From an optimization exercise on the open Yosys and OpenROAD flow, aimed at a short achievable clock period and few clock cycles; shortcuts taken in it are not production practice.
In this exercise RTL edits were held to simulation tests only and were not proved equivalent to the original.
The series may have gaps, and a smaller design here may also do less where the tests do not look.
Power and IR drop assume default switching activity.

==> design.v <==
`timescale 1ns / 1ps
module CLA(
    input a,
    input b,
    input in,
    output S,
    output G,
    output P
    );
	xor G1(P,a,b); 
	and G2(G,a,b); 
	xor G0(S,P,in); 
endmodule
`timescale 1ns / 1ps
module CLA4(A,B,in,S,C,G,P);
	input [3:0] A;
	input [3:0] B;
	input in;
	output [3:0] S;
	output C;	
	output G;
	output P;
	wire w1,w2,w3,w4,w5,w6,w9,w10,w11,w12;
	wire C0,C1,C2,P0,P1,P2,P3,G0,G1,G2,G3;
	CLA U1(A[0],B[0],in,S[0],G0,P0);	
	and U5(w1,in,P0);
	or U6(C0,G0,w1);
	CLA U2(A[1],B[1],C0,S[1],G1,P1);	
	and U7(w2,G0,P1);
	and U11(w5,P1,P0,in);
	or U8(C1,G1,w2,w5);
	CLA U3(A[2],B[2],C1,S[2],G2,P2);	
	and U9(w3,G1,P2);
	and U12(w6,G0,P2,P1);
	and U13(w7,P2,P1,P0,in);
	or U10(C2,G2,w3,w6,w7);
	CLA U4(A[3],B[3],C2,S[3],G3,P3);	
	and U14(w8,G2,P3);
	and U15(w9,G1,P3,P2);
	and U16(w10,G0,P3,P2,P1);
	and U17(w11,P3,P2,P1,P0,in);
	or U18(C,G3,w8,w9,w10,w11);
	and U19(P,P3,P2,P1,P0);
	or U20(G,G3,w8,w9,w10);
endmodule
`timescale 1ns / 1ps
module LCU(P,G,in,C,Pout,Gout);
	input [3:0] P;
	input [3:0] G; 
	input in;
	output [3:0] C;
	output Pout,Gout;
	wire w1,w2,w3,w4;
	and U5(w1,in,P[0]);
	or U6(C[0],G[0],w1);
	and U7(w2,G[0],P[1]);
	and U11(w5,P[1],P[0],in);
	or U8(C[1],G[1],w2,w5);
	and U9(w3,G[1],P[2]);
	and U12(w6,G[0],P[2],P[1]);
	and U13(w7,P[2],P[1],P[0],in);
	or U10(C[2],G[2],w3,w6,w7);;
	and U14(w8,G[2],P[3]);
	and U15(w9,G[1],P[3],P[2]);
	and U16(w10,G[0],P[3],P[2],P[1]);
	and U17(w11,P[3],P[2],P[1],P[0],in);
	or U18(C[3],G[3],w8,w9,w10,w11);
	and U19(Pout,P[3],P[2],P[1],P[0]);
	or U20(Gout,G[3],w8,w9,w10);
endmodule
`timescale 1ns / 1ps
module CLA16_CLU(A,B,in,S,Cout,Pout,Gout);
	input [15:0] A,B;
	input in;
	output[15:0] S;
	output Pout,Gout,Cout;
	wire [3 :0] P;
	wire	[3:0] G;
	wire [3:0] C;
	wire w1,w2,w3,w4;
	CLA4 U1(A[3:0],B[3:0],in,S[3:0],C5,G[0],P[0]);	
	CLA4 U2(A[7:4],B[7:4],C[0],S[7:4],C6,G[1],P[1]);	
	CLA4 U3(A[11:8],B[11:8],C[1],S[11:8],C7,G[2],P[2]);	
	CLA4 U4(A[15:12],B[15:12],C[2],S[15:12],C8,G[3],P[3]);	
	LCU U5(P,G,in,C,Pout,Gout);
	assign Cout = C[3];
endmodule
`timescale 1ns / 1ps
module mux_2_1_1(A0,A1,res,sel);
	input sel,A0,A1;
	output reg res;
	always @(*)
	begin
			if(sel)
			begin
				res = A1;
			end
			else
			begin
				res = A0;
			end			
	end
endmodule
`timescale 1ns / 1ps
module mux_2_1_5(A0,A1,sel,res);
	input sel;
	output reg [4:0] res;
	input [4:0] A0,A1;
	always @(*)
	begin
		if(sel)
		begin
			res = A1;
		end
		else
		begin
			res = A0;
		end
	end
endmodule
`timescale 1ns / 1ps
module mux_2_1_32(A0,A1,sel,res);
	output reg [31:0] res;
	 input  sel;
	 input [31:0] A0,A1;
	 always @(*)
	 begin
		if(sel)
		begin
			res = A1;
		end
		else 
		begin
			res = A0;
		end
	 end
endmodule
`timescale 1ns / 1ps
module mux_3_1_32(A0,A1,A2,sel,res
    );
	 output reg [31:0] res;
	 input [1:0] sel;
	 input [31:0] A0,A1,A2;
	 always @(*)
	 begin
		if(sel==2'b00)
		begin
			res = A0;
		end
		else if(sel==2'b01)
		begin
			res = A1;
		end
		else
		begin
			res = A2;
		end
	 end
endmodule
`timescale 1ns / 1ps
module mux_4_1_1(A0,A1,A2,A3,sel,res
    );
	output reg  res;
	 input [1:0] sel;
	 input  A0,A1,A2,A3;
	 always @(*)
	 begin
		if(sel==2'b00)
		begin
			res = A0;
		end
		else if(sel==2'b01)
		begin
			res = A1;
		end
		else if(sel==2'b10)
		begin
			res = A2;
		end
		else 
		begin
			res = A3;
		end
	 end
endmodule
`timescale 1ns / 1ps
module mux_4_1_32(A0,A1,A2,A3,sel,res);
	output reg [31:0] res;
	 input [1:0] sel;
	 input [31:0] A0,A1,A2,A3;
	 always @(*)
	 begin
		if(sel==2'b00)
		begin
			res = A0;
		end
		else if(sel==2'b01)
		begin
			res = A1;
		end
		else if(sel==2'b10)
		begin
			res = A2;
		end
		else 
		begin
			res = A3;
		end
	 end
endmodule
`timescale 1ns / 1ps
module mux_32_1_32(Datain,Out,Sel);
	input [1023:0] Datain;
	output reg [31:0] Out;
	input [4:0] Sel;
	always @(*)
	begin
		case(Sel)
			5'b00000: Out = Datain[31:0];
			5'b00001: Out = Datain[63:32];
			5'b00010: Out = Datain[95:64];
			5'b00011: Out = Datain[127:96];
			5'b00100: Out = Datain[159:128];
			5'b00101: Out = Datain[191:160];
			5'b00110: Out = Datain[223:192];
			5'b00111: Out = Datain[255:224];
			5'b01000: Out = Datain[287:256];
			5'b01001: Out = Datain[319:288];
			5'b01010: Out = Datain[351:320];
			5'b01011: Out = Datain[383:352];
			5'b01100: Out = Datain[415:384];
			5'b01101: Out = Datain[447:416];
			5'b01110: Out = Datain[479:448];
			5'b01111: Out = Datain[511:480];
			5'b10000: Out = Datain[543:512];
			5'b10001: Out = Datain[575:544];
			5'b10010: Out = Datain[607:576];
			5'b10011: Out = Datain[639:608];
			5'b10100: Out = Datain[671:640];
			5'b10101: Out = Datain[703:672];
			5'b10110: Out = Datain[735:704];
			5'b10111: Out = Datain[767:736];
			5'b11000: Out = Datain[799:768];
			5'b11001: Out = Datain[831:800];
			5'b11010: Out = Datain[863:832];
			5'b11011: Out = Datain[895:864];
			5'b11100: Out = Datain[927:896];
			5'b11101: Out = Datain[959:928];
			5'b11110: Out = Datain[991:960];
			5'b11111: Out = Datain[1023:992];
			default :Out = 32'b0;
		endcase
	end
endmodule
`timescale 1ns / 1ps
module ALU_decoder(In,Out);
	input [2:0] In;
	output reg [1:0]  Out;
	always @(*)
	begin
		if(In==3'b011)
		begin
			Out = 2'b01;
		end
		else if(In==3'b100)
		begin
			Out = 2'b10;
		end
		else if(In==3'b101)
		begin
			Out = 2'b11;
		end
		else
		begin
			Out = 2'b00;
		end
	end
endmodule
`timescale 1ns / 1ps
module ALU_32bit(
		A,B,Cin,Op,B_inv,BranchType,Cout,Result,willBranch
    );
	 input [31:0] A, B;
	 input B_inv;
	 input [2:0]Op;
	 input [1:0]BranchType;
	 input Cin;
	 output Cout;
	 output [31:0]Result;
	 output willBranch;
	 wire [31:0] S;
	 wire Cout1;
	 wire [31:0] B_xor;
	 assign B_xor = B ^ {32{B_inv}};
	 wire  Pout1, Gout1;
	 wire  Pout2, Gout2;
	 CLA16_CLU U1(.A(A[15:0]),.B(B_xor[15:0]),.in(Cin),.S(S[15:0]),.Cout(Cout1),.Pout(Pout1),.Gout(Gout1));
	 CLA16_CLU U2(.A(A[31:16]),.B(B_xor[31:16]),.in(Cout1),.S(S[31:16]),.Cout(Cout),.Pout(Pout2),.Gout(Gout2));
	 wire [31:0] S_xor,S_and;
	 wire [31:0] Res1;
	 assign S_xor = A ^ B;
	 assign S_and = A & B;
	 mux_3_1_32 U6(.A0(S_and),.A1(S_xor),.A2(S),.sel(Op[1:0]),.res(Res1));
	 wire [1:0] select1;
	 ALU_decoder U7(.In(Op),.Out(select1));
	 wire [31:0] S_sll,S_slr,S_sra;
	 assign S_sll = A<<B;  
	 assign S_slr = A>>B;  
	 assign S_sra = $signed(A)>>>B;  
	 mux_4_1_32 U8(.A0(Res1),.A1(S_sll),.A2(S_slr),.A3(S_sra),.sel(select1),.res(Result));
	 wire w1,w2,w3,w4,w5,w6;
	 or U9(w1,S[0],S[1],S[2],S[3],S[4],S[5],S[6],S[7],S[8]);
	 or U10(w2,S[9],S[10],S[11],S[12],S[13],S[14],S[15],S[16],S[17]);
	 or U11(w3,S[18],S[19],S[20],S[21],S[22],S[23],S[24],S[25],S[26]);
	 or U12(w4,S[27],S[28],S[29],S[30],S[31]);
	 or U13(w5,w1,w2,w3,w4);
	 not U14(w6,w5);
	 mux_4_1_1 U15(.A0(w6),.A1(w5),.A2(S[31]),.A3(1'b0),.sel(BranchType),.res(willBranch));
endmodule
`timescale 1ns / 1ps
module ALU_Control(
	input[2:0] alu_op,
	input[5:0] func,
	output reg[6:0] alu_control  
    );
	always @(alu_op, func)
		begin
		 if(alu_op == 3'b000)
			begin
			 case(func)
					6'b00000:  
						begin
							alu_control = 7'b0100011;
						end
					6'b00001:  
						begin
							alu_control = 7'b0101111;
						end
					6'b00010:  
						begin
							alu_control = 7'b0000011;
						end
					6'b00011:  
						begin
							alu_control = 7'b0010011;
						end
					6'b00100:  
						begin
							alu_control = 7'b0110011;
						end
					6'b00101:  
						begin
							alu_control = 7'b1000011;
						end
					6'b00110:  
						begin
							alu_control = 7'b1010011;
						end
					default:
						begin
							alu_control = 7'b0;
						end
					endcase
				end
			else if(alu_op == 3'b001)  
				begin
					alu_control = 7'b0100011;
				end
			else if(alu_op == 3'b010)  
				begin
					alu_control = 7'b0100010;
				end
			else if(alu_op == 3'b011)  
				begin
					alu_control = 7'b0100000;
				end
			else if(alu_op == 3'b100)  
				begin
					alu_control = 7'b0100001;
				end
			else if(alu_op==3'b101) 
			begin
				alu_control = 7'b0100011;
			end
			else if(alu_op==3'b110) 
			begin
				alu_control = 7'b0101111;
			end
			else
				begin
					alu_control = 7'b0;
				end
		end
endmodule
`timescale 1ns / 1ps
module controller(
	input[5:0] opcode,
	output reg[2:0] alu_op,
	output reg[1:0] alusrc,
	output reg memWrite, memToReg, branch, jump, regWrite, write_rs, A_0, B_0, write31, chkcarry,carryval
    );
	 always @(opcode)
	 begin
			case(opcode)
				6'b000000:
					begin
						alusrc = 2'b00;
						alu_op = 3'b000;
						memWrite = 1'b0;
						memToReg = 1'b0;
						branch = 1'b0;
						jump = 1'b0;
						regWrite = 1'b1;
						write_rs = 1'b0;
						A_0 = 1'b0;
						B_0 = 1'b0;
						write31 = 1'b0;
						chkcarry = 1'b0;
						carryval = 1'b0;
					end
				6'b000001:
					begin
						alusrc = 2'b00;
						alu_op = 3'b000;
						memWrite = 1'b0;
						memToReg = 1'b0;
						branch = 1'b0;
						jump = 1'b0;
						regWrite = 1'b1;
						write_rs = 1'b0;
						A_0 = 1'b1;
						B_0 = 1'b0;
						write31 = 1'b0;
						chkcarry = 1'b0;
						carryval = 1'b0;
					end
				6'b000010:
					begin
						alusrc = 2'b01;
						alu_op = 3'b101;
						memWrite = 1'b0;
						memToReg = 1'b0;
						branch = 1'b0;
						jump = 1'b0;
						regWrite = 1'b1;
						write_rs = 1'b0;
						A_0 = 1'b0;
						B_0 = 1'b0;
						write31 = 1'b0;
						chkcarry = 1'b0;
						carryval = 1'b0;
					end
				6'b000011:
					begin
						alusrc = 2'b01;
						alu_op = 3'b110;
						memWrite = 1'b0;
						memToReg = 1'b0;
						branch = 1'b0;
						jump = 1'b0;
						regWrite = 1'b1;
						write_rs = 1'b0;
						A_0 = 1'b1;
						B_0 = 1'b0;
						write31 = 1'b0;
						chkcarry = 1'b0;
						carryval = 1'b0;
					end
				6'b000100:
					begin
						alusrc = 2'b10;
						alu_op = 3'b000;
						memWrite = 1'b0;
						memToReg = 1'b0;
						branch = 1'b0;
						jump = 1'b0;
						regWrite = 1'b1;
						write_rs = 1'b0;
						A_0 = 1'b0;
						B_0 = 1'b0;
						write31 = 1'b0;
						chkcarry = 1'b0;
						carryval = 1'b0;
					end
				6'b000101:
					begin
						alusrc = 2'b00;
						alu_op = 3'b000;
						memWrite = 1'b0;
						memToReg = 1'b0;
						branch = 1'b0;
						jump = 1'b1;
						regWrite = 1'b0;
						write_rs = 1'b0;
						A_0 = 1'b0;
						B_0 = 1'b0;
						write31 = 1'b0;
						chkcarry = 1'b0;						
						carryval = 1'b0;
					end
				6'b000110:
					begin
						alusrc = 2'b00;
						alu_op = 3'b000;
						memWrite = 1'b0;
						memToReg = 1'b0;
						branch = 1'b0;
						jump = 1'b1;
						regWrite = 1'b1;
						write_rs = 1'b0;
						A_0 = 1'b0;
						B_0 = 1'b0;
						write31 = 1'b1;
						chkcarry = 1'b0;
						carryval = 1'b0;
					end
				6'b000111:
					begin
						alusrc = 2'b00;
						alu_op = 3'b000;
						memWrite = 1'b0;
						memToReg = 1'b0;
						branch = 1'b0;
						jump = 1'b1;
						regWrite = 1'b0;
						write_rs = 1'b0;
						A_0 = 1'b0;
						B_0 = 1'b0;
						write31 = 1'b0;
						chkcarry = 1'b1;
						carryval = 1'b1;
					end
				6'b001000:
					begin
						alusrc = 2'b00;
						alu_op = 3'b000;
						memWrite = 1'b0;
						memToReg = 1'b0;
						branch = 1'b0;
						jump = 1'b1;
						regWrite = 1'b0;
						write_rs = 1'b0;
						A_0 = 1'b0;
						B_0 = 1'b0;
						write31 = 1'b0;
						chkcarry = 1'b1;
						carryval = 1'b0;
					end
				6'b001001:
					begin
						alusrc = 2'b01;
						alu_op = 3'b001;
						memWrite = 1'b0;
						memToReg = 1'b1;
						branch = 1'b0;
						jump = 1'b0;
						regWrite = 1'b1;
						write_rs = 1'b1;
						A_0 = 1'b0;
						B_0 = 1'b0;
						write31 = 1'b0;
						chkcarry = 1'b0;
						carryval = 1'b0;
					end
				6'b001010:
					begin
						alusrc = 2'b01;
						alu_op = 3'b001;
						memWrite = 1'b1;
						memToReg = 1'b0;
						branch = 1'b0;
						jump = 1'b0;
						regWrite = 1'b0;
						write_rs = 1'b0;
						A_0 = 1'b0;
						B_0 = 1'b0;
						write31 = 1'b0;
						chkcarry = 1'b0;
						carryval = 1'b0;
					end
				6'b001011:
					begin
						alusrc = 2'b00;
						alu_op = 3'b000;
						memWrite = 1'b0;
						memToReg = 1'b0;
						branch = 1'b1;
						jump = 1'b1;
						regWrite = 1'b0;
						write_rs = 1'b0;
						A_0 = 1'b0;
						B_0 = 1'b0;
						write31 = 1'b0;
						chkcarry = 1'b0;
						carryval = 1'b0;
					end
				6'b001100:
					begin
						alusrc = 2'b00; 
						alu_op = 3'b010;
						memWrite = 1'b0;
						memToReg = 1'b0;
						branch = 1'b1;
						jump = 1'b0;
						regWrite = 1'b0;
						write_rs = 1'b0; 
						A_0 = 1'b0;
						B_0 = 1'b1;
						write31 = 1'b0;
						chkcarry = 1'b0;
						carryval = 1'b0;
					end
				6'b001101:
					begin
						alusrc = 2'b00; 
						alu_op = 3'b011;
						memWrite = 1'b0;
						memToReg = 1'b0;
						branch = 1'b1;
						jump = 1'b0;
						regWrite = 1'b0;
						write_rs = 1'b0; 
						A_0 = 1'b0;
						B_0 = 1'b1;
						write31 = 1'b0;
						chkcarry = 1'b0;
						carryval = 1'b0;
					end
				6'b001110:
					begin
						alusrc = 2'b00; 
						alu_op = 3'b100;
						memWrite = 1'b0;
						memToReg = 1'b0;
						branch = 1'b1;
						jump = 1'b0;
						regWrite = 1'b0;
						write_rs = 1'b0; 
						A_0 = 1'b0;
						B_0 = 1'b1;
						write31 = 1'b0;
						chkcarry = 1'b0;
						carryval = 1'b0;
					end
				default:
					begin
						alusrc = 2'b00;
						alu_op = 3'b000;
						memWrite = 1'b0;
						memToReg = 1'b0;
						branch = 1'b0;
						jump = 1'b0;
						regWrite = 1'b0;
						write_rs = 1'b0;
						A_0 = 1'b0;
						B_0 = 1'b0;
						write31 = 1'b0;
						chkcarry = 1'b0;
						carryval = 1'b0;
					end
			endcase
	 end
endmodule
`timescale 1ns / 1ps
module DFF_32(D,Q,rst,clk);	
	input [31:0] D;
	output reg [31:0] Q;
	input rst,clk;
	always @(posedge clk or posedge rst)
	begin
		if(rst)
		begin
			Q <= 32'b0;
		end
		else
		begin
			Q <= D; 
		end
	end
endmodule
`timescale 1ns / 1ps
module RegDecoder(RegWrite,WriteReg,WriteFlag);
	input RegWrite;
	input [4:0] WriteReg;
	output [31:0] WriteFlag;
	wire [31:0] w1;
	assign w1 = 1<<WriteReg;
	assign WriteFlag = RegWrite?w1:32'b0;
endmodule
`timescale 1ns / 1ps
module RegFile(WriteReg,WriteData,RegWrite,ReadReg1,ReadReg2,ReadData1,ReadData2,rst,Clk,rout);
	input [4:0] WriteReg;
	input Clk;
	input [31:0] WriteData;	
	input rst;
	input RegWrite;
	output [31:0] rout; 
	input [4:0] ReadReg1,ReadReg2;
	output  [31:0] ReadData1,ReadData2;
	wire [31:0] writeOneHot;
	RegDecoder U1(.RegWrite(RegWrite),.WriteReg(WriteReg),.WriteFlag(writeOneHot));
	wire [1023:0] D; 
	wire [1023:0] Q; 
	mux_2_1_32 U2(.A0(Q[31:0]),.A1(WriteData),.sel(writeOneHot[0]),.res(D[31:0]));
	mux_2_1_32 U3(.A0(Q[63:32]),.A1(WriteData),.sel(writeOneHot[1]),.res(D[63:32]));
	mux_2_1_32 U4(.A0(Q[95:64]),.A1(WriteData),.sel(writeOneHot[2]),.res(D[95:64]));
	mux_2_1_32 U5(.A0(Q[127:96]),.A1(WriteData),.sel(writeOneHot[3]),.res(D[127:96]));
	mux_2_1_32 U6(.A0(Q[159:128]),.A1(WriteData),.sel(writeOneHot[4]),.res(D[159:128]));
	mux_2_1_32 U7(.A0(Q[191:160]),.A1(WriteData),.sel(writeOneHot[5]),.res(D[191:160]));
	mux_2_1_32 U8(.A0(Q[223:192]),.A1(WriteData),.sel(writeOneHot[6]),.res(D[223:192]));
	mux_2_1_32 U9(.A0(Q[255:224]),.A1(WriteData),.sel(writeOneHot[7]),.res(D[255:224]));
	mux_2_1_32 U10(.A0(Q[287:256]),.A1(WriteData),.sel(writeOneHot[8]),.res(D[287:256]));
	mux_2_1_32 U11(.A0(Q[319:288]),.A1(WriteData),.sel(writeOneHot[9]),.res(D[319:288]));
	mux_2_1_32 U12(.A0(Q[351:320]),.A1(WriteData),.sel(writeOneHot[10]),.res(D[351:320]));
	mux_2_1_32 U13(.A0(Q[383:352]),.A1(WriteData),.sel(writeOneHot[11]),.res(D[383:352]));
	mux_2_1_32 U14(.A0(Q[415:384]),.A1(WriteData),.sel(writeOneHot[12]),.res(D[415:384]));
	mux_2_1_32 U15(.A0(Q[447:416]),.A1(WriteData),.sel(writeOneHot[13]),.res(D[447:416]));
	mux_2_1_32 U16(.A0(Q[479:448]),.A1(WriteData),.sel(writeOneHot[14]),.res(D[479:448]));
	mux_2_1_32 U17(.A0(Q[511:480]),.A1(WriteData),.sel(writeOneHot[15]),.res(D[511:480]));
	mux_2_1_32 U18(.A0(Q[543:512]),.A1(WriteData),.sel(writeOneHot[16]),.res(D[543:512]));
	mux_2_1_32 U19(.A0(Q[575:544]),.A1(WriteData),.sel(writeOneHot[17]),.res(D[575:544]));
	mux_2_1_32 U20(.A0(Q[607:576]),.A1(WriteData),.sel(writeOneHot[18]),.res(D[607:576]));
	mux_2_1_32 U21(.A0(Q[639:608]),.A1(WriteData),.sel(writeOneHot[19]),.res(D[639:608]));
	mux_2_1_32 U22(.A0(Q[671:640]),.A1(WriteData),.sel(writeOneHot[20]),.res(D[671:640]));
	mux_2_1_32 U23(.A0(Q[703:672]),.A1(WriteData),.sel(writeOneHot[21]),.res(D[703:672]));
	mux_2_1_32 U24(.A0(Q[735:704]),.A1(WriteData),.sel(writeOneHot[22]),.res(D[735:704]));
	mux_2_1_32 U25(.A0(Q[767:736]),.A1(WriteData),.sel(writeOneHot[23]),.res(D[767:736]));
	mux_2_1_32 U26(.A0(Q[799:768]),.A1(WriteData),.sel(writeOneHot[24]),.res(D[799:768]));
	mux_2_1_32 U27(.A0(Q[831:800]),.A1(WriteData),.sel(writeOneHot[25]),.res(D[831:800]));
	mux_2_1_32 U28(.A0(Q[863:832]),.A1(WriteData),.sel(writeOneHot[26]),.res(D[863:832]));
	mux_2_1_32 U29(.A0(Q[895:864]),.A1(WriteData),.sel(writeOneHot[27]),.res(D[895:864]));
	mux_2_1_32 U30(.A0(Q[927:896]),.A1(WriteData),.sel(writeOneHot[28]),.res(D[927:896]));
	mux_2_1_32 U31(.A0(Q[959:928]),.A1(WriteData),.sel(writeOneHot[29]),.res(D[959:928]));
	mux_2_1_32 U32(.A0(Q[991:960]),.A1(WriteData),.sel(writeOneHot[30]),.res(D[991:960]));
	mux_2_1_32 U33(.A0(Q[1023:992]),.A1(WriteData),.sel(writeOneHot[31]),.res(D[1023:992]));
	DFF_32 U34(.D(D[31:0]),.Q(Q[31:0]),.rst(rst),.clk(Clk));
	DFF_32 U35(.D(D[63:32]),.Q(Q[63:32]),.rst(rst),.clk(Clk));
	DFF_32 U36(.D(D[95:64]),.Q(Q[95:64]),.rst(rst),.clk(Clk));
	DFF_32 U37(.D(D[127:96]),.Q(Q[127:96]),.rst(rst),.clk(Clk));
	DFF_32 U38(.D(D[159:128]),.Q(Q[159:128]),.rst(rst),.clk(Clk));
	DFF_32 U39(.D(D[191:160]),.Q(Q[191:160]),.rst(rst),.clk(Clk));
	DFF_32 U40(.D(D[223:192]),.Q(Q[223:192]),.rst(rst),.clk(Clk));
	DFF_32 U41(.D(D[255:224]),.Q(Q[255:224]),.rst(rst),.clk(Clk));
	DFF_32 U42(.D(D[287:256]),.Q(Q[287:256]),.rst(rst),.clk(Clk));
	DFF_32 U43(.D(D[319:288]),.Q(Q[319:288]),.rst(rst),.clk(Clk));
	DFF_32 U44(.D(D[351:320]),.Q(Q[351:320]),.rst(rst),.clk(Clk));
	DFF_32 U45(.D(D[383:352]),.Q(Q[383:352]),.rst(rst),.clk(Clk));
	DFF_32 U46(.D(D[415:384]),.Q(Q[415:384]),.rst(rst),.clk(Clk));
	DFF_32 U47(.D(D[447:416]),.Q(Q[447:416]),.rst(rst),.clk(Clk));
	DFF_32 U48(.D(D[479:448]),.Q(Q[479:448]),.rst(rst),.clk(Clk));
	DFF_32 U49(.D(D[511:480]),.Q(Q[511:480]),.rst(rst),.clk(Clk));
	DFF_32 U50(.D(D[543:512]),.Q(Q[543:512]),.rst(rst),.clk(Clk));
	DFF_32 U51(.D(D[575:544]),.Q(Q[575:544]),.rst(rst),.clk(Clk));
	DFF_32 U52(.D(D[607:576]),.Q(Q[607:576]),.rst(rst),.clk(Clk));
	DFF_32 U53(.D(D[639:608]),.Q(Q[639:608]),.rst(rst),.clk(Clk));
	DFF_32 U54(.D(D[671:640]),.Q(Q[671:640]),.rst(rst),.clk(Clk));
	DFF_32 U55(.D(D[703:672]),.Q(Q[703:672]),.rst(rst),.clk(Clk));
	DFF_32 U56(.D(D[735:704]),.Q(Q[735:704]),.rst(rst),.clk(Clk));
	DFF_32 U57(.D(D[767:736]),.Q(Q[767:736]),.rst(rst),.clk(Clk));
	DFF_32 U58(.D(D[799:768]),.Q(Q[799:768]),.rst(rst),.clk(Clk));
	DFF_32 U59(.D(D[831:800]),.Q(Q[831:800]),.rst(rst),.clk(Clk));
	DFF_32 U60(.D(D[863:832]),.Q(Q[863:832]),.rst(rst),.clk(Clk));
	DFF_32 U61(.D(D[895:864]),.Q(Q[895:864]),.rst(rst),.clk(Clk));
	DFF_32 U62(.D(D[927:896]),.Q(Q[927:896]),.rst(rst),.clk(Clk));
	DFF_32 U63(.D(D[959:928]),.Q(Q[959:928]),.rst(rst),.clk(Clk));
	DFF_32 U64(.D(D[991:960]),.Q(Q[991:960]),.rst(rst),.clk(Clk));
	DFF_32 U65(.D(D[1023:992]),.Q(Q[1023:992]),.rst(rst),.clk(Clk));
	assign rout = Q[991:960]; 
	mux_32_1_32 U66(.Datain(Q),.Out(ReadData1),.Sel(ReadReg1));
	mux_32_1_32 U67(.Datain(Q),.Out(ReadData2),.Sel(ReadReg2));
endmodule
`timescale 1ns / 1ps
module signExtend(In,Out
    );
	input [15:0] In;
	output [31:0] Out;
	assign Out = In[15]?{16'b1111111111111111,In}:{16'b0,In};
endmodule
`timescale 1ns / 1ps
module unsignedExtend(In,Out
    );
	input [4:0] In;
	output [31:0] Out;
	assign Out = {27'b0,In};
endmodule
`timescale 1ns / 1ps
module LftShft2(In,Out
    );
	input [31:0] In;
	output [31:0] Out;
	assign Out = {In[29:0],{1'b0,1'b0}};
endmodule
`timescale 1ns / 1ps
module LftShft2_26(In,Out
    );
	input [25:0] In;
	output [27:0] Out;
	assign Out = {In[25:0],{1'b0,1'b0}};
endmodule
`timescale 1ns / 1ps
module datapath(currInstrAdr,nextInstrAdr_,currInstr,MemtoReg,ALU_src,A_0,B_0,write31,
				MemWrite,jump,chkCarry,branch,RegWrite,CarVal,writeRs,clk,phaseA,phaseB,setCarry,rst,ALU_control,
				imem_rdata,dmem_addr,dmem_wdata,dmem_we,dmem_rdata,
				rout);
	input MemtoReg,writeRs,A_0,B_0,write31,MemWrite,jump,chkCarry,branch,RegWrite;
	input [1:0] ALU_src;
	output [31:0] rout; 
	input CarVal;
	input [6:0] ALU_control;
	input clk,phaseA,phaseB,setCarry,rst;
	input [31:0] imem_rdata;
	output [31:0] dmem_addr,dmem_wdata;
	output dmem_we;
	input [31:0] dmem_rdata;
	input [31:0] currInstrAdr;
	wire [31:0] nextInstrAdr; 
	output [31:0] nextInstrAdr_; 
	output reg [31:0] currInstr;
	always @(posedge clk)
	begin
		if(phaseA) currInstr <= imem_rdata;
	end
	assign nextInstrAdr = currInstrAdr + 32'b100;
	wire [27:0] w1;
	wire [31:0] nextJump;
	LftShft2_26 shft2l(.In(currInstr[25:0]),.Out(w1));
	assign nextJump = {nextInstrAdr[31:28],w1}; 
	wire [4:0] w2;    
	mux_2_1_5 _regDest(.A0(currInstr[25:21]),.A1(currInstr[20:16]),.sel(writeRs),.res(w2));
	wire [4:0] _wrtReg;
	mux_2_1_5 _aluDest2(.A1(5'b11111),.A0(w2),.sel(write31),.res(_wrtReg));
	wire [31:0] _writeData; 
	wire [31:0] readRs,readRt;
	RegFile _regFile(.WriteReg(_wrtReg),.WriteData(_writeData),
						.RegWrite(RegWrite & phaseB),.ReadReg1(currInstr[25:21]),.ReadReg2(currInstr[20:16]),
						.ReadData1(readRs),.ReadData2(readRt),.Clk(clk),.rst(rst),.rout(rout));
	wire [31:0] extdImm;
	signExtend _sgnEndt(.In(currInstr[15:0]),.Out(extdImm));
	wire [31:0] extdShmt;	
	unsignedExtend _usgnEndt(.In(currInstr[15:11]),.Out(extdShmt));
	wire [31:0] b_src; 
	mux_3_1_32 __alu_src(.A0(readRt),.A1(extdImm),.A2(extdShmt),.sel(ALU_src),.res(b_src));
	wire [31:0] ALU_arg1,ALU_arg2;
	mux_2_1_32 __alu_src2(.A0(readRs),.A1(32'b0),.sel(A_0),.res(ALU_arg1));
	mux_2_1_32 __alu_src3(.A0(b_src),.A1(32'b0),.sel(B_0),.res(ALU_arg2));
	wire [31:0] ALU_res;   
	wire CarryOut,willBranch;
	ALU_32bit cpu_ALU(	
		.A(ALU_arg1),.B(ALU_arg2),.Cin(ALU_control[2]),.Op(ALU_control[6:4]),.B_inv(ALU_control[3]),.BranchType(ALU_control[1:0]),.Cout(CarryOut),.Result(ALU_res),.willBranch(willBranch)
    );
	reg CarryFlag;
	always @(posedge clk or posedge rst)
	begin
		if(rst) CarryFlag <= 1'b0;
		else if(phaseB & setCarry) CarryFlag <= CarryOut;
	end
	wire notCar;
	assign notCar = ~ CarryFlag; 
	wire [31:0] MemOut;
	assign dmem_addr = ALU_res;
	assign dmem_wdata = readRt;
	assign dmem_we = MemWrite & phaseB;
	assign MemOut = dmem_rdata;
	wire [31:0] temp_writeData;
	mux_2_1_32 __writeReg(.A0(ALU_res),.A1(MemOut),.sel(MemtoReg),.res(temp_writeData));
	mux_2_1_32 __writeReg2(.A0(temp_writeData),.A1(nextInstrAdr),.sel(write31),.res(_writeData));
	wire [31:0] IncBrnc; 
	LftShft2 _shft_brnc(.In(extdImm),.Out(IncBrnc));
	wire [31:0] nxtBrncAdr;
	assign nxtBrncAdr = IncBrnc + nextInstrAdr;
	wire b1;
	and _brnc1(b1,branch,willBranch);
	wire [31:0] nxtAdr1;
	mux_2_1_32 _brnc2(.A0(nextInstrAdr),.A1(nxtBrncAdr),.sel(b1),.res(nxtAdr1));
	wire _chkCar; 
	mux_2_1_1 _t2(.A0(notCar),.A1(CarryFlag),.sel(CarVal),.res(_chkCar));
	wire jmpCond1; 
	and _t3(jmpCond1,jump,_chkCar);
	wire jmpCond2;
	mux_2_1_1 _t7(.A0(jump),.A1(jmpCond1),.sel(chkCarry),.res(jmpCond2));
	wire jmpCond3;
	and _t4(jmpCond3,jump,branch); 
	wire [31:0] nxtAdr2;
	mux_2_1_32 _t5(.A0(nxtAdr1),.A1(nextJump),.sel(jmpCond2),.res(nxtAdr2));
	mux_2_1_32 _t6(.A0(nxtAdr2),.A1(readRs),.sel(jmpCond3),.res(nextInstrAdr_));
endmodule
`timescale 1ns / 1ps
module KGP_RISC(rst,clk,imem_addr,imem_rdata,dmem_addr,dmem_wdata,dmem_we,dmem_rdata,rout,halted
    );
	 input clk,rst;
	 output [31:0] imem_addr;
	 input [31:0] imem_rdata;
	 output [31:0] dmem_addr,dmem_wdata;
	 output dmem_we;
	 input [31:0] dmem_rdata;
	 output reg halted;
	 wire [31:0] prevVal,nxtVal;
	 wire [31:0] currInstr;
	 assign imem_addr = nxtVal;
	 reg [1:0] counter;
	 wire phaseA,phaseB,phaseC;
	 always @(posedge clk or posedge rst)
	 begin
		if(rst) counter <= 2'b0;
		else if(counter>=2'b10)	counter <= 2'b0;
		else counter <= counter + 2'b1;
	 end
	 assign phaseA = (counter==2'b00);
	 assign phaseB = (counter==2'b01);
	 assign phaseC = (counter==2'b10);
	 wire halt;
	 assign halt = (currInstr[31:26]==6'b111111);
	 always @(posedge clk or posedge rst)
	 begin
		if(rst) halted <= 1'b0;
		else if(phaseC & halt) halted <= 1'b1;
	 end
	 wire [31:0] pcD;
	 assign pcD = (phaseC & ~halt) ? prevVal : nxtVal;
	 DFF_32 PC(.D(pcD),.Q(nxtVal),.rst(rst),.clk(clk)); 
	 output [31:0] rout;
	 wire MemtoReg,writeRs,A_0,B_0,write31,MemWrite,jump,chkCarry,branch,RegWrite;
	 wire [1:0] ALU_src;
	 wire CarVal;
	 wire [6:0] ALU_control;
	 wire setCarry;
	 assign setCarry = ((currInstr[31:26]==6'b000000) & (currInstr[10:6]==5'b0)) | (currInstr[31:26]==6'b000001) | (currInstr[31:26]==6'b000010) | (currInstr[31:26]==6'b000011);
	 datapath _Datapath(.currInstrAdr(nxtVal),.nextInstrAdr_(prevVal),.currInstr(currInstr),.MemtoReg(MemtoReg),
				.ALU_src(ALU_src),.A_0(A_0),.B_0(B_0),.write31(write31),
				.MemWrite(MemWrite),.jump(jump),.chkCarry(chkCarry),.branch(branch),
				.RegWrite(RegWrite),.CarVal(CarVal),.writeRs(writeRs),.clk(clk),.phaseA(phaseA),.phaseB(phaseB),.setCarry(setCarry),.rst(rst),.ALU_control(ALU_control),
				.imem_rdata(imem_rdata),.dmem_addr(dmem_addr),.dmem_wdata(dmem_wdata),.dmem_we(dmem_we),.dmem_rdata(dmem_rdata),
				.rout(rout));
	wire [2:0] ALU_op;
	controller CPU_control(
	.opcode(currInstr[31:26]),
	.alu_op(ALU_op),
	.alusrc(ALU_src),
	.memWrite(MemWrite), .memToReg(MemtoReg), .branch(branch), .jump(jump), .regWrite(RegWrite), .write_rs(writeRs), 
	.A_0(A_0), .B_0(B_0), .write31(write31), .chkcarry(chkCarry),.carryval(CarVal)
    );
	 ALU_Control ALU_controller(
		.alu_op(ALU_op),
		.func(currInstr[10:5]),
		.alu_control(ALU_control) 
    );
endmodule
==> run.sh <==
#!/bin/bash
# synth_recipe.tcl (not shown) runs the flow's synth.tcl, then flattens the netlist and writes it again
# the make line also repeats each setting of config.mk as NAME=value (left out here)
make -C /OpenROAD-flow-scripts/flow DESIGN_CONFIG=/design/flow/config.mk WORK_HOME=/design/flow/orfs CLKGATE_MAP_FILE= SYNTH_SCRIPT=/design/flow/synth_recipe.tcl finish
==> config.mk <==
export PLATFORM = sky130hd
export DESIGN_NAME = KGP_RISC
export DESIGN_NICKNAME = KGP_RISC
export VERILOG_FILES = /design/flow/design.v
export SDC_FILE = /design/flow/constraint.sdc
export NUM_CORES = 4
export LEC_CHECK = 0
export CAP_MARGIN = 20
export CORE_MARGIN = 2
export CORE_UTILIZATION = 40
export SETUP_SLACK_MARGIN = 0.8
export SLEW_MARGIN = 20
==> constraint.sdc <==
create_clock -name core_clock -period 12.0 [get_ports {clk}]
set_input_delay 2.4000 -clock core_clock [delete_from_list [all_inputs] [get_ports {clk}]]
set_output_delay 2.4000 -clock core_clock [all_outputs]
set_load 0.01 [all_outputs]
run_1/m1.png
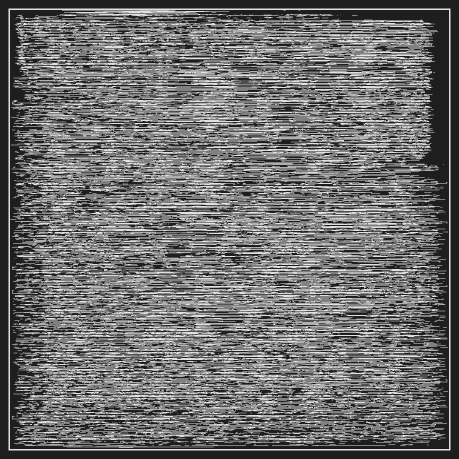
The layer carries 177 mm of wire. 7875 nets have wire on it. The longest straight run is 139 um.

run_1/m2.png
Bar = 100 um. Cells faint in the background.
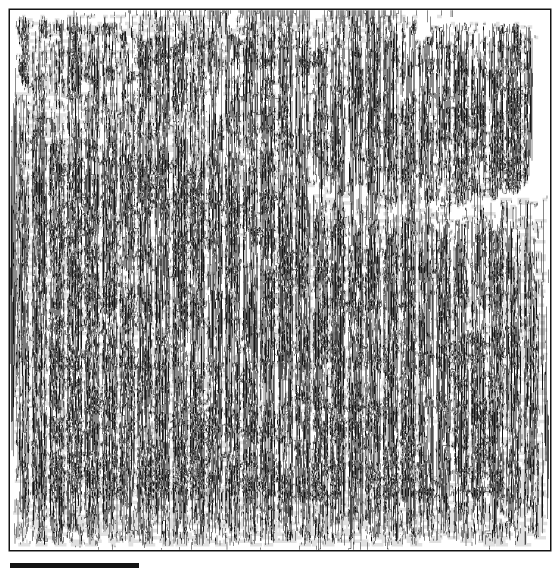
The longest straight run is 205 um. The wires run mostly vertical. 6738 nets have wire on it.

run_1/m3.png
Bar = 100 um. Cells faint in the background.
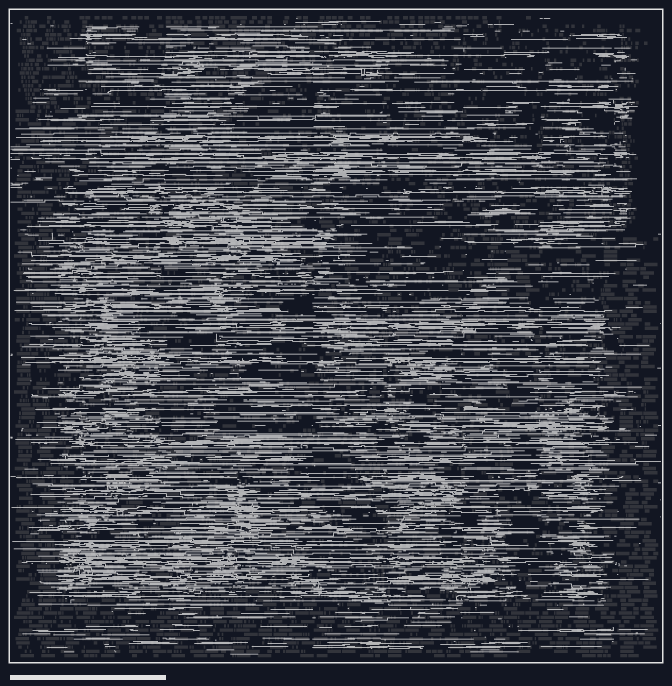
The longest straight run is 210 um. The layer holds 15% of the routed length. The layer carries 69.9 mm of wire. The wires run mostly horizontal.

==> flow_summary.json, run 1 <==
{
  "grt_max_degree": 172,
  "status": "complete, no violations",
  "core_um2": 169000,
  "nets": 8343,
  "critical_path_class": "flop to primary output",
  "synth_top_area_frac": 0.389,
  "clock_latency_ns": 0.87,
  "synthToLayoutAreaGrowth_pct": 15.7,
  "switching_power_mw": 5.10,
  "swShare": 0.399,
  "synth_edf_count": 32,
  "cp.required_ns": 9.60,
  "drv_slew": 0,
  "grt-busiest-layer": "met2",
  "power.internal_mw": 7.68,
  "fin_crit_ns": 11.26,
  "slew_headroom": 0.107,
  "first_global_vias": 70800,
  "hp-class": "flop to flop",
  "h-tree-depth": 4,
  "power_mw": 12.8,
  "dr.pass1.iters": 16,
  "row_count": 151,
  "comb_power_share": 0.322,
  "die-area_um2": 174000,
  "use_met2": 0.713,
  "synth_seq_cells": 1107,
  "synth_area_um2": 68200,
  "hold_viol": 0,
  "critPathCaptureType": "primary output",
  "critPathSlowestCell": "or4_1",
  "cpPeakStageDelay_ns": 0.86,
  "vdd_drop_max_uv": 131,
  "clock.fmax_mhz": 88.8,
  "antenna_found_initial": 67,
  "rsz0062_at_grt": "false",
  "worstPathArrival_ns": 8.86,
  "powerDensity_nw_per_um2": 162,
  "seq_power_share": 0.332,
  "wire_per_inst_um": 45.4,
  "power_leader": "the clock network",
  "netlist_top_cells_area": "dfrtp_1, nand3_1, nand2_1",
  "utilization": 0.466,
  "pwr-share-clk": 0.346,
  "stdcell_count": 10600,
  "grt_overflow": 0,
  "yosys.area.top_type": "dfrtp_1",
  "critPathLaunchType": "flop",
  "grt_use_met1": 0.683,
  "cts.path.max_buffers": 3,
  "post-place-ws_ns": 0.448,
  "yosysMostFrequentCell": "nand3_1",
  "cts_inserted_buffers": 134,
  "synth_cell_types": 107,
  "cap_viol_max_count": 0,
  "drt-total-wl_um": 479000,
  "holdWs_ns": 0.492,
  "synth_warnings": 26,
  "port_buffers": 195,
  "syn_avg_cell_area_um2": 8.33,
  "syn_inst": 8194,
  "cp_cell_sequence": "buf_12, nor2_4, buf_4, nand2_2, buf_4, nand4_1, or4_1, o32a_1, o221ai_2, nand3_1, or4_1, o21ai_2, o21ai_1, a2111oi_1, buf_4, o32ai_1, o21bai_1, inv_1, clkdlybuf4s50_1",
  "ys_seq_area_frac": 0.407,
  "path_clk_slew_ns": 0.06,
  "grt_util_met3": 0.215,
  "cts_tree": "done",
  "drc": 0,
  "final_cell_area_um2": 79000,
  "drt-vias-per-instance": 7.48,
  "placedInstanceArea_um2": 73600,
  "die_h_um": 417,
  "syn_nets": 8368,
  "leakage_nw": 33.9,
  "start_util": 0.403,
  "gp_congestion": 1.10,
  "synth_top_flop_cell": "dfrtp_1",
  "synth_common_cells": "nand3_1, nand2_1, dfrtp_1",
  "setup_tns_ns": 0,
  "dr.first_iter.drc_count": 15300,
  "top_layer": "met5",
  "worstMarginPinSlew_ns": 1.34,
  "routed-wl-met3_um": 69900,
  "setup_ws_ns": 0.736,
  "async_reset_ff_frac": 0.958,
  "grt_first_pass_wirelength_um": 636000,
  "finalSetupViolCount": 0,
  "vias": 79000,
  "drive_gt1_frac": 0.133,
  "grt_usage": 0.534,
  "seq-power_mw": 4.24,
  "power_clock_mw": 4.42,
  "die_w_um": 417,
  "clock_skew_ns": 0.0689,
  "dp_hpwl_um": 336000,
  "io_pins": 196,
  "placed_cells": 10200,
  "wl_met2_um": 184000,
  "wl_met1_um": 177000,
  "crit_path_max_fanout": 35,
  "worst_path_most_repeated_cell": "buf_4",
  "antenna_left": 0,
  "cts.sinks": 1107,
  "p_comb_mw": 4.11,
  "final.period_utilization": 0.939,
  "cts-root-buf": "clkbuf_16"
}
Testbench counts for the RTL of run 1, summed over its fixed seeds: cycles 173,535.
run 1: logic make-up after synthesis:
logic type | count (synthesis) | synth area share
buffers and inverters | 909 | 0.0564
and+or+nand+nor | 3545 | 0.250
muxes | 288 | 0.0467
xor gates and xnor gates | 107 | 0.0137
adders and majority gates | 109 | 0.0208
AOI/OAI and AO/OA | 2129 | 0.205
DFF | 1107 | 0.407
run 1: layout by cell type (no fill, tap or decap), types with 75 or more instances in the layout:
cell,count
nor2_1,354
a22oi_1,258
clkdlybuf4s50_1,195
xnor2_1,77
o21ai_0,766
o31ai_1,128
buf_4,415
nor3_1,87
a21oi_1,182
nand3_1,1131
nand4_1,306
mux2_2,202
nand2_1,1069
mux2i_1,75
and3_1,197
ha_1,100
inv_1,98
o21ai_1,77
a31oi_1,91
clkbuf_16,138
dfrtp_1,1060
run 1: what timing repair did:
item	in CTS	in global routing
gates resized for setup	9	37
setup buffers	12	18
endpoints found under the setup margin	44	45
hold buffers	0	0
pin swaps	3	9
gates cloned	1	5
run 1: worst paths after layout:
check | startpoint | depth (start not counted) | slack, ns | to
worst max-delay path | _Datapath.currInstr[19]$_DFFE_PN_ | 19 | 0.74 | dmem_addr[14]
worst max register to register | _Datapath.currInstr[20]$_DFFE_PN_ | 38 | 0.81 | PC.Q[28]$_DFFE_PP0P_
worst min-delay path | halted$_DFFE_PP0P_ | 1 | 0.49 | halted$_DFFE_PP0P_
min in group asynchronous | rst | 3 | 1.98 | _Datapath._regFile.U44.Q[3]$_DFFE_PP0P_
max in group asynchronous | rst | 5 | 7.66 | _Datapath._regFile.U57.Q[21]$_DFFE_PP0P_
worst min register to register | halted$_DFFE_PP0P_ | 1 | 0.49 | halted$_DFFE_PP0P_
run 1: cell type report:
| type | count | area [um^2] |
|---|---|---|
| Inverter | 104 | 394 |
| Tap cell | 2218 | 2780 |
| Fill cell | 16700 | 90500 |
| Timing Repair Buffer | 638 | 5600 |
| Antenna cell | 61 | 153 |
| Multi-Input combinational cell | 6184 | 37600 |
| Sequential cell | 1107 | 27800 |
| Clock inverter | 57 | 791 |
| Clock buffer | 185 | 3860 |
run 1: critical path: cells and delay by family (launching register included):
kind / cells / cell delay (ns)
buffers and inverters: 6 / 1.96
DFF: 1 / 0.38
AOI/OAI and AO/OA: 7 / 3.15
and+or+nand+nor: 6 / 2.38
--- run 2 (changed files replaced; the others as in run 1) ---
removed: run.sh
==> design.v <==
`timescale 1ns / 1ps
module CLA #(parameter W = 32) (A, B, CI, S, CO);
	input [W-1:0] A, B;
	input CI;
	output [W-1:0] S;
	output CO;
	parameter L = 5;           
	wire [W-1:0] g [0:L];
	wire [W-1:0] p [0:L];
	wire [W-1:0] hp = A ^ B;
	assign g[0] = (A & B) | {{(W-1){1'b0}}, hp[0] & CI};
	assign p[0] = hp;
	genvar k, i;
	generate
		for (k = 0; k < L; k = k + 1) begin : lvl
			for (i = 0; i < W; i = i + 1) begin : bit_
				if (i >= (1 << k)) begin : m
					assign g[k+1][i] = g[k][i] | (p[k][i] & g[k][i - (1 << k)]);
					assign p[k+1][i] = p[k][i] & p[k][i - (1 << k)];
				end else begin : t
					assign g[k+1][i] = g[k][i];
					assign p[k+1][i] = p[k][i];
				end
			end
		end
	endgenerate
	assign S = hp ^ {g[L][W-2:0], CI};
	assign CO = g[L][W-1];
endmodule
`timescale 1ns / 1ps
module KGP_RISC(rst,clk,imem_addr,imem_rdata,dmem_addr,dmem_wdata,dmem_we,dmem_rdata,rout,halted);
	input clk,rst;
	output [31:0] imem_addr;
	input [31:0] imem_rdata;
	output [31:0] dmem_addr,dmem_wdata;
	output dmem_we;
	input [31:0] dmem_rdata;
	output [31:0] rout;
	output reg halted;
	reg [31:0] pc_o;           
	reg [31:0] m_ao;           
	reg m_we;
	reg [31:0] r30_o;          
	integer i;
	reg [31:0] pc;
	reg stopped;
	reg [31:0] link;           
	reg lp_v;                  
	reg [31:0] lp_pc, lp_tgt;
	reg d_v;
	reg [31:0] d_ir, d_pc, d_pc4;
	reg d_pt;                  
	reg hA_E, hA_M, hA_W, hB_E, hB_M, hB_W;
	reg [31:0] rs_oh, rt_oh;
	reg [31:0] d_ptgt;         
	reg e_v;
	reg [31:0] e_a, e_bx, e_sd, e_pc4, e_tgt, e_ptgt;
	reg e_af1, e_bf1, e_sf1;    
	reg e_inv, e_setc, e_wen, e_lw, e_sw, e_halt;
	reg [4:0] e_rd;
	reg [6:0] e_rsel;      
	reg e_chk;             
	reg [2:0] e_bty;       
	reg e_pred;            
	reg e_azero;           
	reg e_brchk;           
	reg e_tbad;            
	reg m_v;
	reg [31:0] m_res, m_sd;
	reg m_wen, m_lw, m_sw, m_halt;
	reg [4:0] m_rd;
	reg w_v;
	reg [31:0] w_val;
	reg w_wen;
	reg [4:0] w_rd;
	reg cflag;
	reg [31:0] rf [0:31];
	reg [31:0] zf;
	wire [31:0] rv [0:31];
	genvar g;
	generate for (g = 0; g < 32; g = g + 1) begin : rd_
		assign rv[g] = zf[g] ? 32'd0 : rf[g];
	end endgenerate
	assign imem_addr = pc_o;
	assign rout = r30_o;
	assign dmem_addr = m_ao;
	assign dmem_wdata = m_sd;
	assign dmem_we = m_we;
	wire [29:0] pcw = pc[31:2];
	wire [29:0] pc_all1;
	assign pc_all1[0] = 1'b1;
	genvar q;
	generate for (q = 1; q < 30; q = q + 1) begin : inc_
		assign pc_all1[q] = &pcw[q-1:0];
	end endgenerate
	wire [31:0] pc4 = {pcw ^ pc_all1, pc[1:0]};
	wire [5:0] f_op = imem_rdata[31:26];
	wire f_jmp = (f_op == 6'd5) | (f_op == 6'd6);
	wire f_ret = (f_op == 6'd11);
	wire f_lp  = lp_v & (pc == lp_pc);
	wire [31:0] f_jtgt = {pc4[31:28], imem_rdata[25:0], 2'b00};
	wire [31:0] f_otgt = f_ret ? link : lp_tgt;
	wire f_pt = f_jmp | f_ret | f_lp;
	wire [31:0] A  = e_af1 ? m_res : e_a;
	wire [31:0] Bx = e_bf1 ? (m_res ^ {32{e_inv}}) : e_bx;
	wire [31:0] SD = e_sf1 ? m_res : e_sd;
	wire [32:0] sum;
	CLA #(32) e_add(.A(A), .B(Bx), .CI(e_inv), .S(sum[31:0]), .CO(sum[32]));
	wire [31:0] axb = A ^ Bx;
	wire [31:0] aob = A | Bx;
	wire e_sumz = &(axb ~^ {aob[30:0], e_inv});
	wire [31:0] B = Bx;       
	wire big = |B[31:5];
	wire [31:0] sll = big ? 32'd0 : (A << B[4:0]);
	wire [31:0] srl = big ? 32'd0 : (A >> B[4:0]);
	wire [31:0] sra0 = $signed(A) >>> B[4:0];
	wire [31:0] sra = big ? {32{A[31]}} : sra0;
	wire [31:0] res_o = ({32{e_rsel[1]}} & (A & B)) |
	                  ({32{e_rsel[2]}} & (A ^ B)) |
	                  ({32{e_rsel[3]}} & sll) |
	                  ({32{e_rsel[4]}} & srl) |
	                  ({32{e_rsel[5]}} & sra) |
	                  ({32{e_rsel[6]}} & e_pc4);
	wire [31:0] res = e_rsel[0] ? sum[31:0] : res_o;
	wire a_zero = e_af1 ? m_zero : e_azero;
	wire e_taken = (e_bty == 3'd0) ? a_zero :
	               (e_bty == 3'd1) ? ~a_zero :
	               (e_bty == 3'd2) ? A[31] :
	               (e_bty == 3'd3) ? cflag : ~cflag;
	wire e_dirbad = e_chk & (e_taken != e_pred);
	wire e_brbad  = e_brchk & (A != e_ptgt);
	wire e_tgtbad = e_tbad & (e_tgt != e_ptgt) & (~e_chk | e_taken);
	wire e_redir = e_v & (e_dirbad | e_brbad | e_tgtbad);
	wire [31:0] e_target = e_brchk ? A : ((e_chk & ~e_taken) ? e_pc4 : e_tgt);
	wire [5:0] op = d_ir[31:26];
	wire [4:0] rs = d_ir[25:21];
	wire [4:0] rt = d_ir[20:16];
	wire [31:0] simm = {{16{d_ir[15]}}, d_ir[15:0]};
	wire [5:0] fn = d_ir[10:5];
	wire is_r    = (op == 6'd0);
	wire is_comp = (op == 6'd1);
	wire is_addi = (op == 6'd2);
	wire is_compi= (op == 6'd3);
	wire is_sh   = (op == 6'd4);
	wire is_b    = (op == 6'd5);
	wire is_bl   = (op == 6'd6);
	wire is_bcy  = (op == 6'd7);
	wire is_bncy = (op == 6'd8);
	wire is_lw   = (op == 6'd9);
	wire is_sw   = (op == 6'd10);
	wire is_br   = (op == 6'd11);
	wire is_bltz = (op == 6'd12);
	wire is_bz   = (op == 6'd13);
	wire is_bnz  = (op == 6'd14);
	wire is_halt = (op == 6'd63);
	wire is_rb   = is_bltz | is_bz | is_bnz;
	wire is_cb   = is_bcy | is_bncy;
	wire useA    = is_r | is_addi | is_sh | is_lw | is_sw | is_br | is_rb;
	wire useB    = is_r | is_comp | is_sw;
	wire wen     = is_r | is_comp | is_addi | is_compi | is_sh | is_lw | is_bl;
	wire [4:0] rd = is_lw ? rt : (is_bl ? 5'd31 : rs);
	wire mA = hA_M & m_v & m_wen & ~m_lw;
	wire mlA_ = hA_M & m_v & m_wen & m_lw;
	wire mlB_ = hB_M & m_v & m_wen & m_lw;
	wire wA = hA_W & w_v & w_wen;
	wire mB = hB_M & m_v & m_wen & ~m_lw;
	wire wB = hB_W & w_v & w_wen;
	reg [31:0] ra, rb;
	reg ra_zero;
	always @(*) begin
		ra = 32'd0;
		rb = 32'd0;
		ra_zero = 1'b0;
		for (i = 0; i < 32; i = i + 1) begin
			ra = ra | ({32{rs_oh[i]}} & rv[i]);
			rb = rb | ({32{rt_oh[i]}} & rv[i]);
			ra_zero = ra_zero | (rs_oh[i] & zf[i]);
		end
	end
	wire [31:0] va = mA ? m_res : (wA ? w_val : ra);
	wire [31:0] vb = mB ? m_res : (wB ? w_val : rb);
	wire [31:0] xa = mlA_ ? dmem_rdata : va;      
	wire [31:0] xb = mlB_ ? dmem_rdata : vb;
	wire ld_zero = (dmem_rdata == 32'd0);
	wire m_zero = (m_res == 32'd0);
	wire w_zero = (w_val == 32'd0);
	wire va_zero = mA ? m_zero : (wA ? w_zero : ra_zero);
	wire eA  = hA_E & e_v & e_wen;
	wire eB  = hB_E & e_v & e_wen;
	wire mlA = mlA_;
	wire mlB = mlB_;
	wire ld_use = e_v & e_lw & ((useA & hA_E) | (useB & hB_E));
	wire d_stall = d_v & ld_use;
	wire [29:0] d_btgt_w;
	wire d_btgt_co;
	CLA #(30) d_add(.A(d_pc4[31:2]), .B(simm[29:0]), .CI(1'b0), .S(d_btgt_w), .CO(d_btgt_co));
	wire [31:0] d_btgt = {d_btgt_w, d_pc4[1:0]};
	wire [31:0] d_jtgt = {d_pc4[31:28], d_ir[25:0], 2'b00};
	wire ez = is_bz | is_bnz;
	wire rb_ready = ~(eA | mlA);
	wire d_zero = va_zero;
	wire cb_ready = ~(e_v & e_setc);
	wire rb_taken = (is_bz & d_zero) | (is_bnz & ~d_zero) | (is_bltz & va[31]);
	wire cb_taken = (is_bcy & cflag) | (is_bncy & ~cflag);
	wire rb_pred = d_pt | d_ir[15];           
	wire d_taken = is_b | is_bl | (is_br & d_pt) |
	               (is_rb & (rb_ready ? rb_taken : rb_pred)) |
	               (is_cb & cb_ready & cb_taken);
	wire d_redir = d_v & ~d_stall & (d_taken != d_pt);
	wire [31:0] d_target = ~d_taken ? d_pc4 : (is_rb ? d_btgt : d_jtgt);
	wire d_halt = d_v & is_halt & ~e_redir;
	wire d_go = d_v & ~d_stall & ~e_redir;    
	wire f_go = ~e_redir & ~d_stall & ~(d_v & d_redir) & ~stopped & ~d_halt;
	wire [31:0] f_next = f_jmp ? f_jtgt : ((f_ret | f_lp) ? f_otgt : pc4);
	wire [31:0] pc_next = e_redir ? e_target :
	                      d_stall ? pc :
	                      d_redir ? d_target :
	                      (stopped | d_halt) ? pc : f_next;
	always @(posedge clk or posedge rst) begin
		if (rst) begin
			pc <= 32'd0;
			stopped <= 1'b0;
			d_v <= 1'b0;
		end else begin
			pc <= pc_next;
			if (e_redir | (~d_stall & (d_redir | stopped | d_halt))) d_v <= 1'b0;
			else if (~d_stall) d_v <= 1'b1;
			if (~e_redir & ~d_stall & ~d_redir & d_halt) stopped <= 1'b1;
		end
	end
	always @(posedge clk) begin
		pc_o <= rst ? 32'd0 : pc_next;
	end
	always @(posedge clk) begin
		if (~d_stall) begin
			d_ir <= imem_rdata;
			d_pc <= pc;
			d_pc4 <= pc4;
			d_pt <= f_pt;
			rs_oh <= 32'd1 << imem_rdata[25:21];
			rt_oh <= 32'd1 << imem_rdata[20:16];
			d_ptgt <= f_jmp ? f_jtgt : f_otgt;
		end
	end
	always @(posedge clk) begin
		if (~d_stall) begin
			hA_E <= (imem_rdata[25:21] == rd);
			hA_M <= (imem_rdata[25:21] == e_rd);
			hA_W <= (imem_rdata[25:21] == m_rd);
			hB_E <= (imem_rdata[20:16] == rd);
			hB_M <= (imem_rdata[20:16] == e_rd);
			hB_W <= (imem_rdata[20:16] == m_rd);
		end else begin
			hA_E <= 1'b0;
			hA_M <= hA_E;
			hA_W <= hA_M;
			hB_E <= 1'b0;
			hB_M <= hB_E;
			hB_W <= hB_M;
		end
	end
	always @(posedge clk or posedge rst) begin
		if (rst) begin
			lp_v <= 1'b0;
		end else if (d_v & is_rb & d_ir[15]) begin
			lp_v <= 1'b1;
		end
	end
	always @(posedge clk or posedge rst) begin
		if (rst) link <= 32'd0;
		else if (d_v & ~d_stall & is_bl) link <= d_pc4;
	end
	always @(posedge clk) begin
		if (d_v & is_rb & d_ir[15]) begin
			lp_pc <= d_pc;
			lp_tgt <= d_btgt;
		end
	end
	always @(posedge clk or posedge rst) begin
		if (rst) e_v <= 1'b0;
		else e_v <= d_go;
	end
	always @(posedge clk) begin
		begin
			e_a    <= (is_comp | is_compi) ? 32'd0 : xa;
			e_bx   <= ((is_r | is_comp) ? xb : (is_sh ? {27'd0, d_ir[15:11]} : simm)) ^
			          {32{(is_r & (fn == 6'd1)) | is_comp | is_compi}};
			e_sd   <= xb;
			e_af1  <= useA & eA;
			e_bf1  <= (is_r | is_comp) & eB;
			e_sf1  <= eB;
			e_inv  <= (is_r & (fn == 6'd1)) | is_comp | is_compi;
			e_setc <= (is_r & (fn[5:1] == 5'd0)) | is_comp | is_addi | is_compi;
			e_wen  <= wen;
			e_lw   <= is_lw;
			e_sw   <= is_sw;
			e_halt <= is_halt;
			e_rd   <= rd;
			e_rsel <= { is_bl,
			            (is_r | is_sh) & (fn == 6'd6),
			            (is_r | is_sh) & (fn == 6'd5),
			            (is_r | is_sh) & (fn == 6'd4),
			            is_r & (fn == 6'd3),
			            is_r & (fn == 6'd2),
			            (is_r & (fn[5:1] == 5'd0)) | is_comp | is_addi | is_compi | is_lw | is_sw };
			e_pc4  <= d_pc4;
			e_tgt  <= is_rb ? d_btgt : d_jtgt;
			e_ptgt <= d_pt ? d_ptgt : d_pc4;
			e_chk  <= (is_rb & ~rb_ready) | (is_cb & ~cb_ready);
			e_bty  <= is_bz ? 3'd0 : is_bnz ? 3'd1 : is_bltz ? 3'd2 : is_bcy ? 3'd3 : 3'd4;
			e_pred <= is_rb & rb_pred;
			e_azero <= mlA ? ld_zero : va_zero;
			e_brchk <= is_br;
			e_tbad <= is_rb & d_pt;
		end
	end
	always @(posedge clk or posedge rst) begin
		if (rst) cflag <= 1'b0;
		else if (e_v & e_setc) cflag <= sum[32];
	end
	always @(posedge clk or posedge rst) begin
		if (rst) begin
			m_v <= 1'b0;
			m_we <= 1'b0;
		end else begin
			m_v <= e_v;
			m_we <= e_v & e_sw;
		end
	end
	always @(posedge clk) begin
		m_res  <= res;
		m_ao   <= sum[31:0];
		m_sd   <= SD;
		m_wen  <= e_wen;
		m_lw   <= e_lw;
		m_sw   <= e_sw;
		m_halt <= e_halt;
		m_rd   <= e_rd;
	end
	always @(posedge clk or posedge rst) begin
		if (rst) halted <= 1'b0;
		else if (m_v & m_halt) halted <= 1'b1;
	end
	always @(posedge clk or posedge rst) begin
		if (rst) w_v <= 1'b0;
		else w_v <= m_v;
	end
	always @(posedge clk) begin
		w_val <= m_lw ? dmem_rdata : m_res;
		w_wen <= m_wen;
		w_rd  <= m_rd;
	end
	always @(posedge clk) begin
		if (w_v & w_wen) rf[w_rd] <= w_val;
	end
	always @(posedge clk or posedge rst) begin
		if (rst) r30_o <= 32'd0;
		else if (w_v & w_wen & (w_rd == 5'd30)) r30_o <= w_val;
	end
	always @(posedge clk or posedge rst) begin
		if (rst) zf <= 32'hffffffff;
		else if (w_v & w_wen) zf[w_rd] <= w_zero;
	end
endmodule
==> flow/run.sh <==
#!/bin/bash
set -euo pipefail
bash standard.sh finish SETUP_SLACK_MARGIN=8.4 "BUFFER_PORTS_ARGS=-buffer_cell sky130_fd_sc_hd__buf_4" > flow_make.log 2>&1
==> standard.sh <==
#!/bin/bash
# synth_recipe.tcl (not shown) runs the flow's synth.tcl, then flattens the netlist and writes it again
# the make line also repeats each setting of config.mk as NAME=value (left out here)
make -C /OpenROAD-flow-scripts/flow DESIGN_CONFIG=/design/flow/config.mk WORK_HOME=/design/flow/orfs CLKGATE_MAP_FILE= SYNTH_SCRIPT=/design/flow/synth_recipe.tcl "${@:-finish}"
==> config.mk <==
export PLATFORM = sky130hd
export DESIGN_NAME = KGP_RISC
export DESIGN_NICKNAME = KGP_RISC
export VERILOG_FILES = /design/flow/design.v
export SDC_FILE = /design/flow/constraint.sdc
export NUM_CORES = 4
export LEC_CHECK = 0
export CAP_MARGIN = 20
export CORE_MARGIN = 2
export CORE_UTILIZATION = 35
export SLEW_MARGIN = 20
run_2/m3.png
Bar = 100 um. Cells faint in the background.
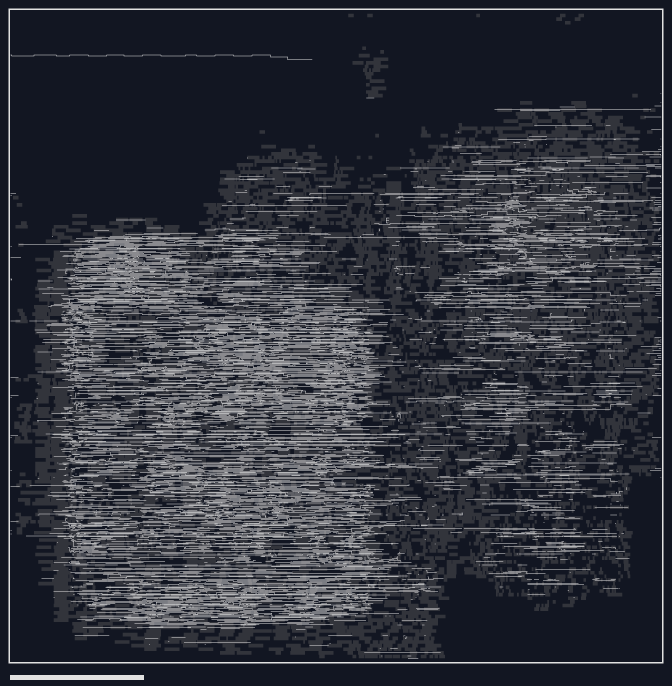
1568 nets have wire on it. The layer carries 65.9 mm of wire. The longest straight run is 216 um. The layer holds 16% of the routed length. The wires run mostly horizontal.

==> run 2 against run 1 <==
Net effect: still clean on timing, DRC and antenna; area after synthesis grew 20%; global-route usage shrank 19 points; maximum frequency grew to 2.7 times the previous value; cell count shrank 2.2%; non-clock buffer count grew 26; clock-buffer cell count grew 66; flip-flop and latch count grew 708; largest power group is now sequential cells; critical path depth shrank 3; largest cell class is now registers; highest routed layer unchanged; sequential share of layout area grew 15 points; cell area grew 27%; critical path type is now flop to flop; clock skew grew 0.034 ns; synthesized cell count shrank 18%.
==> flow_summary.json, run 2 <==
{
  "dr.first_iter.drc_count": 15400,
  "comb_power_share": 0.202,
  "die-area_um2": 237000,
  "grt_usage": 0.342,
  "critPathLaunch": "m_res[4]$_DFF_P_",
  "yosys.area.top_type": "edfxtp_1",
  "post_cts.resized_instances": 698,
  "slew_headroom": 0.144,
  "holdBufCountCts": 0,
  "hp-class": "flop to flop",
  "worstPathArrival_ns": 4.85,
  "ys_seq_area_frac": 0.611,
  "pwr-share-clk": 0.350,
  "switching_power_mw": 5.59,
  "cts-root-buf": "clkbuf_16",
  "dp_hpwl_um": 256000,
  "syn_avg_cell_area_um2": 12.2,
  "final_cell_mix": "edfxtp_1, a22oi_1, buf_4, nand2_1, nor2_1",
  "clock.fmax_mhz": 243,
  "grt_first_pass_wirelength_um": 563000,
  "path_clk_slew_ns": 0.06,
  "die_h_um": 487,
  "critPathCaptureType": "flop",
  "synth_cell_types": 99,
  "nets": 7216,
  "hold_viol": 0,
  "syn_inst": 6694,
  "synthToLayoutAreaGrowth_pct": 23.3,
  "syn_nets": 6834,
  "start_util": 0.351,
  "final_cell_area_um2": 101000,
  "port_buffers": 195,
  "worstRegToRegCells": 16,
  "critical_path_class": "flop to flop",
  "hold_start": "e_lw$_DFF_P_",
  "setup_tns_ns": 0,
  "cp.required_ns": 12.74,
  "grt_max_degree": 84,
  "die_w_um": 487,
  "r2r_end": "m_res[31]$_DFF_P_",
  "rsz0062_at_grt": "true",
  "netlist_top_cells_area": "edfxtp_1, dfxtp_1, a22oi_1",
  "clock_skew_ns": 0.102,
  "drive_gt1_frac": 0.249,
  "placedInstanceArea_um2": 87700,
  "setup_ws_ns": 7.89,
  "gp_congestion": 1.02,
  "hold_end": "m_lw$_DFF_P_",
  "core_um2": 232000,
  "dr.pass1.iters": 21,
  "largest_reg_flops": 1024,
  "synth_top_area_frac": 0.470,
  "power.internal_mw": 12.5,
  "grt_overflow": 0,
  "cts.path.max_buffers": 3,
  "rr_startpoint": "m_res[4]$_DFF_P_",
  "antenna_found_initial": 35,
  "drt-vias-per-instance": 6.96,
  "clock_latency_ns": 0.91,
  "final.period_utilization": 0.342,
  "synth_area_um2": 81600,
  "cts_setup_buffers": 156,
  "first_global_vias": 66800,
  "top_register": "rf",
  "finalSetupViolCount": 0,
  "synth_common_cells": "edfxtp_1, a22oi_1, dfxtp_1",
  "synth_seq_cells": 1815,
  "seq_power_share": 0.448,
  "synth_warnings": 3,
  "drc": 0,
  "layout_commonest_cell": "edfxtp_1",
  "cts_inserted_buffers": 186,
  "leakage_nw": 35.6,
  "cts_tree": "done",
  "io_pins": 196,
  "cap_viol_max_count": 0,
  "fin_crit_ns": 4.11,
  "vdd_drop_max_uv": 140,
  "post-place-ws_ns": 6.56,
  "h-tree-depth": 4,
  "cts.sinks": 1815,
  "crit_path_max_fanout": 21,
  "critPathLaunchType": "flop",
  "row_count": 177,
  "synth_top_flop_cell": "edfxtp_1",
  "async_reset_ff_frac": 0.0755,
  "drt-total-wl_um": 425000,
  "drv_slew": 0,
  "setup.worst_path.end": "m_res[31]$_DFF_P_",
  "whs_path_depth": 0,
  "powerDensity_nw_per_um2": 179,
  "antenna_left": 0,
  "vias": 71800,
  "yosysMostFrequentCell": "edfxtp_1",
  "swShare": 0.310,
  "worstMarginPinSlew_ns": 1.28,
  "status": "complete, no violations",
  "synth_edf_count": 1277,
  "wire_per_inst_um": 41.2,
  "r2r_slack_ns": 7.89
}
Testbench counts for the RTL of run 2, summed over its fixed seeds: cycles 65,200.
run_2/m2.png
Bar = 100 um. Cells faint in the background.
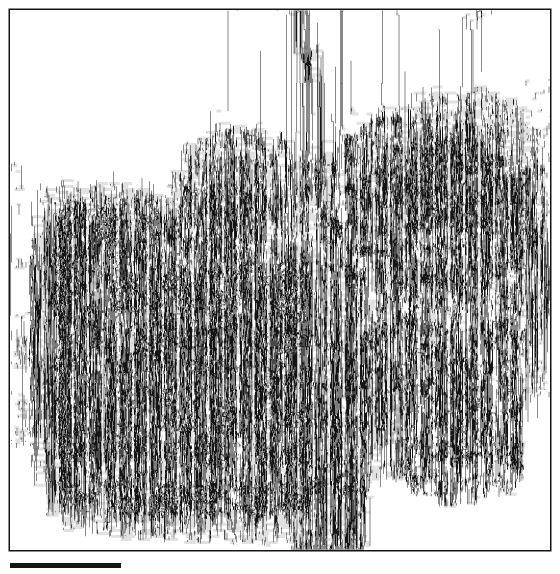
The layer carries 175 mm of wire. The longest straight run is 168 um. The wires run mostly vertical. 6319 nets have wire on it.

==> run 2: cell count changes after synthesis, moves of 386 or more <==
cell	delta
o21ai_0	-580
a22oi_1	+480
nand2_1	-714
dfrtp_1	-955
dfxtp_1	+386
edfxtp_1	+1245
nand3_1	-920
==> run 2: power by group through the flow <==
stage | Combinational, mW | Clock (mW) | Sequential (mW)
2_1_floorplan | 1.69 | 0 | 7.77
3_3_place_gp | 2.90 | 0 | 8.12
3_5_place_dp | 2.91 | 0 | 8.12
4_1_cts | 3.26 | 6.28 | 8.05
5_1_grt | 3.77 | 6.53 | 8.10
6_report | 3.64 | 6.31 | 8.09
==> run 2: cells by family after synthesis <==
kind of cell,synth area share
AO/OA/AOI/OAI,0.171
flip-flops,0.611
AND/OR/NAND/NOR,0.0961
buffers and inverters,0.0279
multiplexers,0.0539
XOR/XNOR,0.0291
adder cells (fa/ha/maj),0.0116
==> run 2: metrics by stage <==
stage / hold slack [ns] / util / total power [mW] / cells
2_1_floorplan: 0.310 / - / 9.46 / 6694
3_3_place_gp: 0.318 / 0.378 / 11.0 / 9676
3_5_place_dp: 0.321 / 0.378 / 11.0 / 9676
4_1_cts: 0.345 / 0.425 / 17.6 / 10200
5_1_grt: 0.353 / 0.433 / 18.4 / 10300
6_report: 0.346 / 0.433 / 18.0 / 10300
==> run 2: per-layer routing <==
metal | part of all wire | GRT usage
met2 | 0.41 | 0.492
met5 | 0.0016 | 0.0110
met4 | 0.094 | 0.240
met1 | 0.34 | 0.413
met3 | 0.16 | 0.140
==> run 2: critical path, cell delays in order (launching register included) <==
cell and delay [ns]:
dfxtp_2 0.54, xnor2_2 0.15, a21o_1 0.17, buf_12 0.15, inv_16 0.07, ha_4 0.17
or3_4 0.36, nand2b_4 0.15, a211o_1 0.27, and3_4 0.17, a221o_2 0.42, a31oi_4 0.21
nor2b_2 0.07, or4_4 0.43, a311oi_2 0.28, xnor2_1 0.18, a2bb2oi_1 0.19
==> run 2: area by class of cell <==
| cell class | count | area, um^2 |
|---|---|---|
| Fill cell | 21100 | 132000 |
| Clock inverter | 103 | 1300 |
| Sequential cell | 1815 | 50100 |
| Tap cell | 3043 | 3810 |
| Inverter | 114 | 517 |
| Timing Repair inverter | 2 | 20.0 |
| Multi-Input combinational cell | 4293 | 32800 |
| Antenna cell | 32 | 80.1 |
| Clock buffer | 251 | 5300 |
| Timing Repair Buffer | 664 | 6710 |
## Run 3: what changed since run 2
--- a/design.v
+++ b/design.v
@@ -63,6 +63,8 @@
 	reg [2:0] e_bty;       
 	reg e_pred;            
 	reg e_azero;           
+	reg e_wz;              
+	reg e_wzok;            
 	reg e_brchk;           
 	reg e_tbad;            
 	reg m_v;
@@ -197,8 +199,14 @@
 	wire [31:0] d_btgt = {d_btgt_w, d_pc4[1:0]};
 	wire [31:0] d_jtgt = {d_pc4[31:28], d_ir[25:0], 2'b00};
 	wire ez = is_bz | is_bnz;
-	wire rb_ready = ~(eA | mlA);
-	wire d_zero = va_zero;
+	wire rb_ready = ~((eA & ~(e_wzok & ez)) | mlA);
+	wire d_zero = eA ? e_wz : va_zero;
+	wire d_inv = (is_r & (fn == 6'd1)) | is_comp | is_compi;
+	wire [31:0] za = (is_comp | is_compi) ? 32'd0 : xa;
+	wire [31:0] zb = ((is_r | is_comp) ? xb : simm) ^ {32{d_inv}};
+	wire [31:0] zaxb = za ^ zb;
+	wire [31:0] zaob = za | zb;
+	wire d_wz = &(zaxb ~^ {zaob[30:0], d_inv});
 	wire cb_ready = ~(e_v & e_setc);
 	wire rb_taken = (is_bz & d_zero) | (is_bnz & ~d_zero) | (is_bltz & va[31]);
 	wire cb_taken = (is_bcy & cflag) | (is_bncy & ~cflag);
@@ -282,14 +290,17 @@
 	end
 	always @(posedge clk) begin
 		begin
-			e_a    <= (is_comp | is_compi) ? 32'd0 : xa;
+			e_a    <= za;
 			e_bx   <= ((is_r | is_comp) ? xb : (is_sh ? {27'd0, d_ir[15:11]} : simm)) ^
 			          {32{(is_r & (fn == 6'd1)) | is_comp | is_compi}};
 			e_sd   <= xb;
 			e_af1  <= useA & eA;
 			e_bf1  <= (is_r | is_comp) & eB;
 			e_sf1  <= eB;
-			e_inv  <= (is_r & (fn == 6'd1)) | is_comp | is_compi;
+			e_inv  <= d_inv;
+			e_wz   <= d_wz;
+			e_wzok <= ((is_r & (fn[5:1] == 5'd0)) | is_comp | is_addi | is_compi) &
+			          ~(useA & eA) & ~((is_r | is_comp) & eB);
 			e_setc <= (is_r & (fn[5:1] == 5'd0)) | is_comp | is_addi | is_compi;
 			e_wen  <= wen;
 			e_lw   <= is_lw;
@@ -353,11 +364,11 @@
 	always @(posedge clk) begin
 		if (w_v & w_wen) rf[w_rd] <= w_val;
 	end
-	always @(posedge clk or posedge rst) begin
+	always @(posedge clk) begin
 		if (rst) r30_o <= 32'd0;
 		else if (w_v & w_wen & (w_rd == 5'd30)) r30_o <= w_val;
 	end
-	always @(posedge clk or posedge rst) begin
+	always @(posedge clk) begin
 		if (rst) zf <= 32'hffffffff;
 		else if (w_v & w_wen) zf[w_rd] <= w_zero;
 	end
run_3/m3.png
Bar = 100 um. Cells faint in the background.
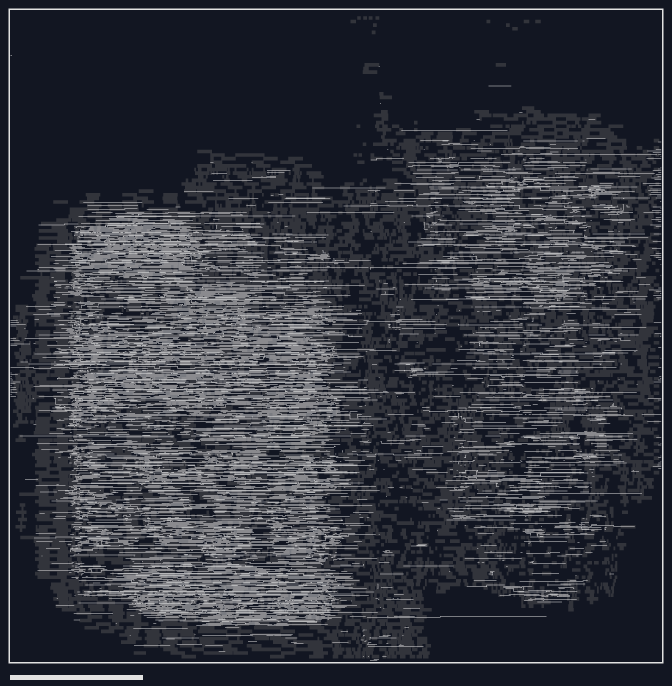
The wires run mostly horizontal. The layer holds 15% of the routed length. 1724 nets have wire on it. The layer carries 67.4 mm of wire.

==> run 3 against run 2 <==
Net effect: hold slack worse by 0.0011 ns; critical path depth down 1; core utilization up 1.1 points; flip-flop and latch count up 2; global-route usage up 0.27 points.
==> flow_summary.json, run 3 <==
{
  "status": "complete, no violations",
  "clock_latency_ns": 0.92,
  "clock_skew_ns": 0.0783,
  "multi_input_area_um2": 35000,
  "syn_avg_cell_area_um2": 11.9,
  "netlist_top_cells_area": "edfxtp_1, dfxtp_1, a22oi_1",
  "wire_per_inst_um": 40.5,
  "vias": 74800,
  "first_global_vias": 69300,
  "final_cell_mix": "edfxtp_1, a22oi_1, buf_4, nand2_1, nor2_1",
  "cap_viol_max_count": 0,
  "grt_first_pass_wirelength_um": 581000,
  "yosysMostFrequentCell": "edfxtp_1",
  "finalSetupViolCount": 0,
  "cpPeakStageDelay_ns": 0.61,
  "top_register": "rf",
  "final_cell_area_um2": 105000,
  "dr.first_iter.drc_count": 16400,
  "leakage_nw": 37.1,
  "hold_viol": 0,
  "drc": 0,
  "drt-vias-per-instance": 6.89,
  "synth_seq_cells": 1817,
  "path_clk_slew_ns": 0.06,
  "antenna_found_initial": 27,
  "crit_path_max_fanout": 16,
  "setup_ws_ns": 7.56,
  "yosys.area.top_type": "edfxtp_1",
  "fillers": 21400,
  "path_buf_inv": 2,
  "h-tree-depth": 4,
  "grt_overflow": 0,
  "critPathCaptureType": "flop",
  "vdd_drop_max_uv": 137,
  "slew_headroom": 0.243,
  "cts.sinks": 1817,
  "synth_edf_count": 1277,
  "core_um2": 236000,
  "drt-total-wl_um": 440000,
  "die-area_um2": 242000,
  "grt_usage": 0.345,
  "clock.fmax_mhz": 225,
  "row_count": 178,
  "placedInstanceArea_um2": 90100,
  "setup_tns_ns": 0,
  "post-place-ws_ns": 6.70,
  "power_mw": 16.6,
  "synth_area_um2": 83200,
  "synthToLayoutAreaGrowth_pct": 25.9,
  "hp-class": "flop to flop",
  "critPathSlowestCell": "a211oi_2",
  "nets": 7699,
  "syn_nets": 7136,
  "synth_top_flop_cell": "edfxtp_1",
  "final.period_utilization": 0.370,
  "regArea_um2": 49800,
  "drive_gt1_frac": 0.269,
  "cts-root-buf": "clkbuf_16",
  "dp_hpwl_um": 265000,
  "fin_crit_ns": 4.44,
  "synth_top_area_frac": 0.461
}
Testbench counts for the RTL of run 3, summed over its fixed seeds: cycles 63,771.
run_3/m4.png
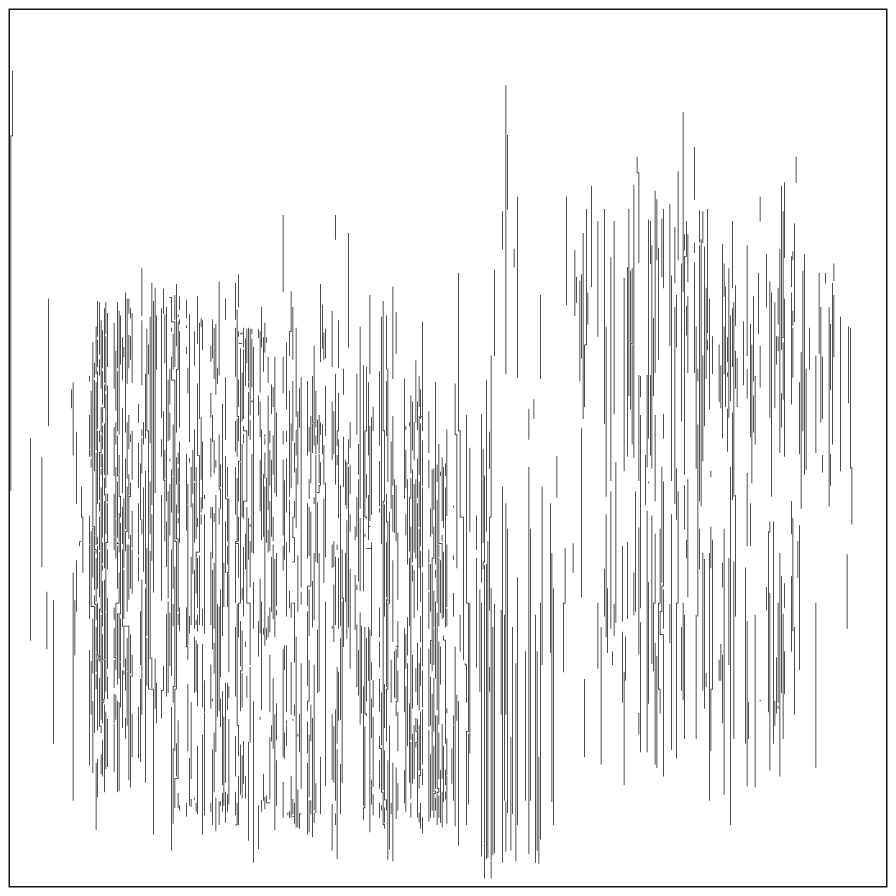
The wires run mostly vertical. The layer holds 10% of the routed length. The layer carries 45.3 mm of wire.

## run 3: changes by cell type after synthesis, sizes merged, moves of 34 or more
cell / before / now
a22oi: 738 / 703
dfxtp: 401 / 467
inv: 111 / 161
mux2: 177 / 143
nand2: 391 / 445
o21ai: 197 / 162
or2: 18 / 58
## run 3: per-stage QoR
| step | util | instances |
|---|---|---|
| floorplan | - | 6965 |
| global placement | 0.382 | 10100 |
| detailed placement | 0.382 | 10100 |
| CTS | 0.433 | 10700 |
| global route | 0.444 | 10800 |
| finish | 0.444 | 10900 |
## run 3: path summary, 6_finish.rpt
| check | startpoint | endpoint | cells past startpoint |
|---|---|---|---|
| setup / recovery | rs_oh[30]$_SDFFCE_PN0N_ | e_wz$_DFF_P_ | 15 |
| hold / removal | e_halt$_DFF_P_ | m_halt$_DFF_P_ | 0 |
| setup reg to reg | rs_oh[30]$_SDFFCE_PN0N_ | e_wz$_DFF_P_ | 15 |
| hold reg to reg | e_halt$_DFF_P_ | m_halt$_DFF_P_ | 0 |
| max in group asynchronous | rst | e_v$_DFF_PP0_ | 3 |
| min in group asynchronous | rst | m_we$_DFF_PP0_ | 2 |
## run 3: layout make-up
type	instances	area share
flip-flops and latches	1817	0.476
multi-input cells	4529	0.334
repair buffers	828	0.0833
clock buffers	248	0.0497
well taps	3150	0.0376
clock inverters	107	0.0124
inverters	164	0.00647
diodes	20	0.000478
## run 3: kinds of logic (layout without fill, tap and decap cells)
kind of cell / Yosys count / in the layout / synth area share
compound gates: 1994 / 1995 / 0.175
xor+xnor: 303 / 303 / 0.0319
fa+ha+maj: 105 / 105 / 0.0161
buf+inv: 627 / 1347 / 0.0292
flops: 1817 / 1817 / 0.595
mux: 406 / 406 / 0.0510
other cells: 0 / 20 / 0
simple gates: 1713 / 1720 / 0.102
## run 3: metal layers
metal / vias up / GRT usage / wire length [um] / share of wire
met5: - / 0.00496 / 595 / 0.0014
met4: 36 / 0.261 / 45300 / 0.10
met3: 2518 / 0.147 / 67400 / 0.15
met2: 7782 / 0.496 / 179000 / 0.41
met1: 36100 / 0.406 / 147000 / 0.33
li1: 28400 / - / - / -
## run 3: where the power goes
| group | switching (mW) | leakage [nW] | total [mW] | internal [mW] |
|---|---|---|---|---|
| clock network | 2.73 | 3.15 | 6.25 | 3.52 |
| logic | 1.43 | 17.6 | 2.46 | 1.04 |
| registers | 0.667 | 16.4 | 7.90 | 7.23 |
## Run 4: what changed since run 3
--- a/design.v
+++ b/design.v
@@ -106,11 +106,13 @@
 	wire [31:0] A  = e_af1 ? m_res : e_a;
 	wire [31:0] Bx = e_bf1 ? (m_res ^ {32{e_inv}}) : e_bx;
 	wire [31:0] SD = e_sf1 ? m_res : e_sd;
-	wire [32:0] sum;
-	CLA #(32) e_add(.A(A), .B(Bx), .CI(e_inv), .S(sum[31:0]), .CO(sum[32]));
-	wire [31:0] axb = A ^ Bx;
-	wire [31:0] aob = A | Bx;
-	wire e_sumz = &(axb ~^ {aob[30:0], e_inv});
+	wire [31:0] m_resx = m_res ^ {32{e_inv}};
+	wire [32:0] s00, s01, s10, s11;
+	CLA #(32) e_add00(.A(e_a),   .B(e_bx),   .CI(e_inv), .S(s00[31:0]), .CO(s00[32]));
+	CLA #(32) e_add01(.A(e_a),   .B(m_resx), .CI(e_inv), .S(s01[31:0]), .CO(s01[32]));
+	CLA #(32) e_add10(.A(m_res), .B(e_bx),   .CI(e_inv), .S(s10[31:0]), .CO(s10[32]));
+	CLA #(32) e_add11(.A(m_res), .B(m_resx), .CI(e_inv), .S(s11[31:0]), .CO(s11[32]));
+	wire [32:0] sum = e_af1 ? (e_bf1 ? s11 : s10) : (e_bf1 ? s01 : s00);
 	wire [31:0] B = Bx;       
 	wire big = |B[31:5];
 	wire [31:0] sll = big ? 32'd0 : (A << B[4:0]);
run_4/m3.png
Bar = 200 um. Cells faint in the background.
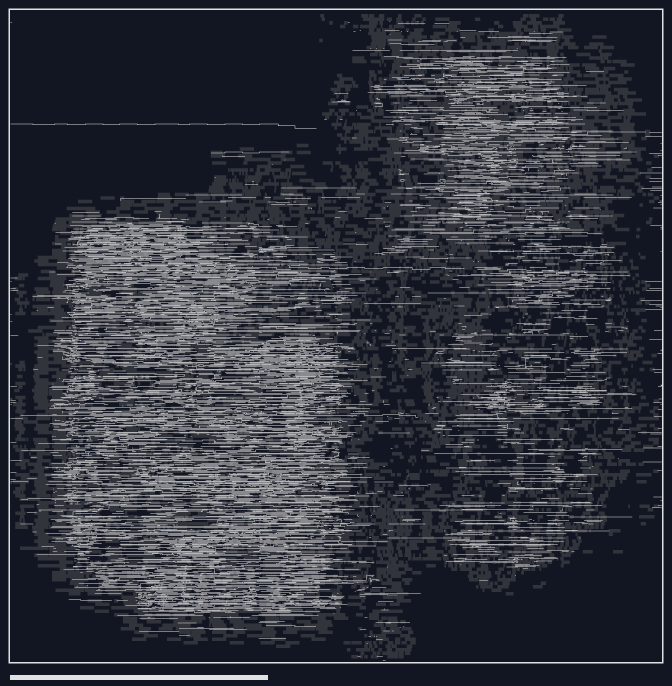
The wires run mostly horizontal. The longest straight run is 179 um. The layer holds 15% of the routed length.

==> run 4 against run 3 <==
Net effect: still clean; area after synthesis is 6.2% higher; maximum frequency is 4.8% higher; die area is 6.1% higher; critical path type unchanged; largest cell class unchanged.
==> flow_summary.json, run 4 <==
{
  "powerDensity_nw_per_um2": 152,
  "io_pins": 196,
  "cp.depth": 18,
  "first_global_vias": 76100,
  "netlist_top_cells_area": "edfxtp_1, dfxtp_1, a22oi_1",
  "gp_congestion": 0.999,
  "synthToLayoutAreaGrowth_pct": 27.8,
  "synth_area_um2": 88300,
  "cpPeakStageDelay_ns": 0.39,
  "slew_headroom": 0.160,
  "critPathSlowestCell": "edfxtp_1",
  "dr.first_iter.drc_count": 17400,
  "drt-total-wl_um": 472000,
  "cap_viol_max_count": 0,
  "top_register": "rf",
  "utilization": 0.449,
  "syn_nets": 8026,
  "synth_seq_cells": 1817,
  "pwr-share-clk": 0.375,
  "cts_inserted_buffers": 192,
  "critPathCaptureType": "flop",
  "drc": 0,
  "holdBufCountCts": 0,
  "switching_power_mw": 5.11,
  "synth_edf_count": 1277,
  "critical_path_class": "flop to flop",
  "seq_power_share": 0.463,
  "synth_top_flop_cell": "edfxtp_1",
  "setup_tns_ns": 0,
  "crit_path_max_fanout": 22,
  "clock_latency_ns": 0.93,
  "largest_reg_flops": 1024,
  "synth_warnings": 3,
  "path_delay_family": "compound AO/OA/AOI/OAI gates",
  "fillers": 22700,
  "leakage_nw": 41.1,
  "fin_crit_ns": 4.23,
  "drv_slew": 0,
  "placed_cells": 11100,
  "nets": 8651,
  "power.internal_mw": 12.1,
  "cts.sinks": 1817,
  "start_util": 0.352,
  "swShare": 0.298,
  "final.period_utilization": 0.353,
  "worstMarginPinSlew_ns": 1.25,
  "cts-root-buf": "clkbuf_16",
  "drive_gt1_frac": 0.272,
  "rsz0062_at_grt": "true",
  "die_h_um": 506,
  "path_clk_slew_ns": 0.06,
  "power_mw": 17.2,
  "placedInstanceArea_um2": 95400,
  "synth_cell_types": 108,
  "hold_viol": 0,
  "synth_top_area_frac": 0.434,
  "port_buffers": 195,
  "cp.required_ns": 12.80,
  "vdd_drop_max_uv": 164,
  "finalSetupViolCount": 0,
  "worstPathArrival_ns": 5.03,
  "ys_seq_area_frac": 0.561,
  "syn_avg_cell_area_um2": 11.4,
  "yosysMostFrequentCell": "edfxtp_1",
  "yosys.area.top_type": "edfxtp_1",
  "dp_hpwl_um": 292000,
  "die-area_um2": 256000,
  "worstRegToRegCells": 18,
  "antenna_left": 0,
  "grt_usage": 0.350,
  "grt_first_pass_wirelength_um": 628000,
  "dr.pass1.iters": 12,
  "cts.path.max_buffers": 3,
  "grt_overflow": 0,
  "core_um2": 251000,
  "syn_inst": 7726,
  "die_w_um": 506,
  "stdcell_count": 11900,
  "path_buf_inv": 2,
  "whs_path_depth": 0,
  "clock.fmax_mhz": 236,
  "cts_tree": "done",
  "final_cell_area_um2": 113000,
  "hp-class": "flop to flop",
  "clock_skew_ns": 0.109,
  "antenna_found_initial": 39,
  "h-tree-depth": 4,
  "vias": 81700,
  "critPathLaunchType": "flop",
  "layout_commonest_cell": "edfxtp_1",
  "async_reset_ff_frac": 0.0402,
  "drt-vias-per-instance": 6.87,
  "comb_power_share": 0.162,
  "status": "complete, no violations",
  "row_count": 184,
  "grt_max_degree": 82,
  "synth_common_cells": "edfxtp_1, a22oi_1, nor2_1",
  "final_cell_mix": "edfxtp_1, a22oi_1, nor2_1, buf_4, nand2_1",
  "wire_per_inst_um": 39.7,
  "cp_cell_sequence": "nor2b_4, buf_12, buf_12, a22o_1, a221oi_1, nand3_1, nor2_1, nand3_1, o211ai_1, o21ai_1, o21ai_2, xnor2_2, ha_2, xor2_2, nand4_1, nor3_2, nand4_1, a21oi_1"
}
Testbench counts for the RTL of run 4, summed over its fixed seeds: cycles 63,771.
run_4/m1.png
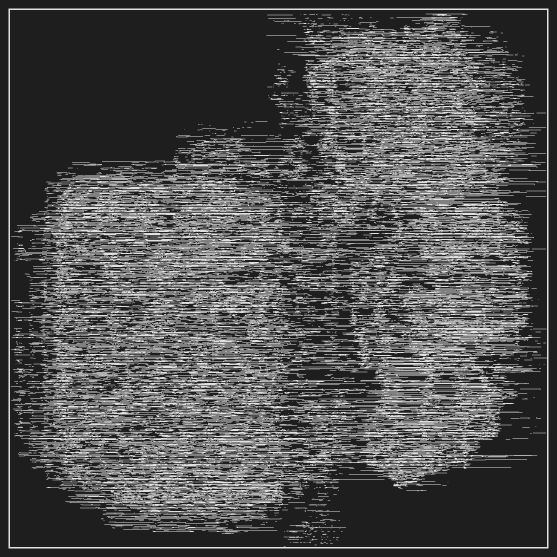
The longest straight run is 110 um. 8289 nets have wire on it.

run 4: metal layers:
layer | part of all wire | GRT usage
met2 | 0.41 | 0.504
met4 | 0.10 | 0.271
met1 | 0.34 | 0.416
met3 | 0.15 | 0.139
met5 | 0.0012 | 0.00593
run 4: power groups by stage:
stage	Combinational [mW]	Sequential (mW)	Clock, mW
final	2.77	7.96	6.44
after global routing	2.90	7.94	6.69
after CTS	2.53	7.89	6.44
after detailed placement	2.20	7.99	0
after global placement	2.19	7.98	0
after floorplan	1.42	7.63	0
run 4: kinds of logic after synthesis:
kind of cell / count (synthesis) / share of synthesized area
compound gates: 2233 / 0.179
mux: 377 / 0.0478
fa+ha+maj: 234 / 0.0337
flops: 1817 / 0.561
xor+xnor: 387 / 0.0384
simple gates: 2003 / 0.111
buf+inv: 675 / 0.0295
run 4: worst paths after layout:
path / from / slack (ns) / to
hold / removal: e_halt$_DFF_P_ / 0.35 / m_halt$_DFF_P_
max in group asynchronous: rst / 9.01 / pc[2]$_DFF_PP0_
min in group asynchronous: rst / 1.87 / link[20]$_DFFE_PP0P_
setup / recovery: rt_oh[28]$_SDFFCE_PN0N_ / 7.77 / e_wz$_DFF_P_
setup reg to reg: rt_oh[28]$_SDFFCE_PN0N_ / 7.77 / e_wz$_DFF_P_
hold reg to reg: e_halt$_DFF_P_ / 0.35 / m_halt$_DFF_P_
run 4: cell type report:
cell class              instances  area (um^2)  area share
repair buffers                910         9920      0.0878
clock buffers                 245         5190      0.0459
repair inverters                2         22.5    0.000199
well taps                    3348         4190      0.0371
multi-input cells            5241        41300       0.366
inverters                     187          787     0.00697
diodes                         26         65.1    0.000576
clock inverters               114         1580      0.0140
flip-flops and latches       1817        49800       0.441
run 4: stage by stage:
| stage | worst slack [ns] | hold slack [ns] |
|---|---|---|
| after floorplan | 7.65 | 0.310 |
| after global placement | 6.44 | 0.316 |
| after detailed placement | 6.47 | 0.318 |
| after CTS | 7.99 | 0.346 |
| after global routing | 7.81 | 0.359 |
| final | 7.77 | 0.352 |
run 4: what timing repair did:
action	CTS	global route
cloned	30	10
pin swaps	196	183
buffers inserted	279	133
gates resized for setup	1110	381
setup endpoints to repair	407	355
## Run 5: what changed since run 4
==> flow/run.sh (replaced) <==
#!/bin/bash
set -euo pipefail
bash standard.sh finish SETUP_SLACK_MARGIN=8.8 "BUFFER_PORTS_ARGS=-buffer_cell sky130_fd_sc_hd__buf_4" > flow_make.log 2>&1
run_5/m1.png
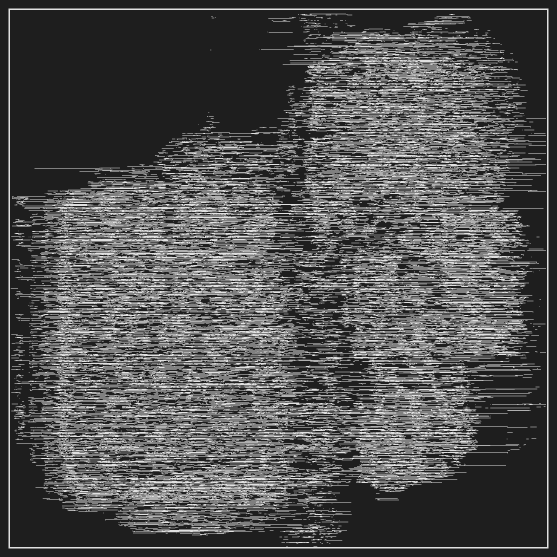
8322 nets have wire on it. The wires run mostly horizontal. The longest straight run is 123 um. The layer carries 159 mm of wire.

==> run 5 against run 4 <==
Net effect: area after synthesis stayed put; setup slack worse by 0.18 ns; largest cell class unchanged; combinational power is 8.3% higher; clock skew is 0.017 ns higher; core utilization is 0.38 points higher.
==> flow_summary.json, run 5 <==
{
  "vias": 82100,
  "utilization": 0.453,
  "netlist_top_cells_area": "edfxtp_1, dfxtp_1, a22oi_1",
  "drc": 0,
  "hold_start": "e_halt$_DFF_P_",
  "fillers": 22600,
  "dp_hpwl_um": 291000,
  "vdd_drop_max_uv": 155,
  "top_register": "rf",
  "start_util": 0.352,
  "ys_seq_area_frac": 0.561,
  "hold_viol": 0,
  "fin_crit_ns": 4.42,
  "dr.pass1.iters": 13,
  "drt-vias-per-instance": 6.87,
  "crit_path_max_fanout": 19,
  "clock.fmax_mhz": 226,
  "row_count": 184,
  "slew_headroom": 0.173,
  "grt_max_degree": 76,
  "cpPeakStageDelay_ns": 0.79,
  "hp-class": "flop to flop",
  "critical_path_class": "flop to flop",
  "synth_common_cells": "edfxtp_1, a22oi_1, nor2_1",
  "syn_avg_cell_area_um2": 11.4,
  "dr.first_iter.drc_count": 18000,
  "placedInstanceArea_um2": 95300,
  "critPathLaunch": "rs_oh[27]$_SDFFCE_PN0N_",
  "layout_commonest_cell": "edfxtp_1",
  "worstRegToRegCells": 15,
  "finalSetupViolCount": 0,
  "cp.required_ns": 12.75,
  "cts.path.max_buffers": 3,
  "worstPathArrival_ns": 5.17,
  "syn_inst": 7726,
  "grt_usage": 0.353,
  "synth_seq_cells": 1817,
  "final_cell_area_um2": 114000,
  "stdcell_count": 12000,
  "r2r_end": "e_wz$_DFF_P_",
  "rr_startpoint": "rs_oh[27]$_SDFFCE_PN0N_",
  "yosys.area.top_type": "edfxtp_1",
  "cts_inserted_buffers": 193,
  "path_buf_inv": 2,
  "setup.worst_path.end": "e_wz$_DFF_P_",
  "die_h_um": 506,
  "hold_end": "m_halt$_DFF_P_",
  "core_um2": 251000,
  "antenna_left": 0,
  "port_buffers": 195,
  "powerDensity_nw_per_um2": 153,
  "cts.sinks": 1817,
  "status": "complete, no violations",
  "first_global_vias": 76300,
  "die-area_um2": 256000,
  "cts_tree": "done",
  "grt_first_pass_wirelength_um": 634000,
  "largest_reg_flops": 1024,
  "synth_edf_count": 1277,
  "synth_warnings": 3,
  "final_cell_mix": "edfxtp_1, a22oi_1, buf_4, nor2_1, nand2_1",
  "synthToLayoutAreaGrowth_pct": 28.9,
  "cp.depth": 15,
  "r2r_slack_ns": 7.58,
  "cp_cell_sequence": "nor2b_4, buf_4, buf_8, a22oi_1, nand3_1, nor4_2, a211oi_2, a21oi_1, or2_2, ha_1, xor2_2, nand4_1, nor4_1, nand4_1, a21oi_1",
  "critPathSlowestCell": "a211oi_2",
  "critPathLaunchType": "flop",
  "gp_congestion": 1.01,
  "io_pins": 196,
  "path_delay_family": "simple AND/OR/NAND/NOR gates",
  "synth_cell_types": 108,
  "wire_per_inst_um": 39.8,
  "whs_path_depth": 0,
  "final.period_utilization": 0.368,
  "synth_area_um2": 88300,
  "nets": 8711,
  "path_clk_slew_ns": 0.06,
  "h-tree-depth": 4,
  "worstMarginPinSlew_ns": 1.24,
  "holdWs_ns": 0.349,
  "die_w_um": 506,
  "clock_latency_ns": 0.93,
  "drt-total-wl_um": 475000,
  "synth_top_area_frac": 0.434,
  "clock_skew_ns": 0.127,
  "critPathCaptureType": "flop",
  "drive_gt1_frac": 0.283,
  "regArea_um2": 49800,
  "async_reset_ff_frac": 0.0402,
  "grt_overflow": 0,
  "yosysMostFrequentCell": "edfxtp_1",
  "drv_slew": 0,
  "setup_tns_ns": 0,
  "cap_viol_max_count": 0,
  "leakage_nw": 41.5,
  "rsz0062_at_grt": "true",
  "syn_nets": 8026,
  "antenna_found_initial": 44,
  "multi_input_area_um2": 41500,
  "synth_top_flop_cell": "edfxtp_1",
  "cts-root-buf": "clkbuf_16",
  "placed_cells": 11000
}
run_5/m4.png
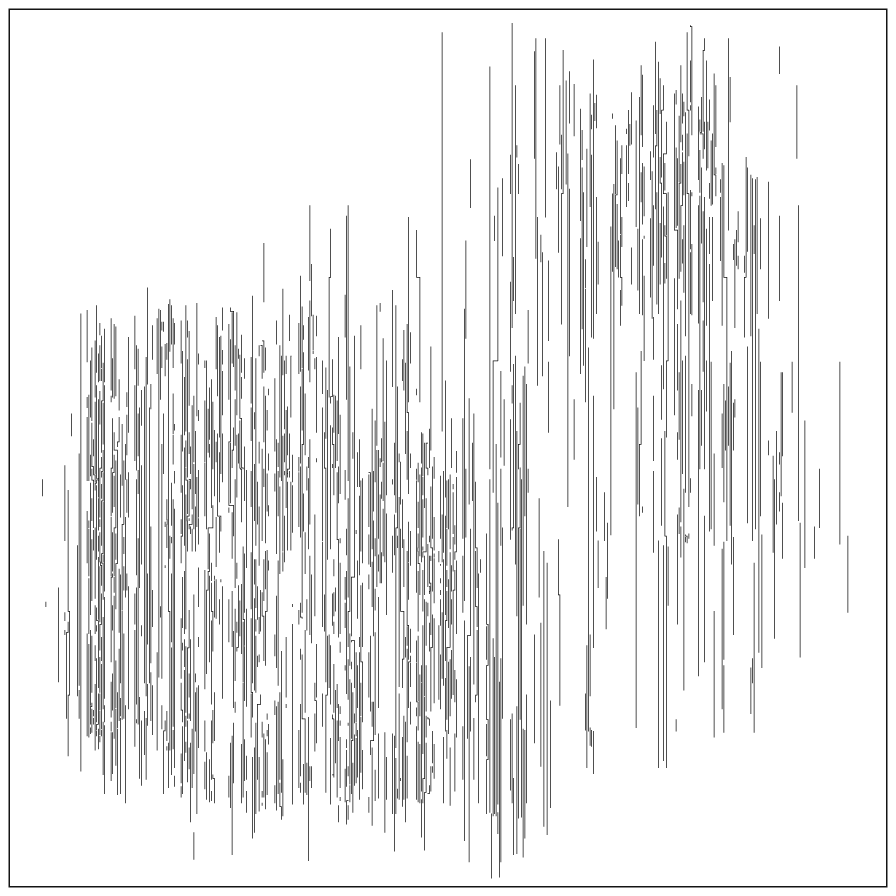
The layer holds 10% of the routed length. The layer carries 47.6 mm of wire. The wires run mostly vertical. 550 nets have wire on it.

[run 5: changes by cell type in the layout (fill, tap and decap cells not counted), sizes merged, moves of 2 or more]
cell,previous run,this run
bufbuf,5,15
bufinv,26,20
buf,898,947
clkbuf,252,272
nor2,552,555
inv,193,191
clkinv,74,66
nand2,476,474
[run 5: final cells by class]
type                       instances  share of cell area
sequential                      1817               0.438
timing repair inverter             1           0.0000769
antenna                           26            0.000571
multi-input combinational       5242               0.365
clock buffer                     265              0.0477
tap                             3348              0.0368
timing repair buffer             969              0.0937
inverter                         187             0.00695
clock inverter                    99              0.0116
[run 5: worst register-to-register path, cell delays in order (launching register included)]
cell,delay [ns]
edfxtp_1,0.44
nor2b_4,0.17
buf_4,0.38
buf_8,0.35
a22oi_1,0.21
nand3_1,0.17
nor4_2,0.07
a211oi_2,0.79
a21oi_1,0.10
or2_2,0.34
ha_1,0.33
xor2_2,0.33
nand4_1,0.13
nor4_1,0.19
nand4_1,0.16
a21oi_1,0.15
[run 5: cell families (layout without fill, tap and decap cells)]
kind of cell | Yosys count | in the layout | synth area share
buffers and inverters | 675 | 1521 | 0.0295
DFF | 1817 | 1817 | 0.561
other | 0 | 26 | 0
AOI/OAI and AO/OA | 2233 | 2234 | 0.179
muxes | 377 | 377 | 0.0478
adders and majority gates | 234 | 234 | 0.0337
xor gates and xnor gates | 387 | 387 | 0.0384
and+or+nand+nor | 2003 | 2010 | 0.111
[run 5: timing repair]
action,4_1_cts,5_1_grt
setup endpoints to repair,1047,392
hold buffers,0,0
resized for setup,1226,332
buffers inserted,344,132
pin swaps,198,159
gates cloned,37,8
[run 5: per-stage QoR]
step / setup slack (ns) / power [mW]
6_report: 7.58 / 17.4
5_1_grt: 7.82 / 17.7
2_1_floorplan: 7.65 / 9.06
4_1_cts: 7.92 / 17.0
3_5_place_dp: 6.55 / 10.2
3_3_place_gp: 6.53 / 10.2
[run 5: layer usage]
layer,GRT usage,wire length [um],vias up
met2,0.508,194000,8416
met5,0.00407,522,-
met1,0.419,159000,39600
met3,0.148,73400,2540
met4,0.266,47600,40
li1,-,-,31500
[run 5: power breakdown]
group	internal, mW	switching [mW]	total (mW)
registers	7.22	0.746	7.97
logic	1.29	1.70	3.00
clock network	3.64	2.78	6.41
total	12.2	5.23	17.4
## Run 6: what changed since run 5
--- a/design.v
+++ b/design.v
@@ -63,7 +63,7 @@
 	reg [2:0] e_bty;       
 	reg e_pred;            
 	reg e_azero;           
-	reg e_wz;              
+	reg [3:0] e_wz;        
 	reg e_wzok;            
 	reg e_brchk;           
 	reg e_tbad;            
@@ -202,13 +202,14 @@
 	wire [31:0] d_jtgt = {d_pc4[31:28], d_ir[25:0], 2'b00};
 	wire ez = is_bz | is_bnz;
 	wire rb_ready = ~((eA & ~(e_wzok & ez)) | mlA);
-	wire d_zero = eA ? e_wz : va_zero;
+	wire d_zero = eA ? (&e_wz) : va_zero;
 	wire d_inv = (is_r & (fn == 6'd1)) | is_comp | is_compi;
 	wire [31:0] za = (is_comp | is_compi) ? 32'd0 : xa;
 	wire [31:0] zb = ((is_r | is_comp) ? xb : simm) ^ {32{d_inv}};
 	wire [31:0] zaxb = za ^ zb;
 	wire [31:0] zaob = za | zb;
-	wire d_wz = &(zaxb ~^ {zaob[30:0], d_inv});
+	wire [31:0] zbit = zaxb ~^ {zaob[30:0], d_inv};
+	wire [3:0] d_wz = {&zbit[31:24], &zbit[23:16], &zbit[15:8], &zbit[7:0]};
 	wire cb_ready = ~(e_v & e_setc);
 	wire rb_taken = (is_bz & d_zero) | (is_bnz & ~d_zero) | (is_bltz & va[31]);
 	wire cb_taken = (is_bcy & cflag) | (is_bncy & ~cflag);
==> flow/run.sh (replaced) <==
#!/bin/bash
set -euo pipefail
bash standard.sh finish SETUP_SLACK_MARGIN=8.4 "BUFFER_PORTS_ARGS=-buffer_cell sky130_fd_sc_hd__buf_4" > flow_make.log 2>&1
run_6/m4.png
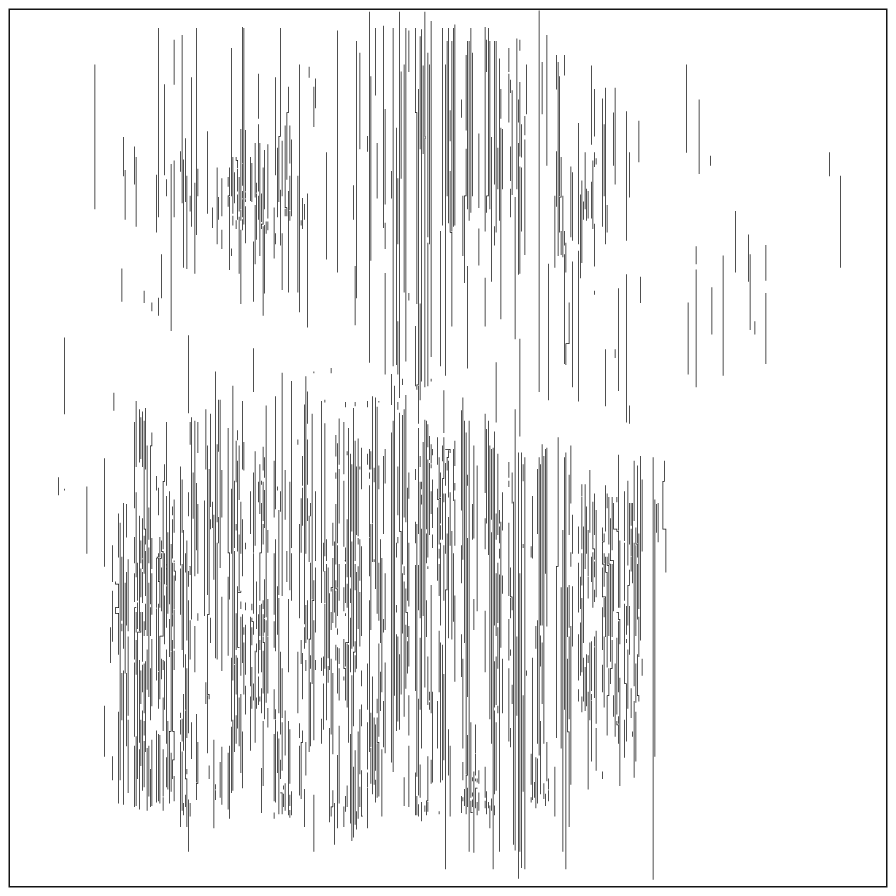
The layer holds 9.0% of the routed length. 576 nets have wire on it. The longest straight run is 256 um. The layer carries 44.3 mm of wire.

==> run 6 against run 5 <==
Net effect: register-to-register slack improved by 0.49 ns; cell area rose by 0.12%; setup slack gained 0.49 ns; global-route usage increased by 0.40 points; die area rose by 0.65%; synthesized cell count grew 0.41%; core utilization shrank 0.36 points; combinational power shrank 8.3%; flip-flop and latch count is 3 higher; via count is 1.7% higher.
==> flow_summary.json, run 6 <==
{
  "holdBufCountCts": 0,
  "clock_skew_ns": 0.108,
  "h-tree-depth": 4,
  "comb_power_share": 0.162,
  "hold_viol": 0,
  "post-place-ws_ns": 6.71,
  "rsz0062_at_grt": "true",
  "hp-class": "flop to flop",
  "synth_area_um2": 88900,
  "dp_hpwl_um": 292000,
  "synth_edf_count": 1277,
  "crit_path_max_fanout": 31,
  "setup_ws_ns": 8.07,
  "syn_nets": 8058,
  "drv_slew": 0,
  "setup_tns_ns": 0,
  "clock.fmax_mhz": 255,
  "placed_cells": 11000,
  "synth_cell_types": 99,
  "synth_top_area_frac": 0.431,
  "seq_power_share": 0.465,
  "path_clk_slew_ns": 0.06,
  "cts-root-buf": "clkbuf_16",
  "antenna_left": 0,
  "grt_first_pass_wirelength_um": 640000,
  "utilization": 0.450,
  "status": "complete, no violations",
  "vias": 83500,
  "worstMarginPinSlew_ns": 1.43,
  "drc": 0,
  "layout_commonest_cell": "edfxtp_1",
  "slew_headroom": 0.0433,
  "power_leader": "sequential cells",
  "io_pins": 196,
  "placedInstanceArea_um2": 96000,
  "cpPeakStageDelay_ns": 0.80,
  "core_um2": 253000,
  "holdWs_ns": 0.320,
  "critical_path_class": "flop to flop",
  "pwr-share-clk": 0.373,
  "yosysMostFrequentCell": "edfxtp_1",
  "final_cell_mix": "edfxtp_1, a22oi_1, buf_4, nand2_1, nor2_1",
  "p_comb_mw": 2.75,
  "die_h_um": 508,
  "final_cell_area_um2": 114000,
  "dr.first_iter.drc_count": 18500,
  "drt-vias-per-instance": 6.97,
  "grt_overflow": 0,
  "cp_cell_sequence": "nor2b_4, buf_4, a22oi_1, nand4_1, nor4_1, a21oi_1, a21oi_1, or2_2, ha_1, xor2_1, nand4_1, nor3_2",
  "power_clock_mw": 6.33,
  "cp.required_ns": 12.81,
  "fillers": 23000,
  "finalSetupViolCount": 0,
  "netlist_top_cells_area": "edfxtp_1, dfxtp_1, a22oi_1",
  "drive_gt1_frac": 0.289,
  "synthToLayoutAreaGrowth_pct": 28.2,
  "dr.pass1.iters": 17,
  "cts.sinks": 1820,
  "antenna_found_initial": 34,
  "fin_crit_ns": 3.93,
  "vdd_drop_max_uv": 177,
  "async_reset_ff_frac": 0.0401,
  "synth_seq_cells": 1820,
  "largest_reg_flops": 1024,
  "syn_avg_cell_area_um2": 11.5,
  "cts_tree": "done",
  "final.period_utilization": 0.327,
  "syn_inst": 7758
}
Testbench counts for the RTL of run 6, summed over its fixed seeds: cycles 63,771.
run_6/ir_map.png
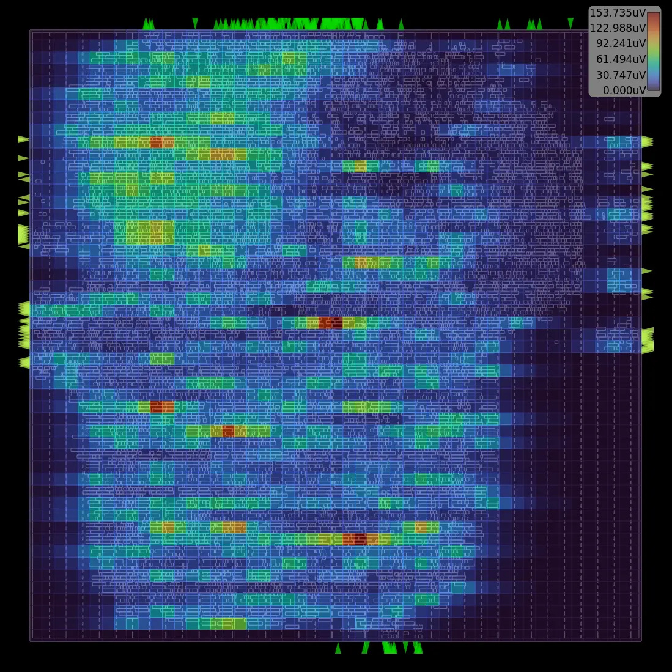
total power: 17.0 mW
PwrDens: 149 nW/um^2
Pint: 11.9 mW
Psw: 5.06 mW

-- run 6: changes by cell type after synthesis, moves of 21 or more --
cell / delta
xnor2_1: -29
nand3b_1: +21
a21oi_1: +41
o211ai_1: +21
mux2i_1: +51
a211oi_1: -47
xor2_1: +39
nor2_1: -49
nand2_1: +28
a22oi_1: -22
-- run 6: per-layer routing --
metal  vias to the layer above  part of all wire  routed length (um)  track usage
met1                     40700              0.35              174000        0.458
met4                        32             0.090               44300        0.236
met2                      8792              0.38              189000        0.482
met5                         -            0.0020                 985       0.0226
met3                      2452              0.17               82800        0.155
li1                      31500                 -                   -            -
-- run 6: path summary, 6_finish.rpt --
| path | startpoint | end | slack, ns | cells after the start |
|---|---|---|---|---|
| setup / recovery | rs_oh[10]$_SDFFCE_PP0N_ | e_wz[3]$_DFF_P_ | 8.07 | 12 |
| hold / removal | e_halt$_DFF_P_ | m_halt$_DFF_P_ | 0.32 | 0 |
| setup reg to reg | rs_oh[10]$_SDFFCE_PP0N_ | e_wz[3]$_DFF_P_ | 8.07 | 12 |
| hold reg to reg | e_halt$_DFF_P_ | m_halt$_DFF_P_ | 0.32 | 0 |
| max in group asynchronous | rst | cflag$_DFFE_PP0P_ | 9.02 | 3 |
| min in group asynchronous | rst | link[5]$_DFFE_PP0P_ | 1.76 | 2 |
-- run 6: final cells by class --
type | instances | area [um^2] | area share
diodes | 38 | 95.1 | 0.000834
repair buffers | 927 | 10200 | 0.0892
multi-input cells | 5261 | 42100 | 0.369
inverters | 193 | 816 | 0.00716
clock inverters | 115 | 1220 | 0.0107
clock buffers | 252 | 5420 | 0.0476
well taps | 3366 | 4210 | 0.0369
flip-flops and latches | 1820 | 50000 | 0.438
-- run 6: what timing repair did --
action	CTS	global route
setup endpoints to repair	519	345
pin swaps	160	207
gates resized for setup	1034	441
buffers inserted	286	180
gates cloned	34	23
-- run 6: cell families after synthesis --
family | synth area share
multiplexers | 0.0564
AND/OR/NAND/NOR | 0.106
XOR/XNOR | 0.0391
adder cells (fa/ha/maj) | 0.0334
buffers and inverters | 0.0301
flip-flops | 0.558
AO/OA/AOI/OAI | 0.177
-- run 6: worst max-delay path: cells and delay by family (launching register included) --
family	cells	cell delay, ns
xor+xnor	1	0.17
fa+ha+maj	1	0.32
simple gates	6	1.08
buf+inv	1	0.80
compound gates	3	0.91
flops	1	0.47

-- what the ideal ports hide --
How much do the figures lean on ideal ports? The routed layouts below were timed once more, with nothing changed but the port constraints. Step 1 assumes that a clkbuf_16 drives the clock port and a buf_2 every other input. Step 2 adds t to the input delays and takes it off the output delays; t is the mean of the earliest and latest rising clock arrival at the registers after step 1. Input paths then give back, and output paths get back, about the clock's delay inside the block. Slacks: ideal / step 1 / step 2; pairs: ideal / step 1.
| run | t (ns) | setup WS [ns] | hold WS [ns] | clock arrival spread, ns |
|---|---|---|---|---|
| run 1 | 0.940 | 0.736 / 0.629 / 0.807 | 0.492 / 0.492 / 0.492 | 0.069 / 0.069 |
| run 2 | 0.946 | 7.893 / 7.893 / 7.218 | 0.346 / 0.346 / 0.346 | 0.104 / 0.105 |
| run 3 | 0.976 | 7.564 / 7.564 / 6.956 | 0.345 / 0.345 / 0.345 | 0.091 / 0.090 |
| run 4 | 0.962 | 7.767 / 7.767 / 7.138 | 0.352 / 0.352 / 0.352 | 0.124 / 0.124 |
| run 5 | 0.954 | 7.584 / 7.584 / 6.966 | 0.349 / 0.349 / 0.349 | 0.134 / 0.134 |
| run 6 | 1.004 | 8.075 / 8.013 / 7.204 | 0.320 / 0.320 / 0.320 | 0.113 / 0.113 |
After both steps setup and hold are still met in every run listed. For run 6, which loses most, drivers alone change the setup slack by -0.062 ns; drivers and shift together by -0.871 ns.
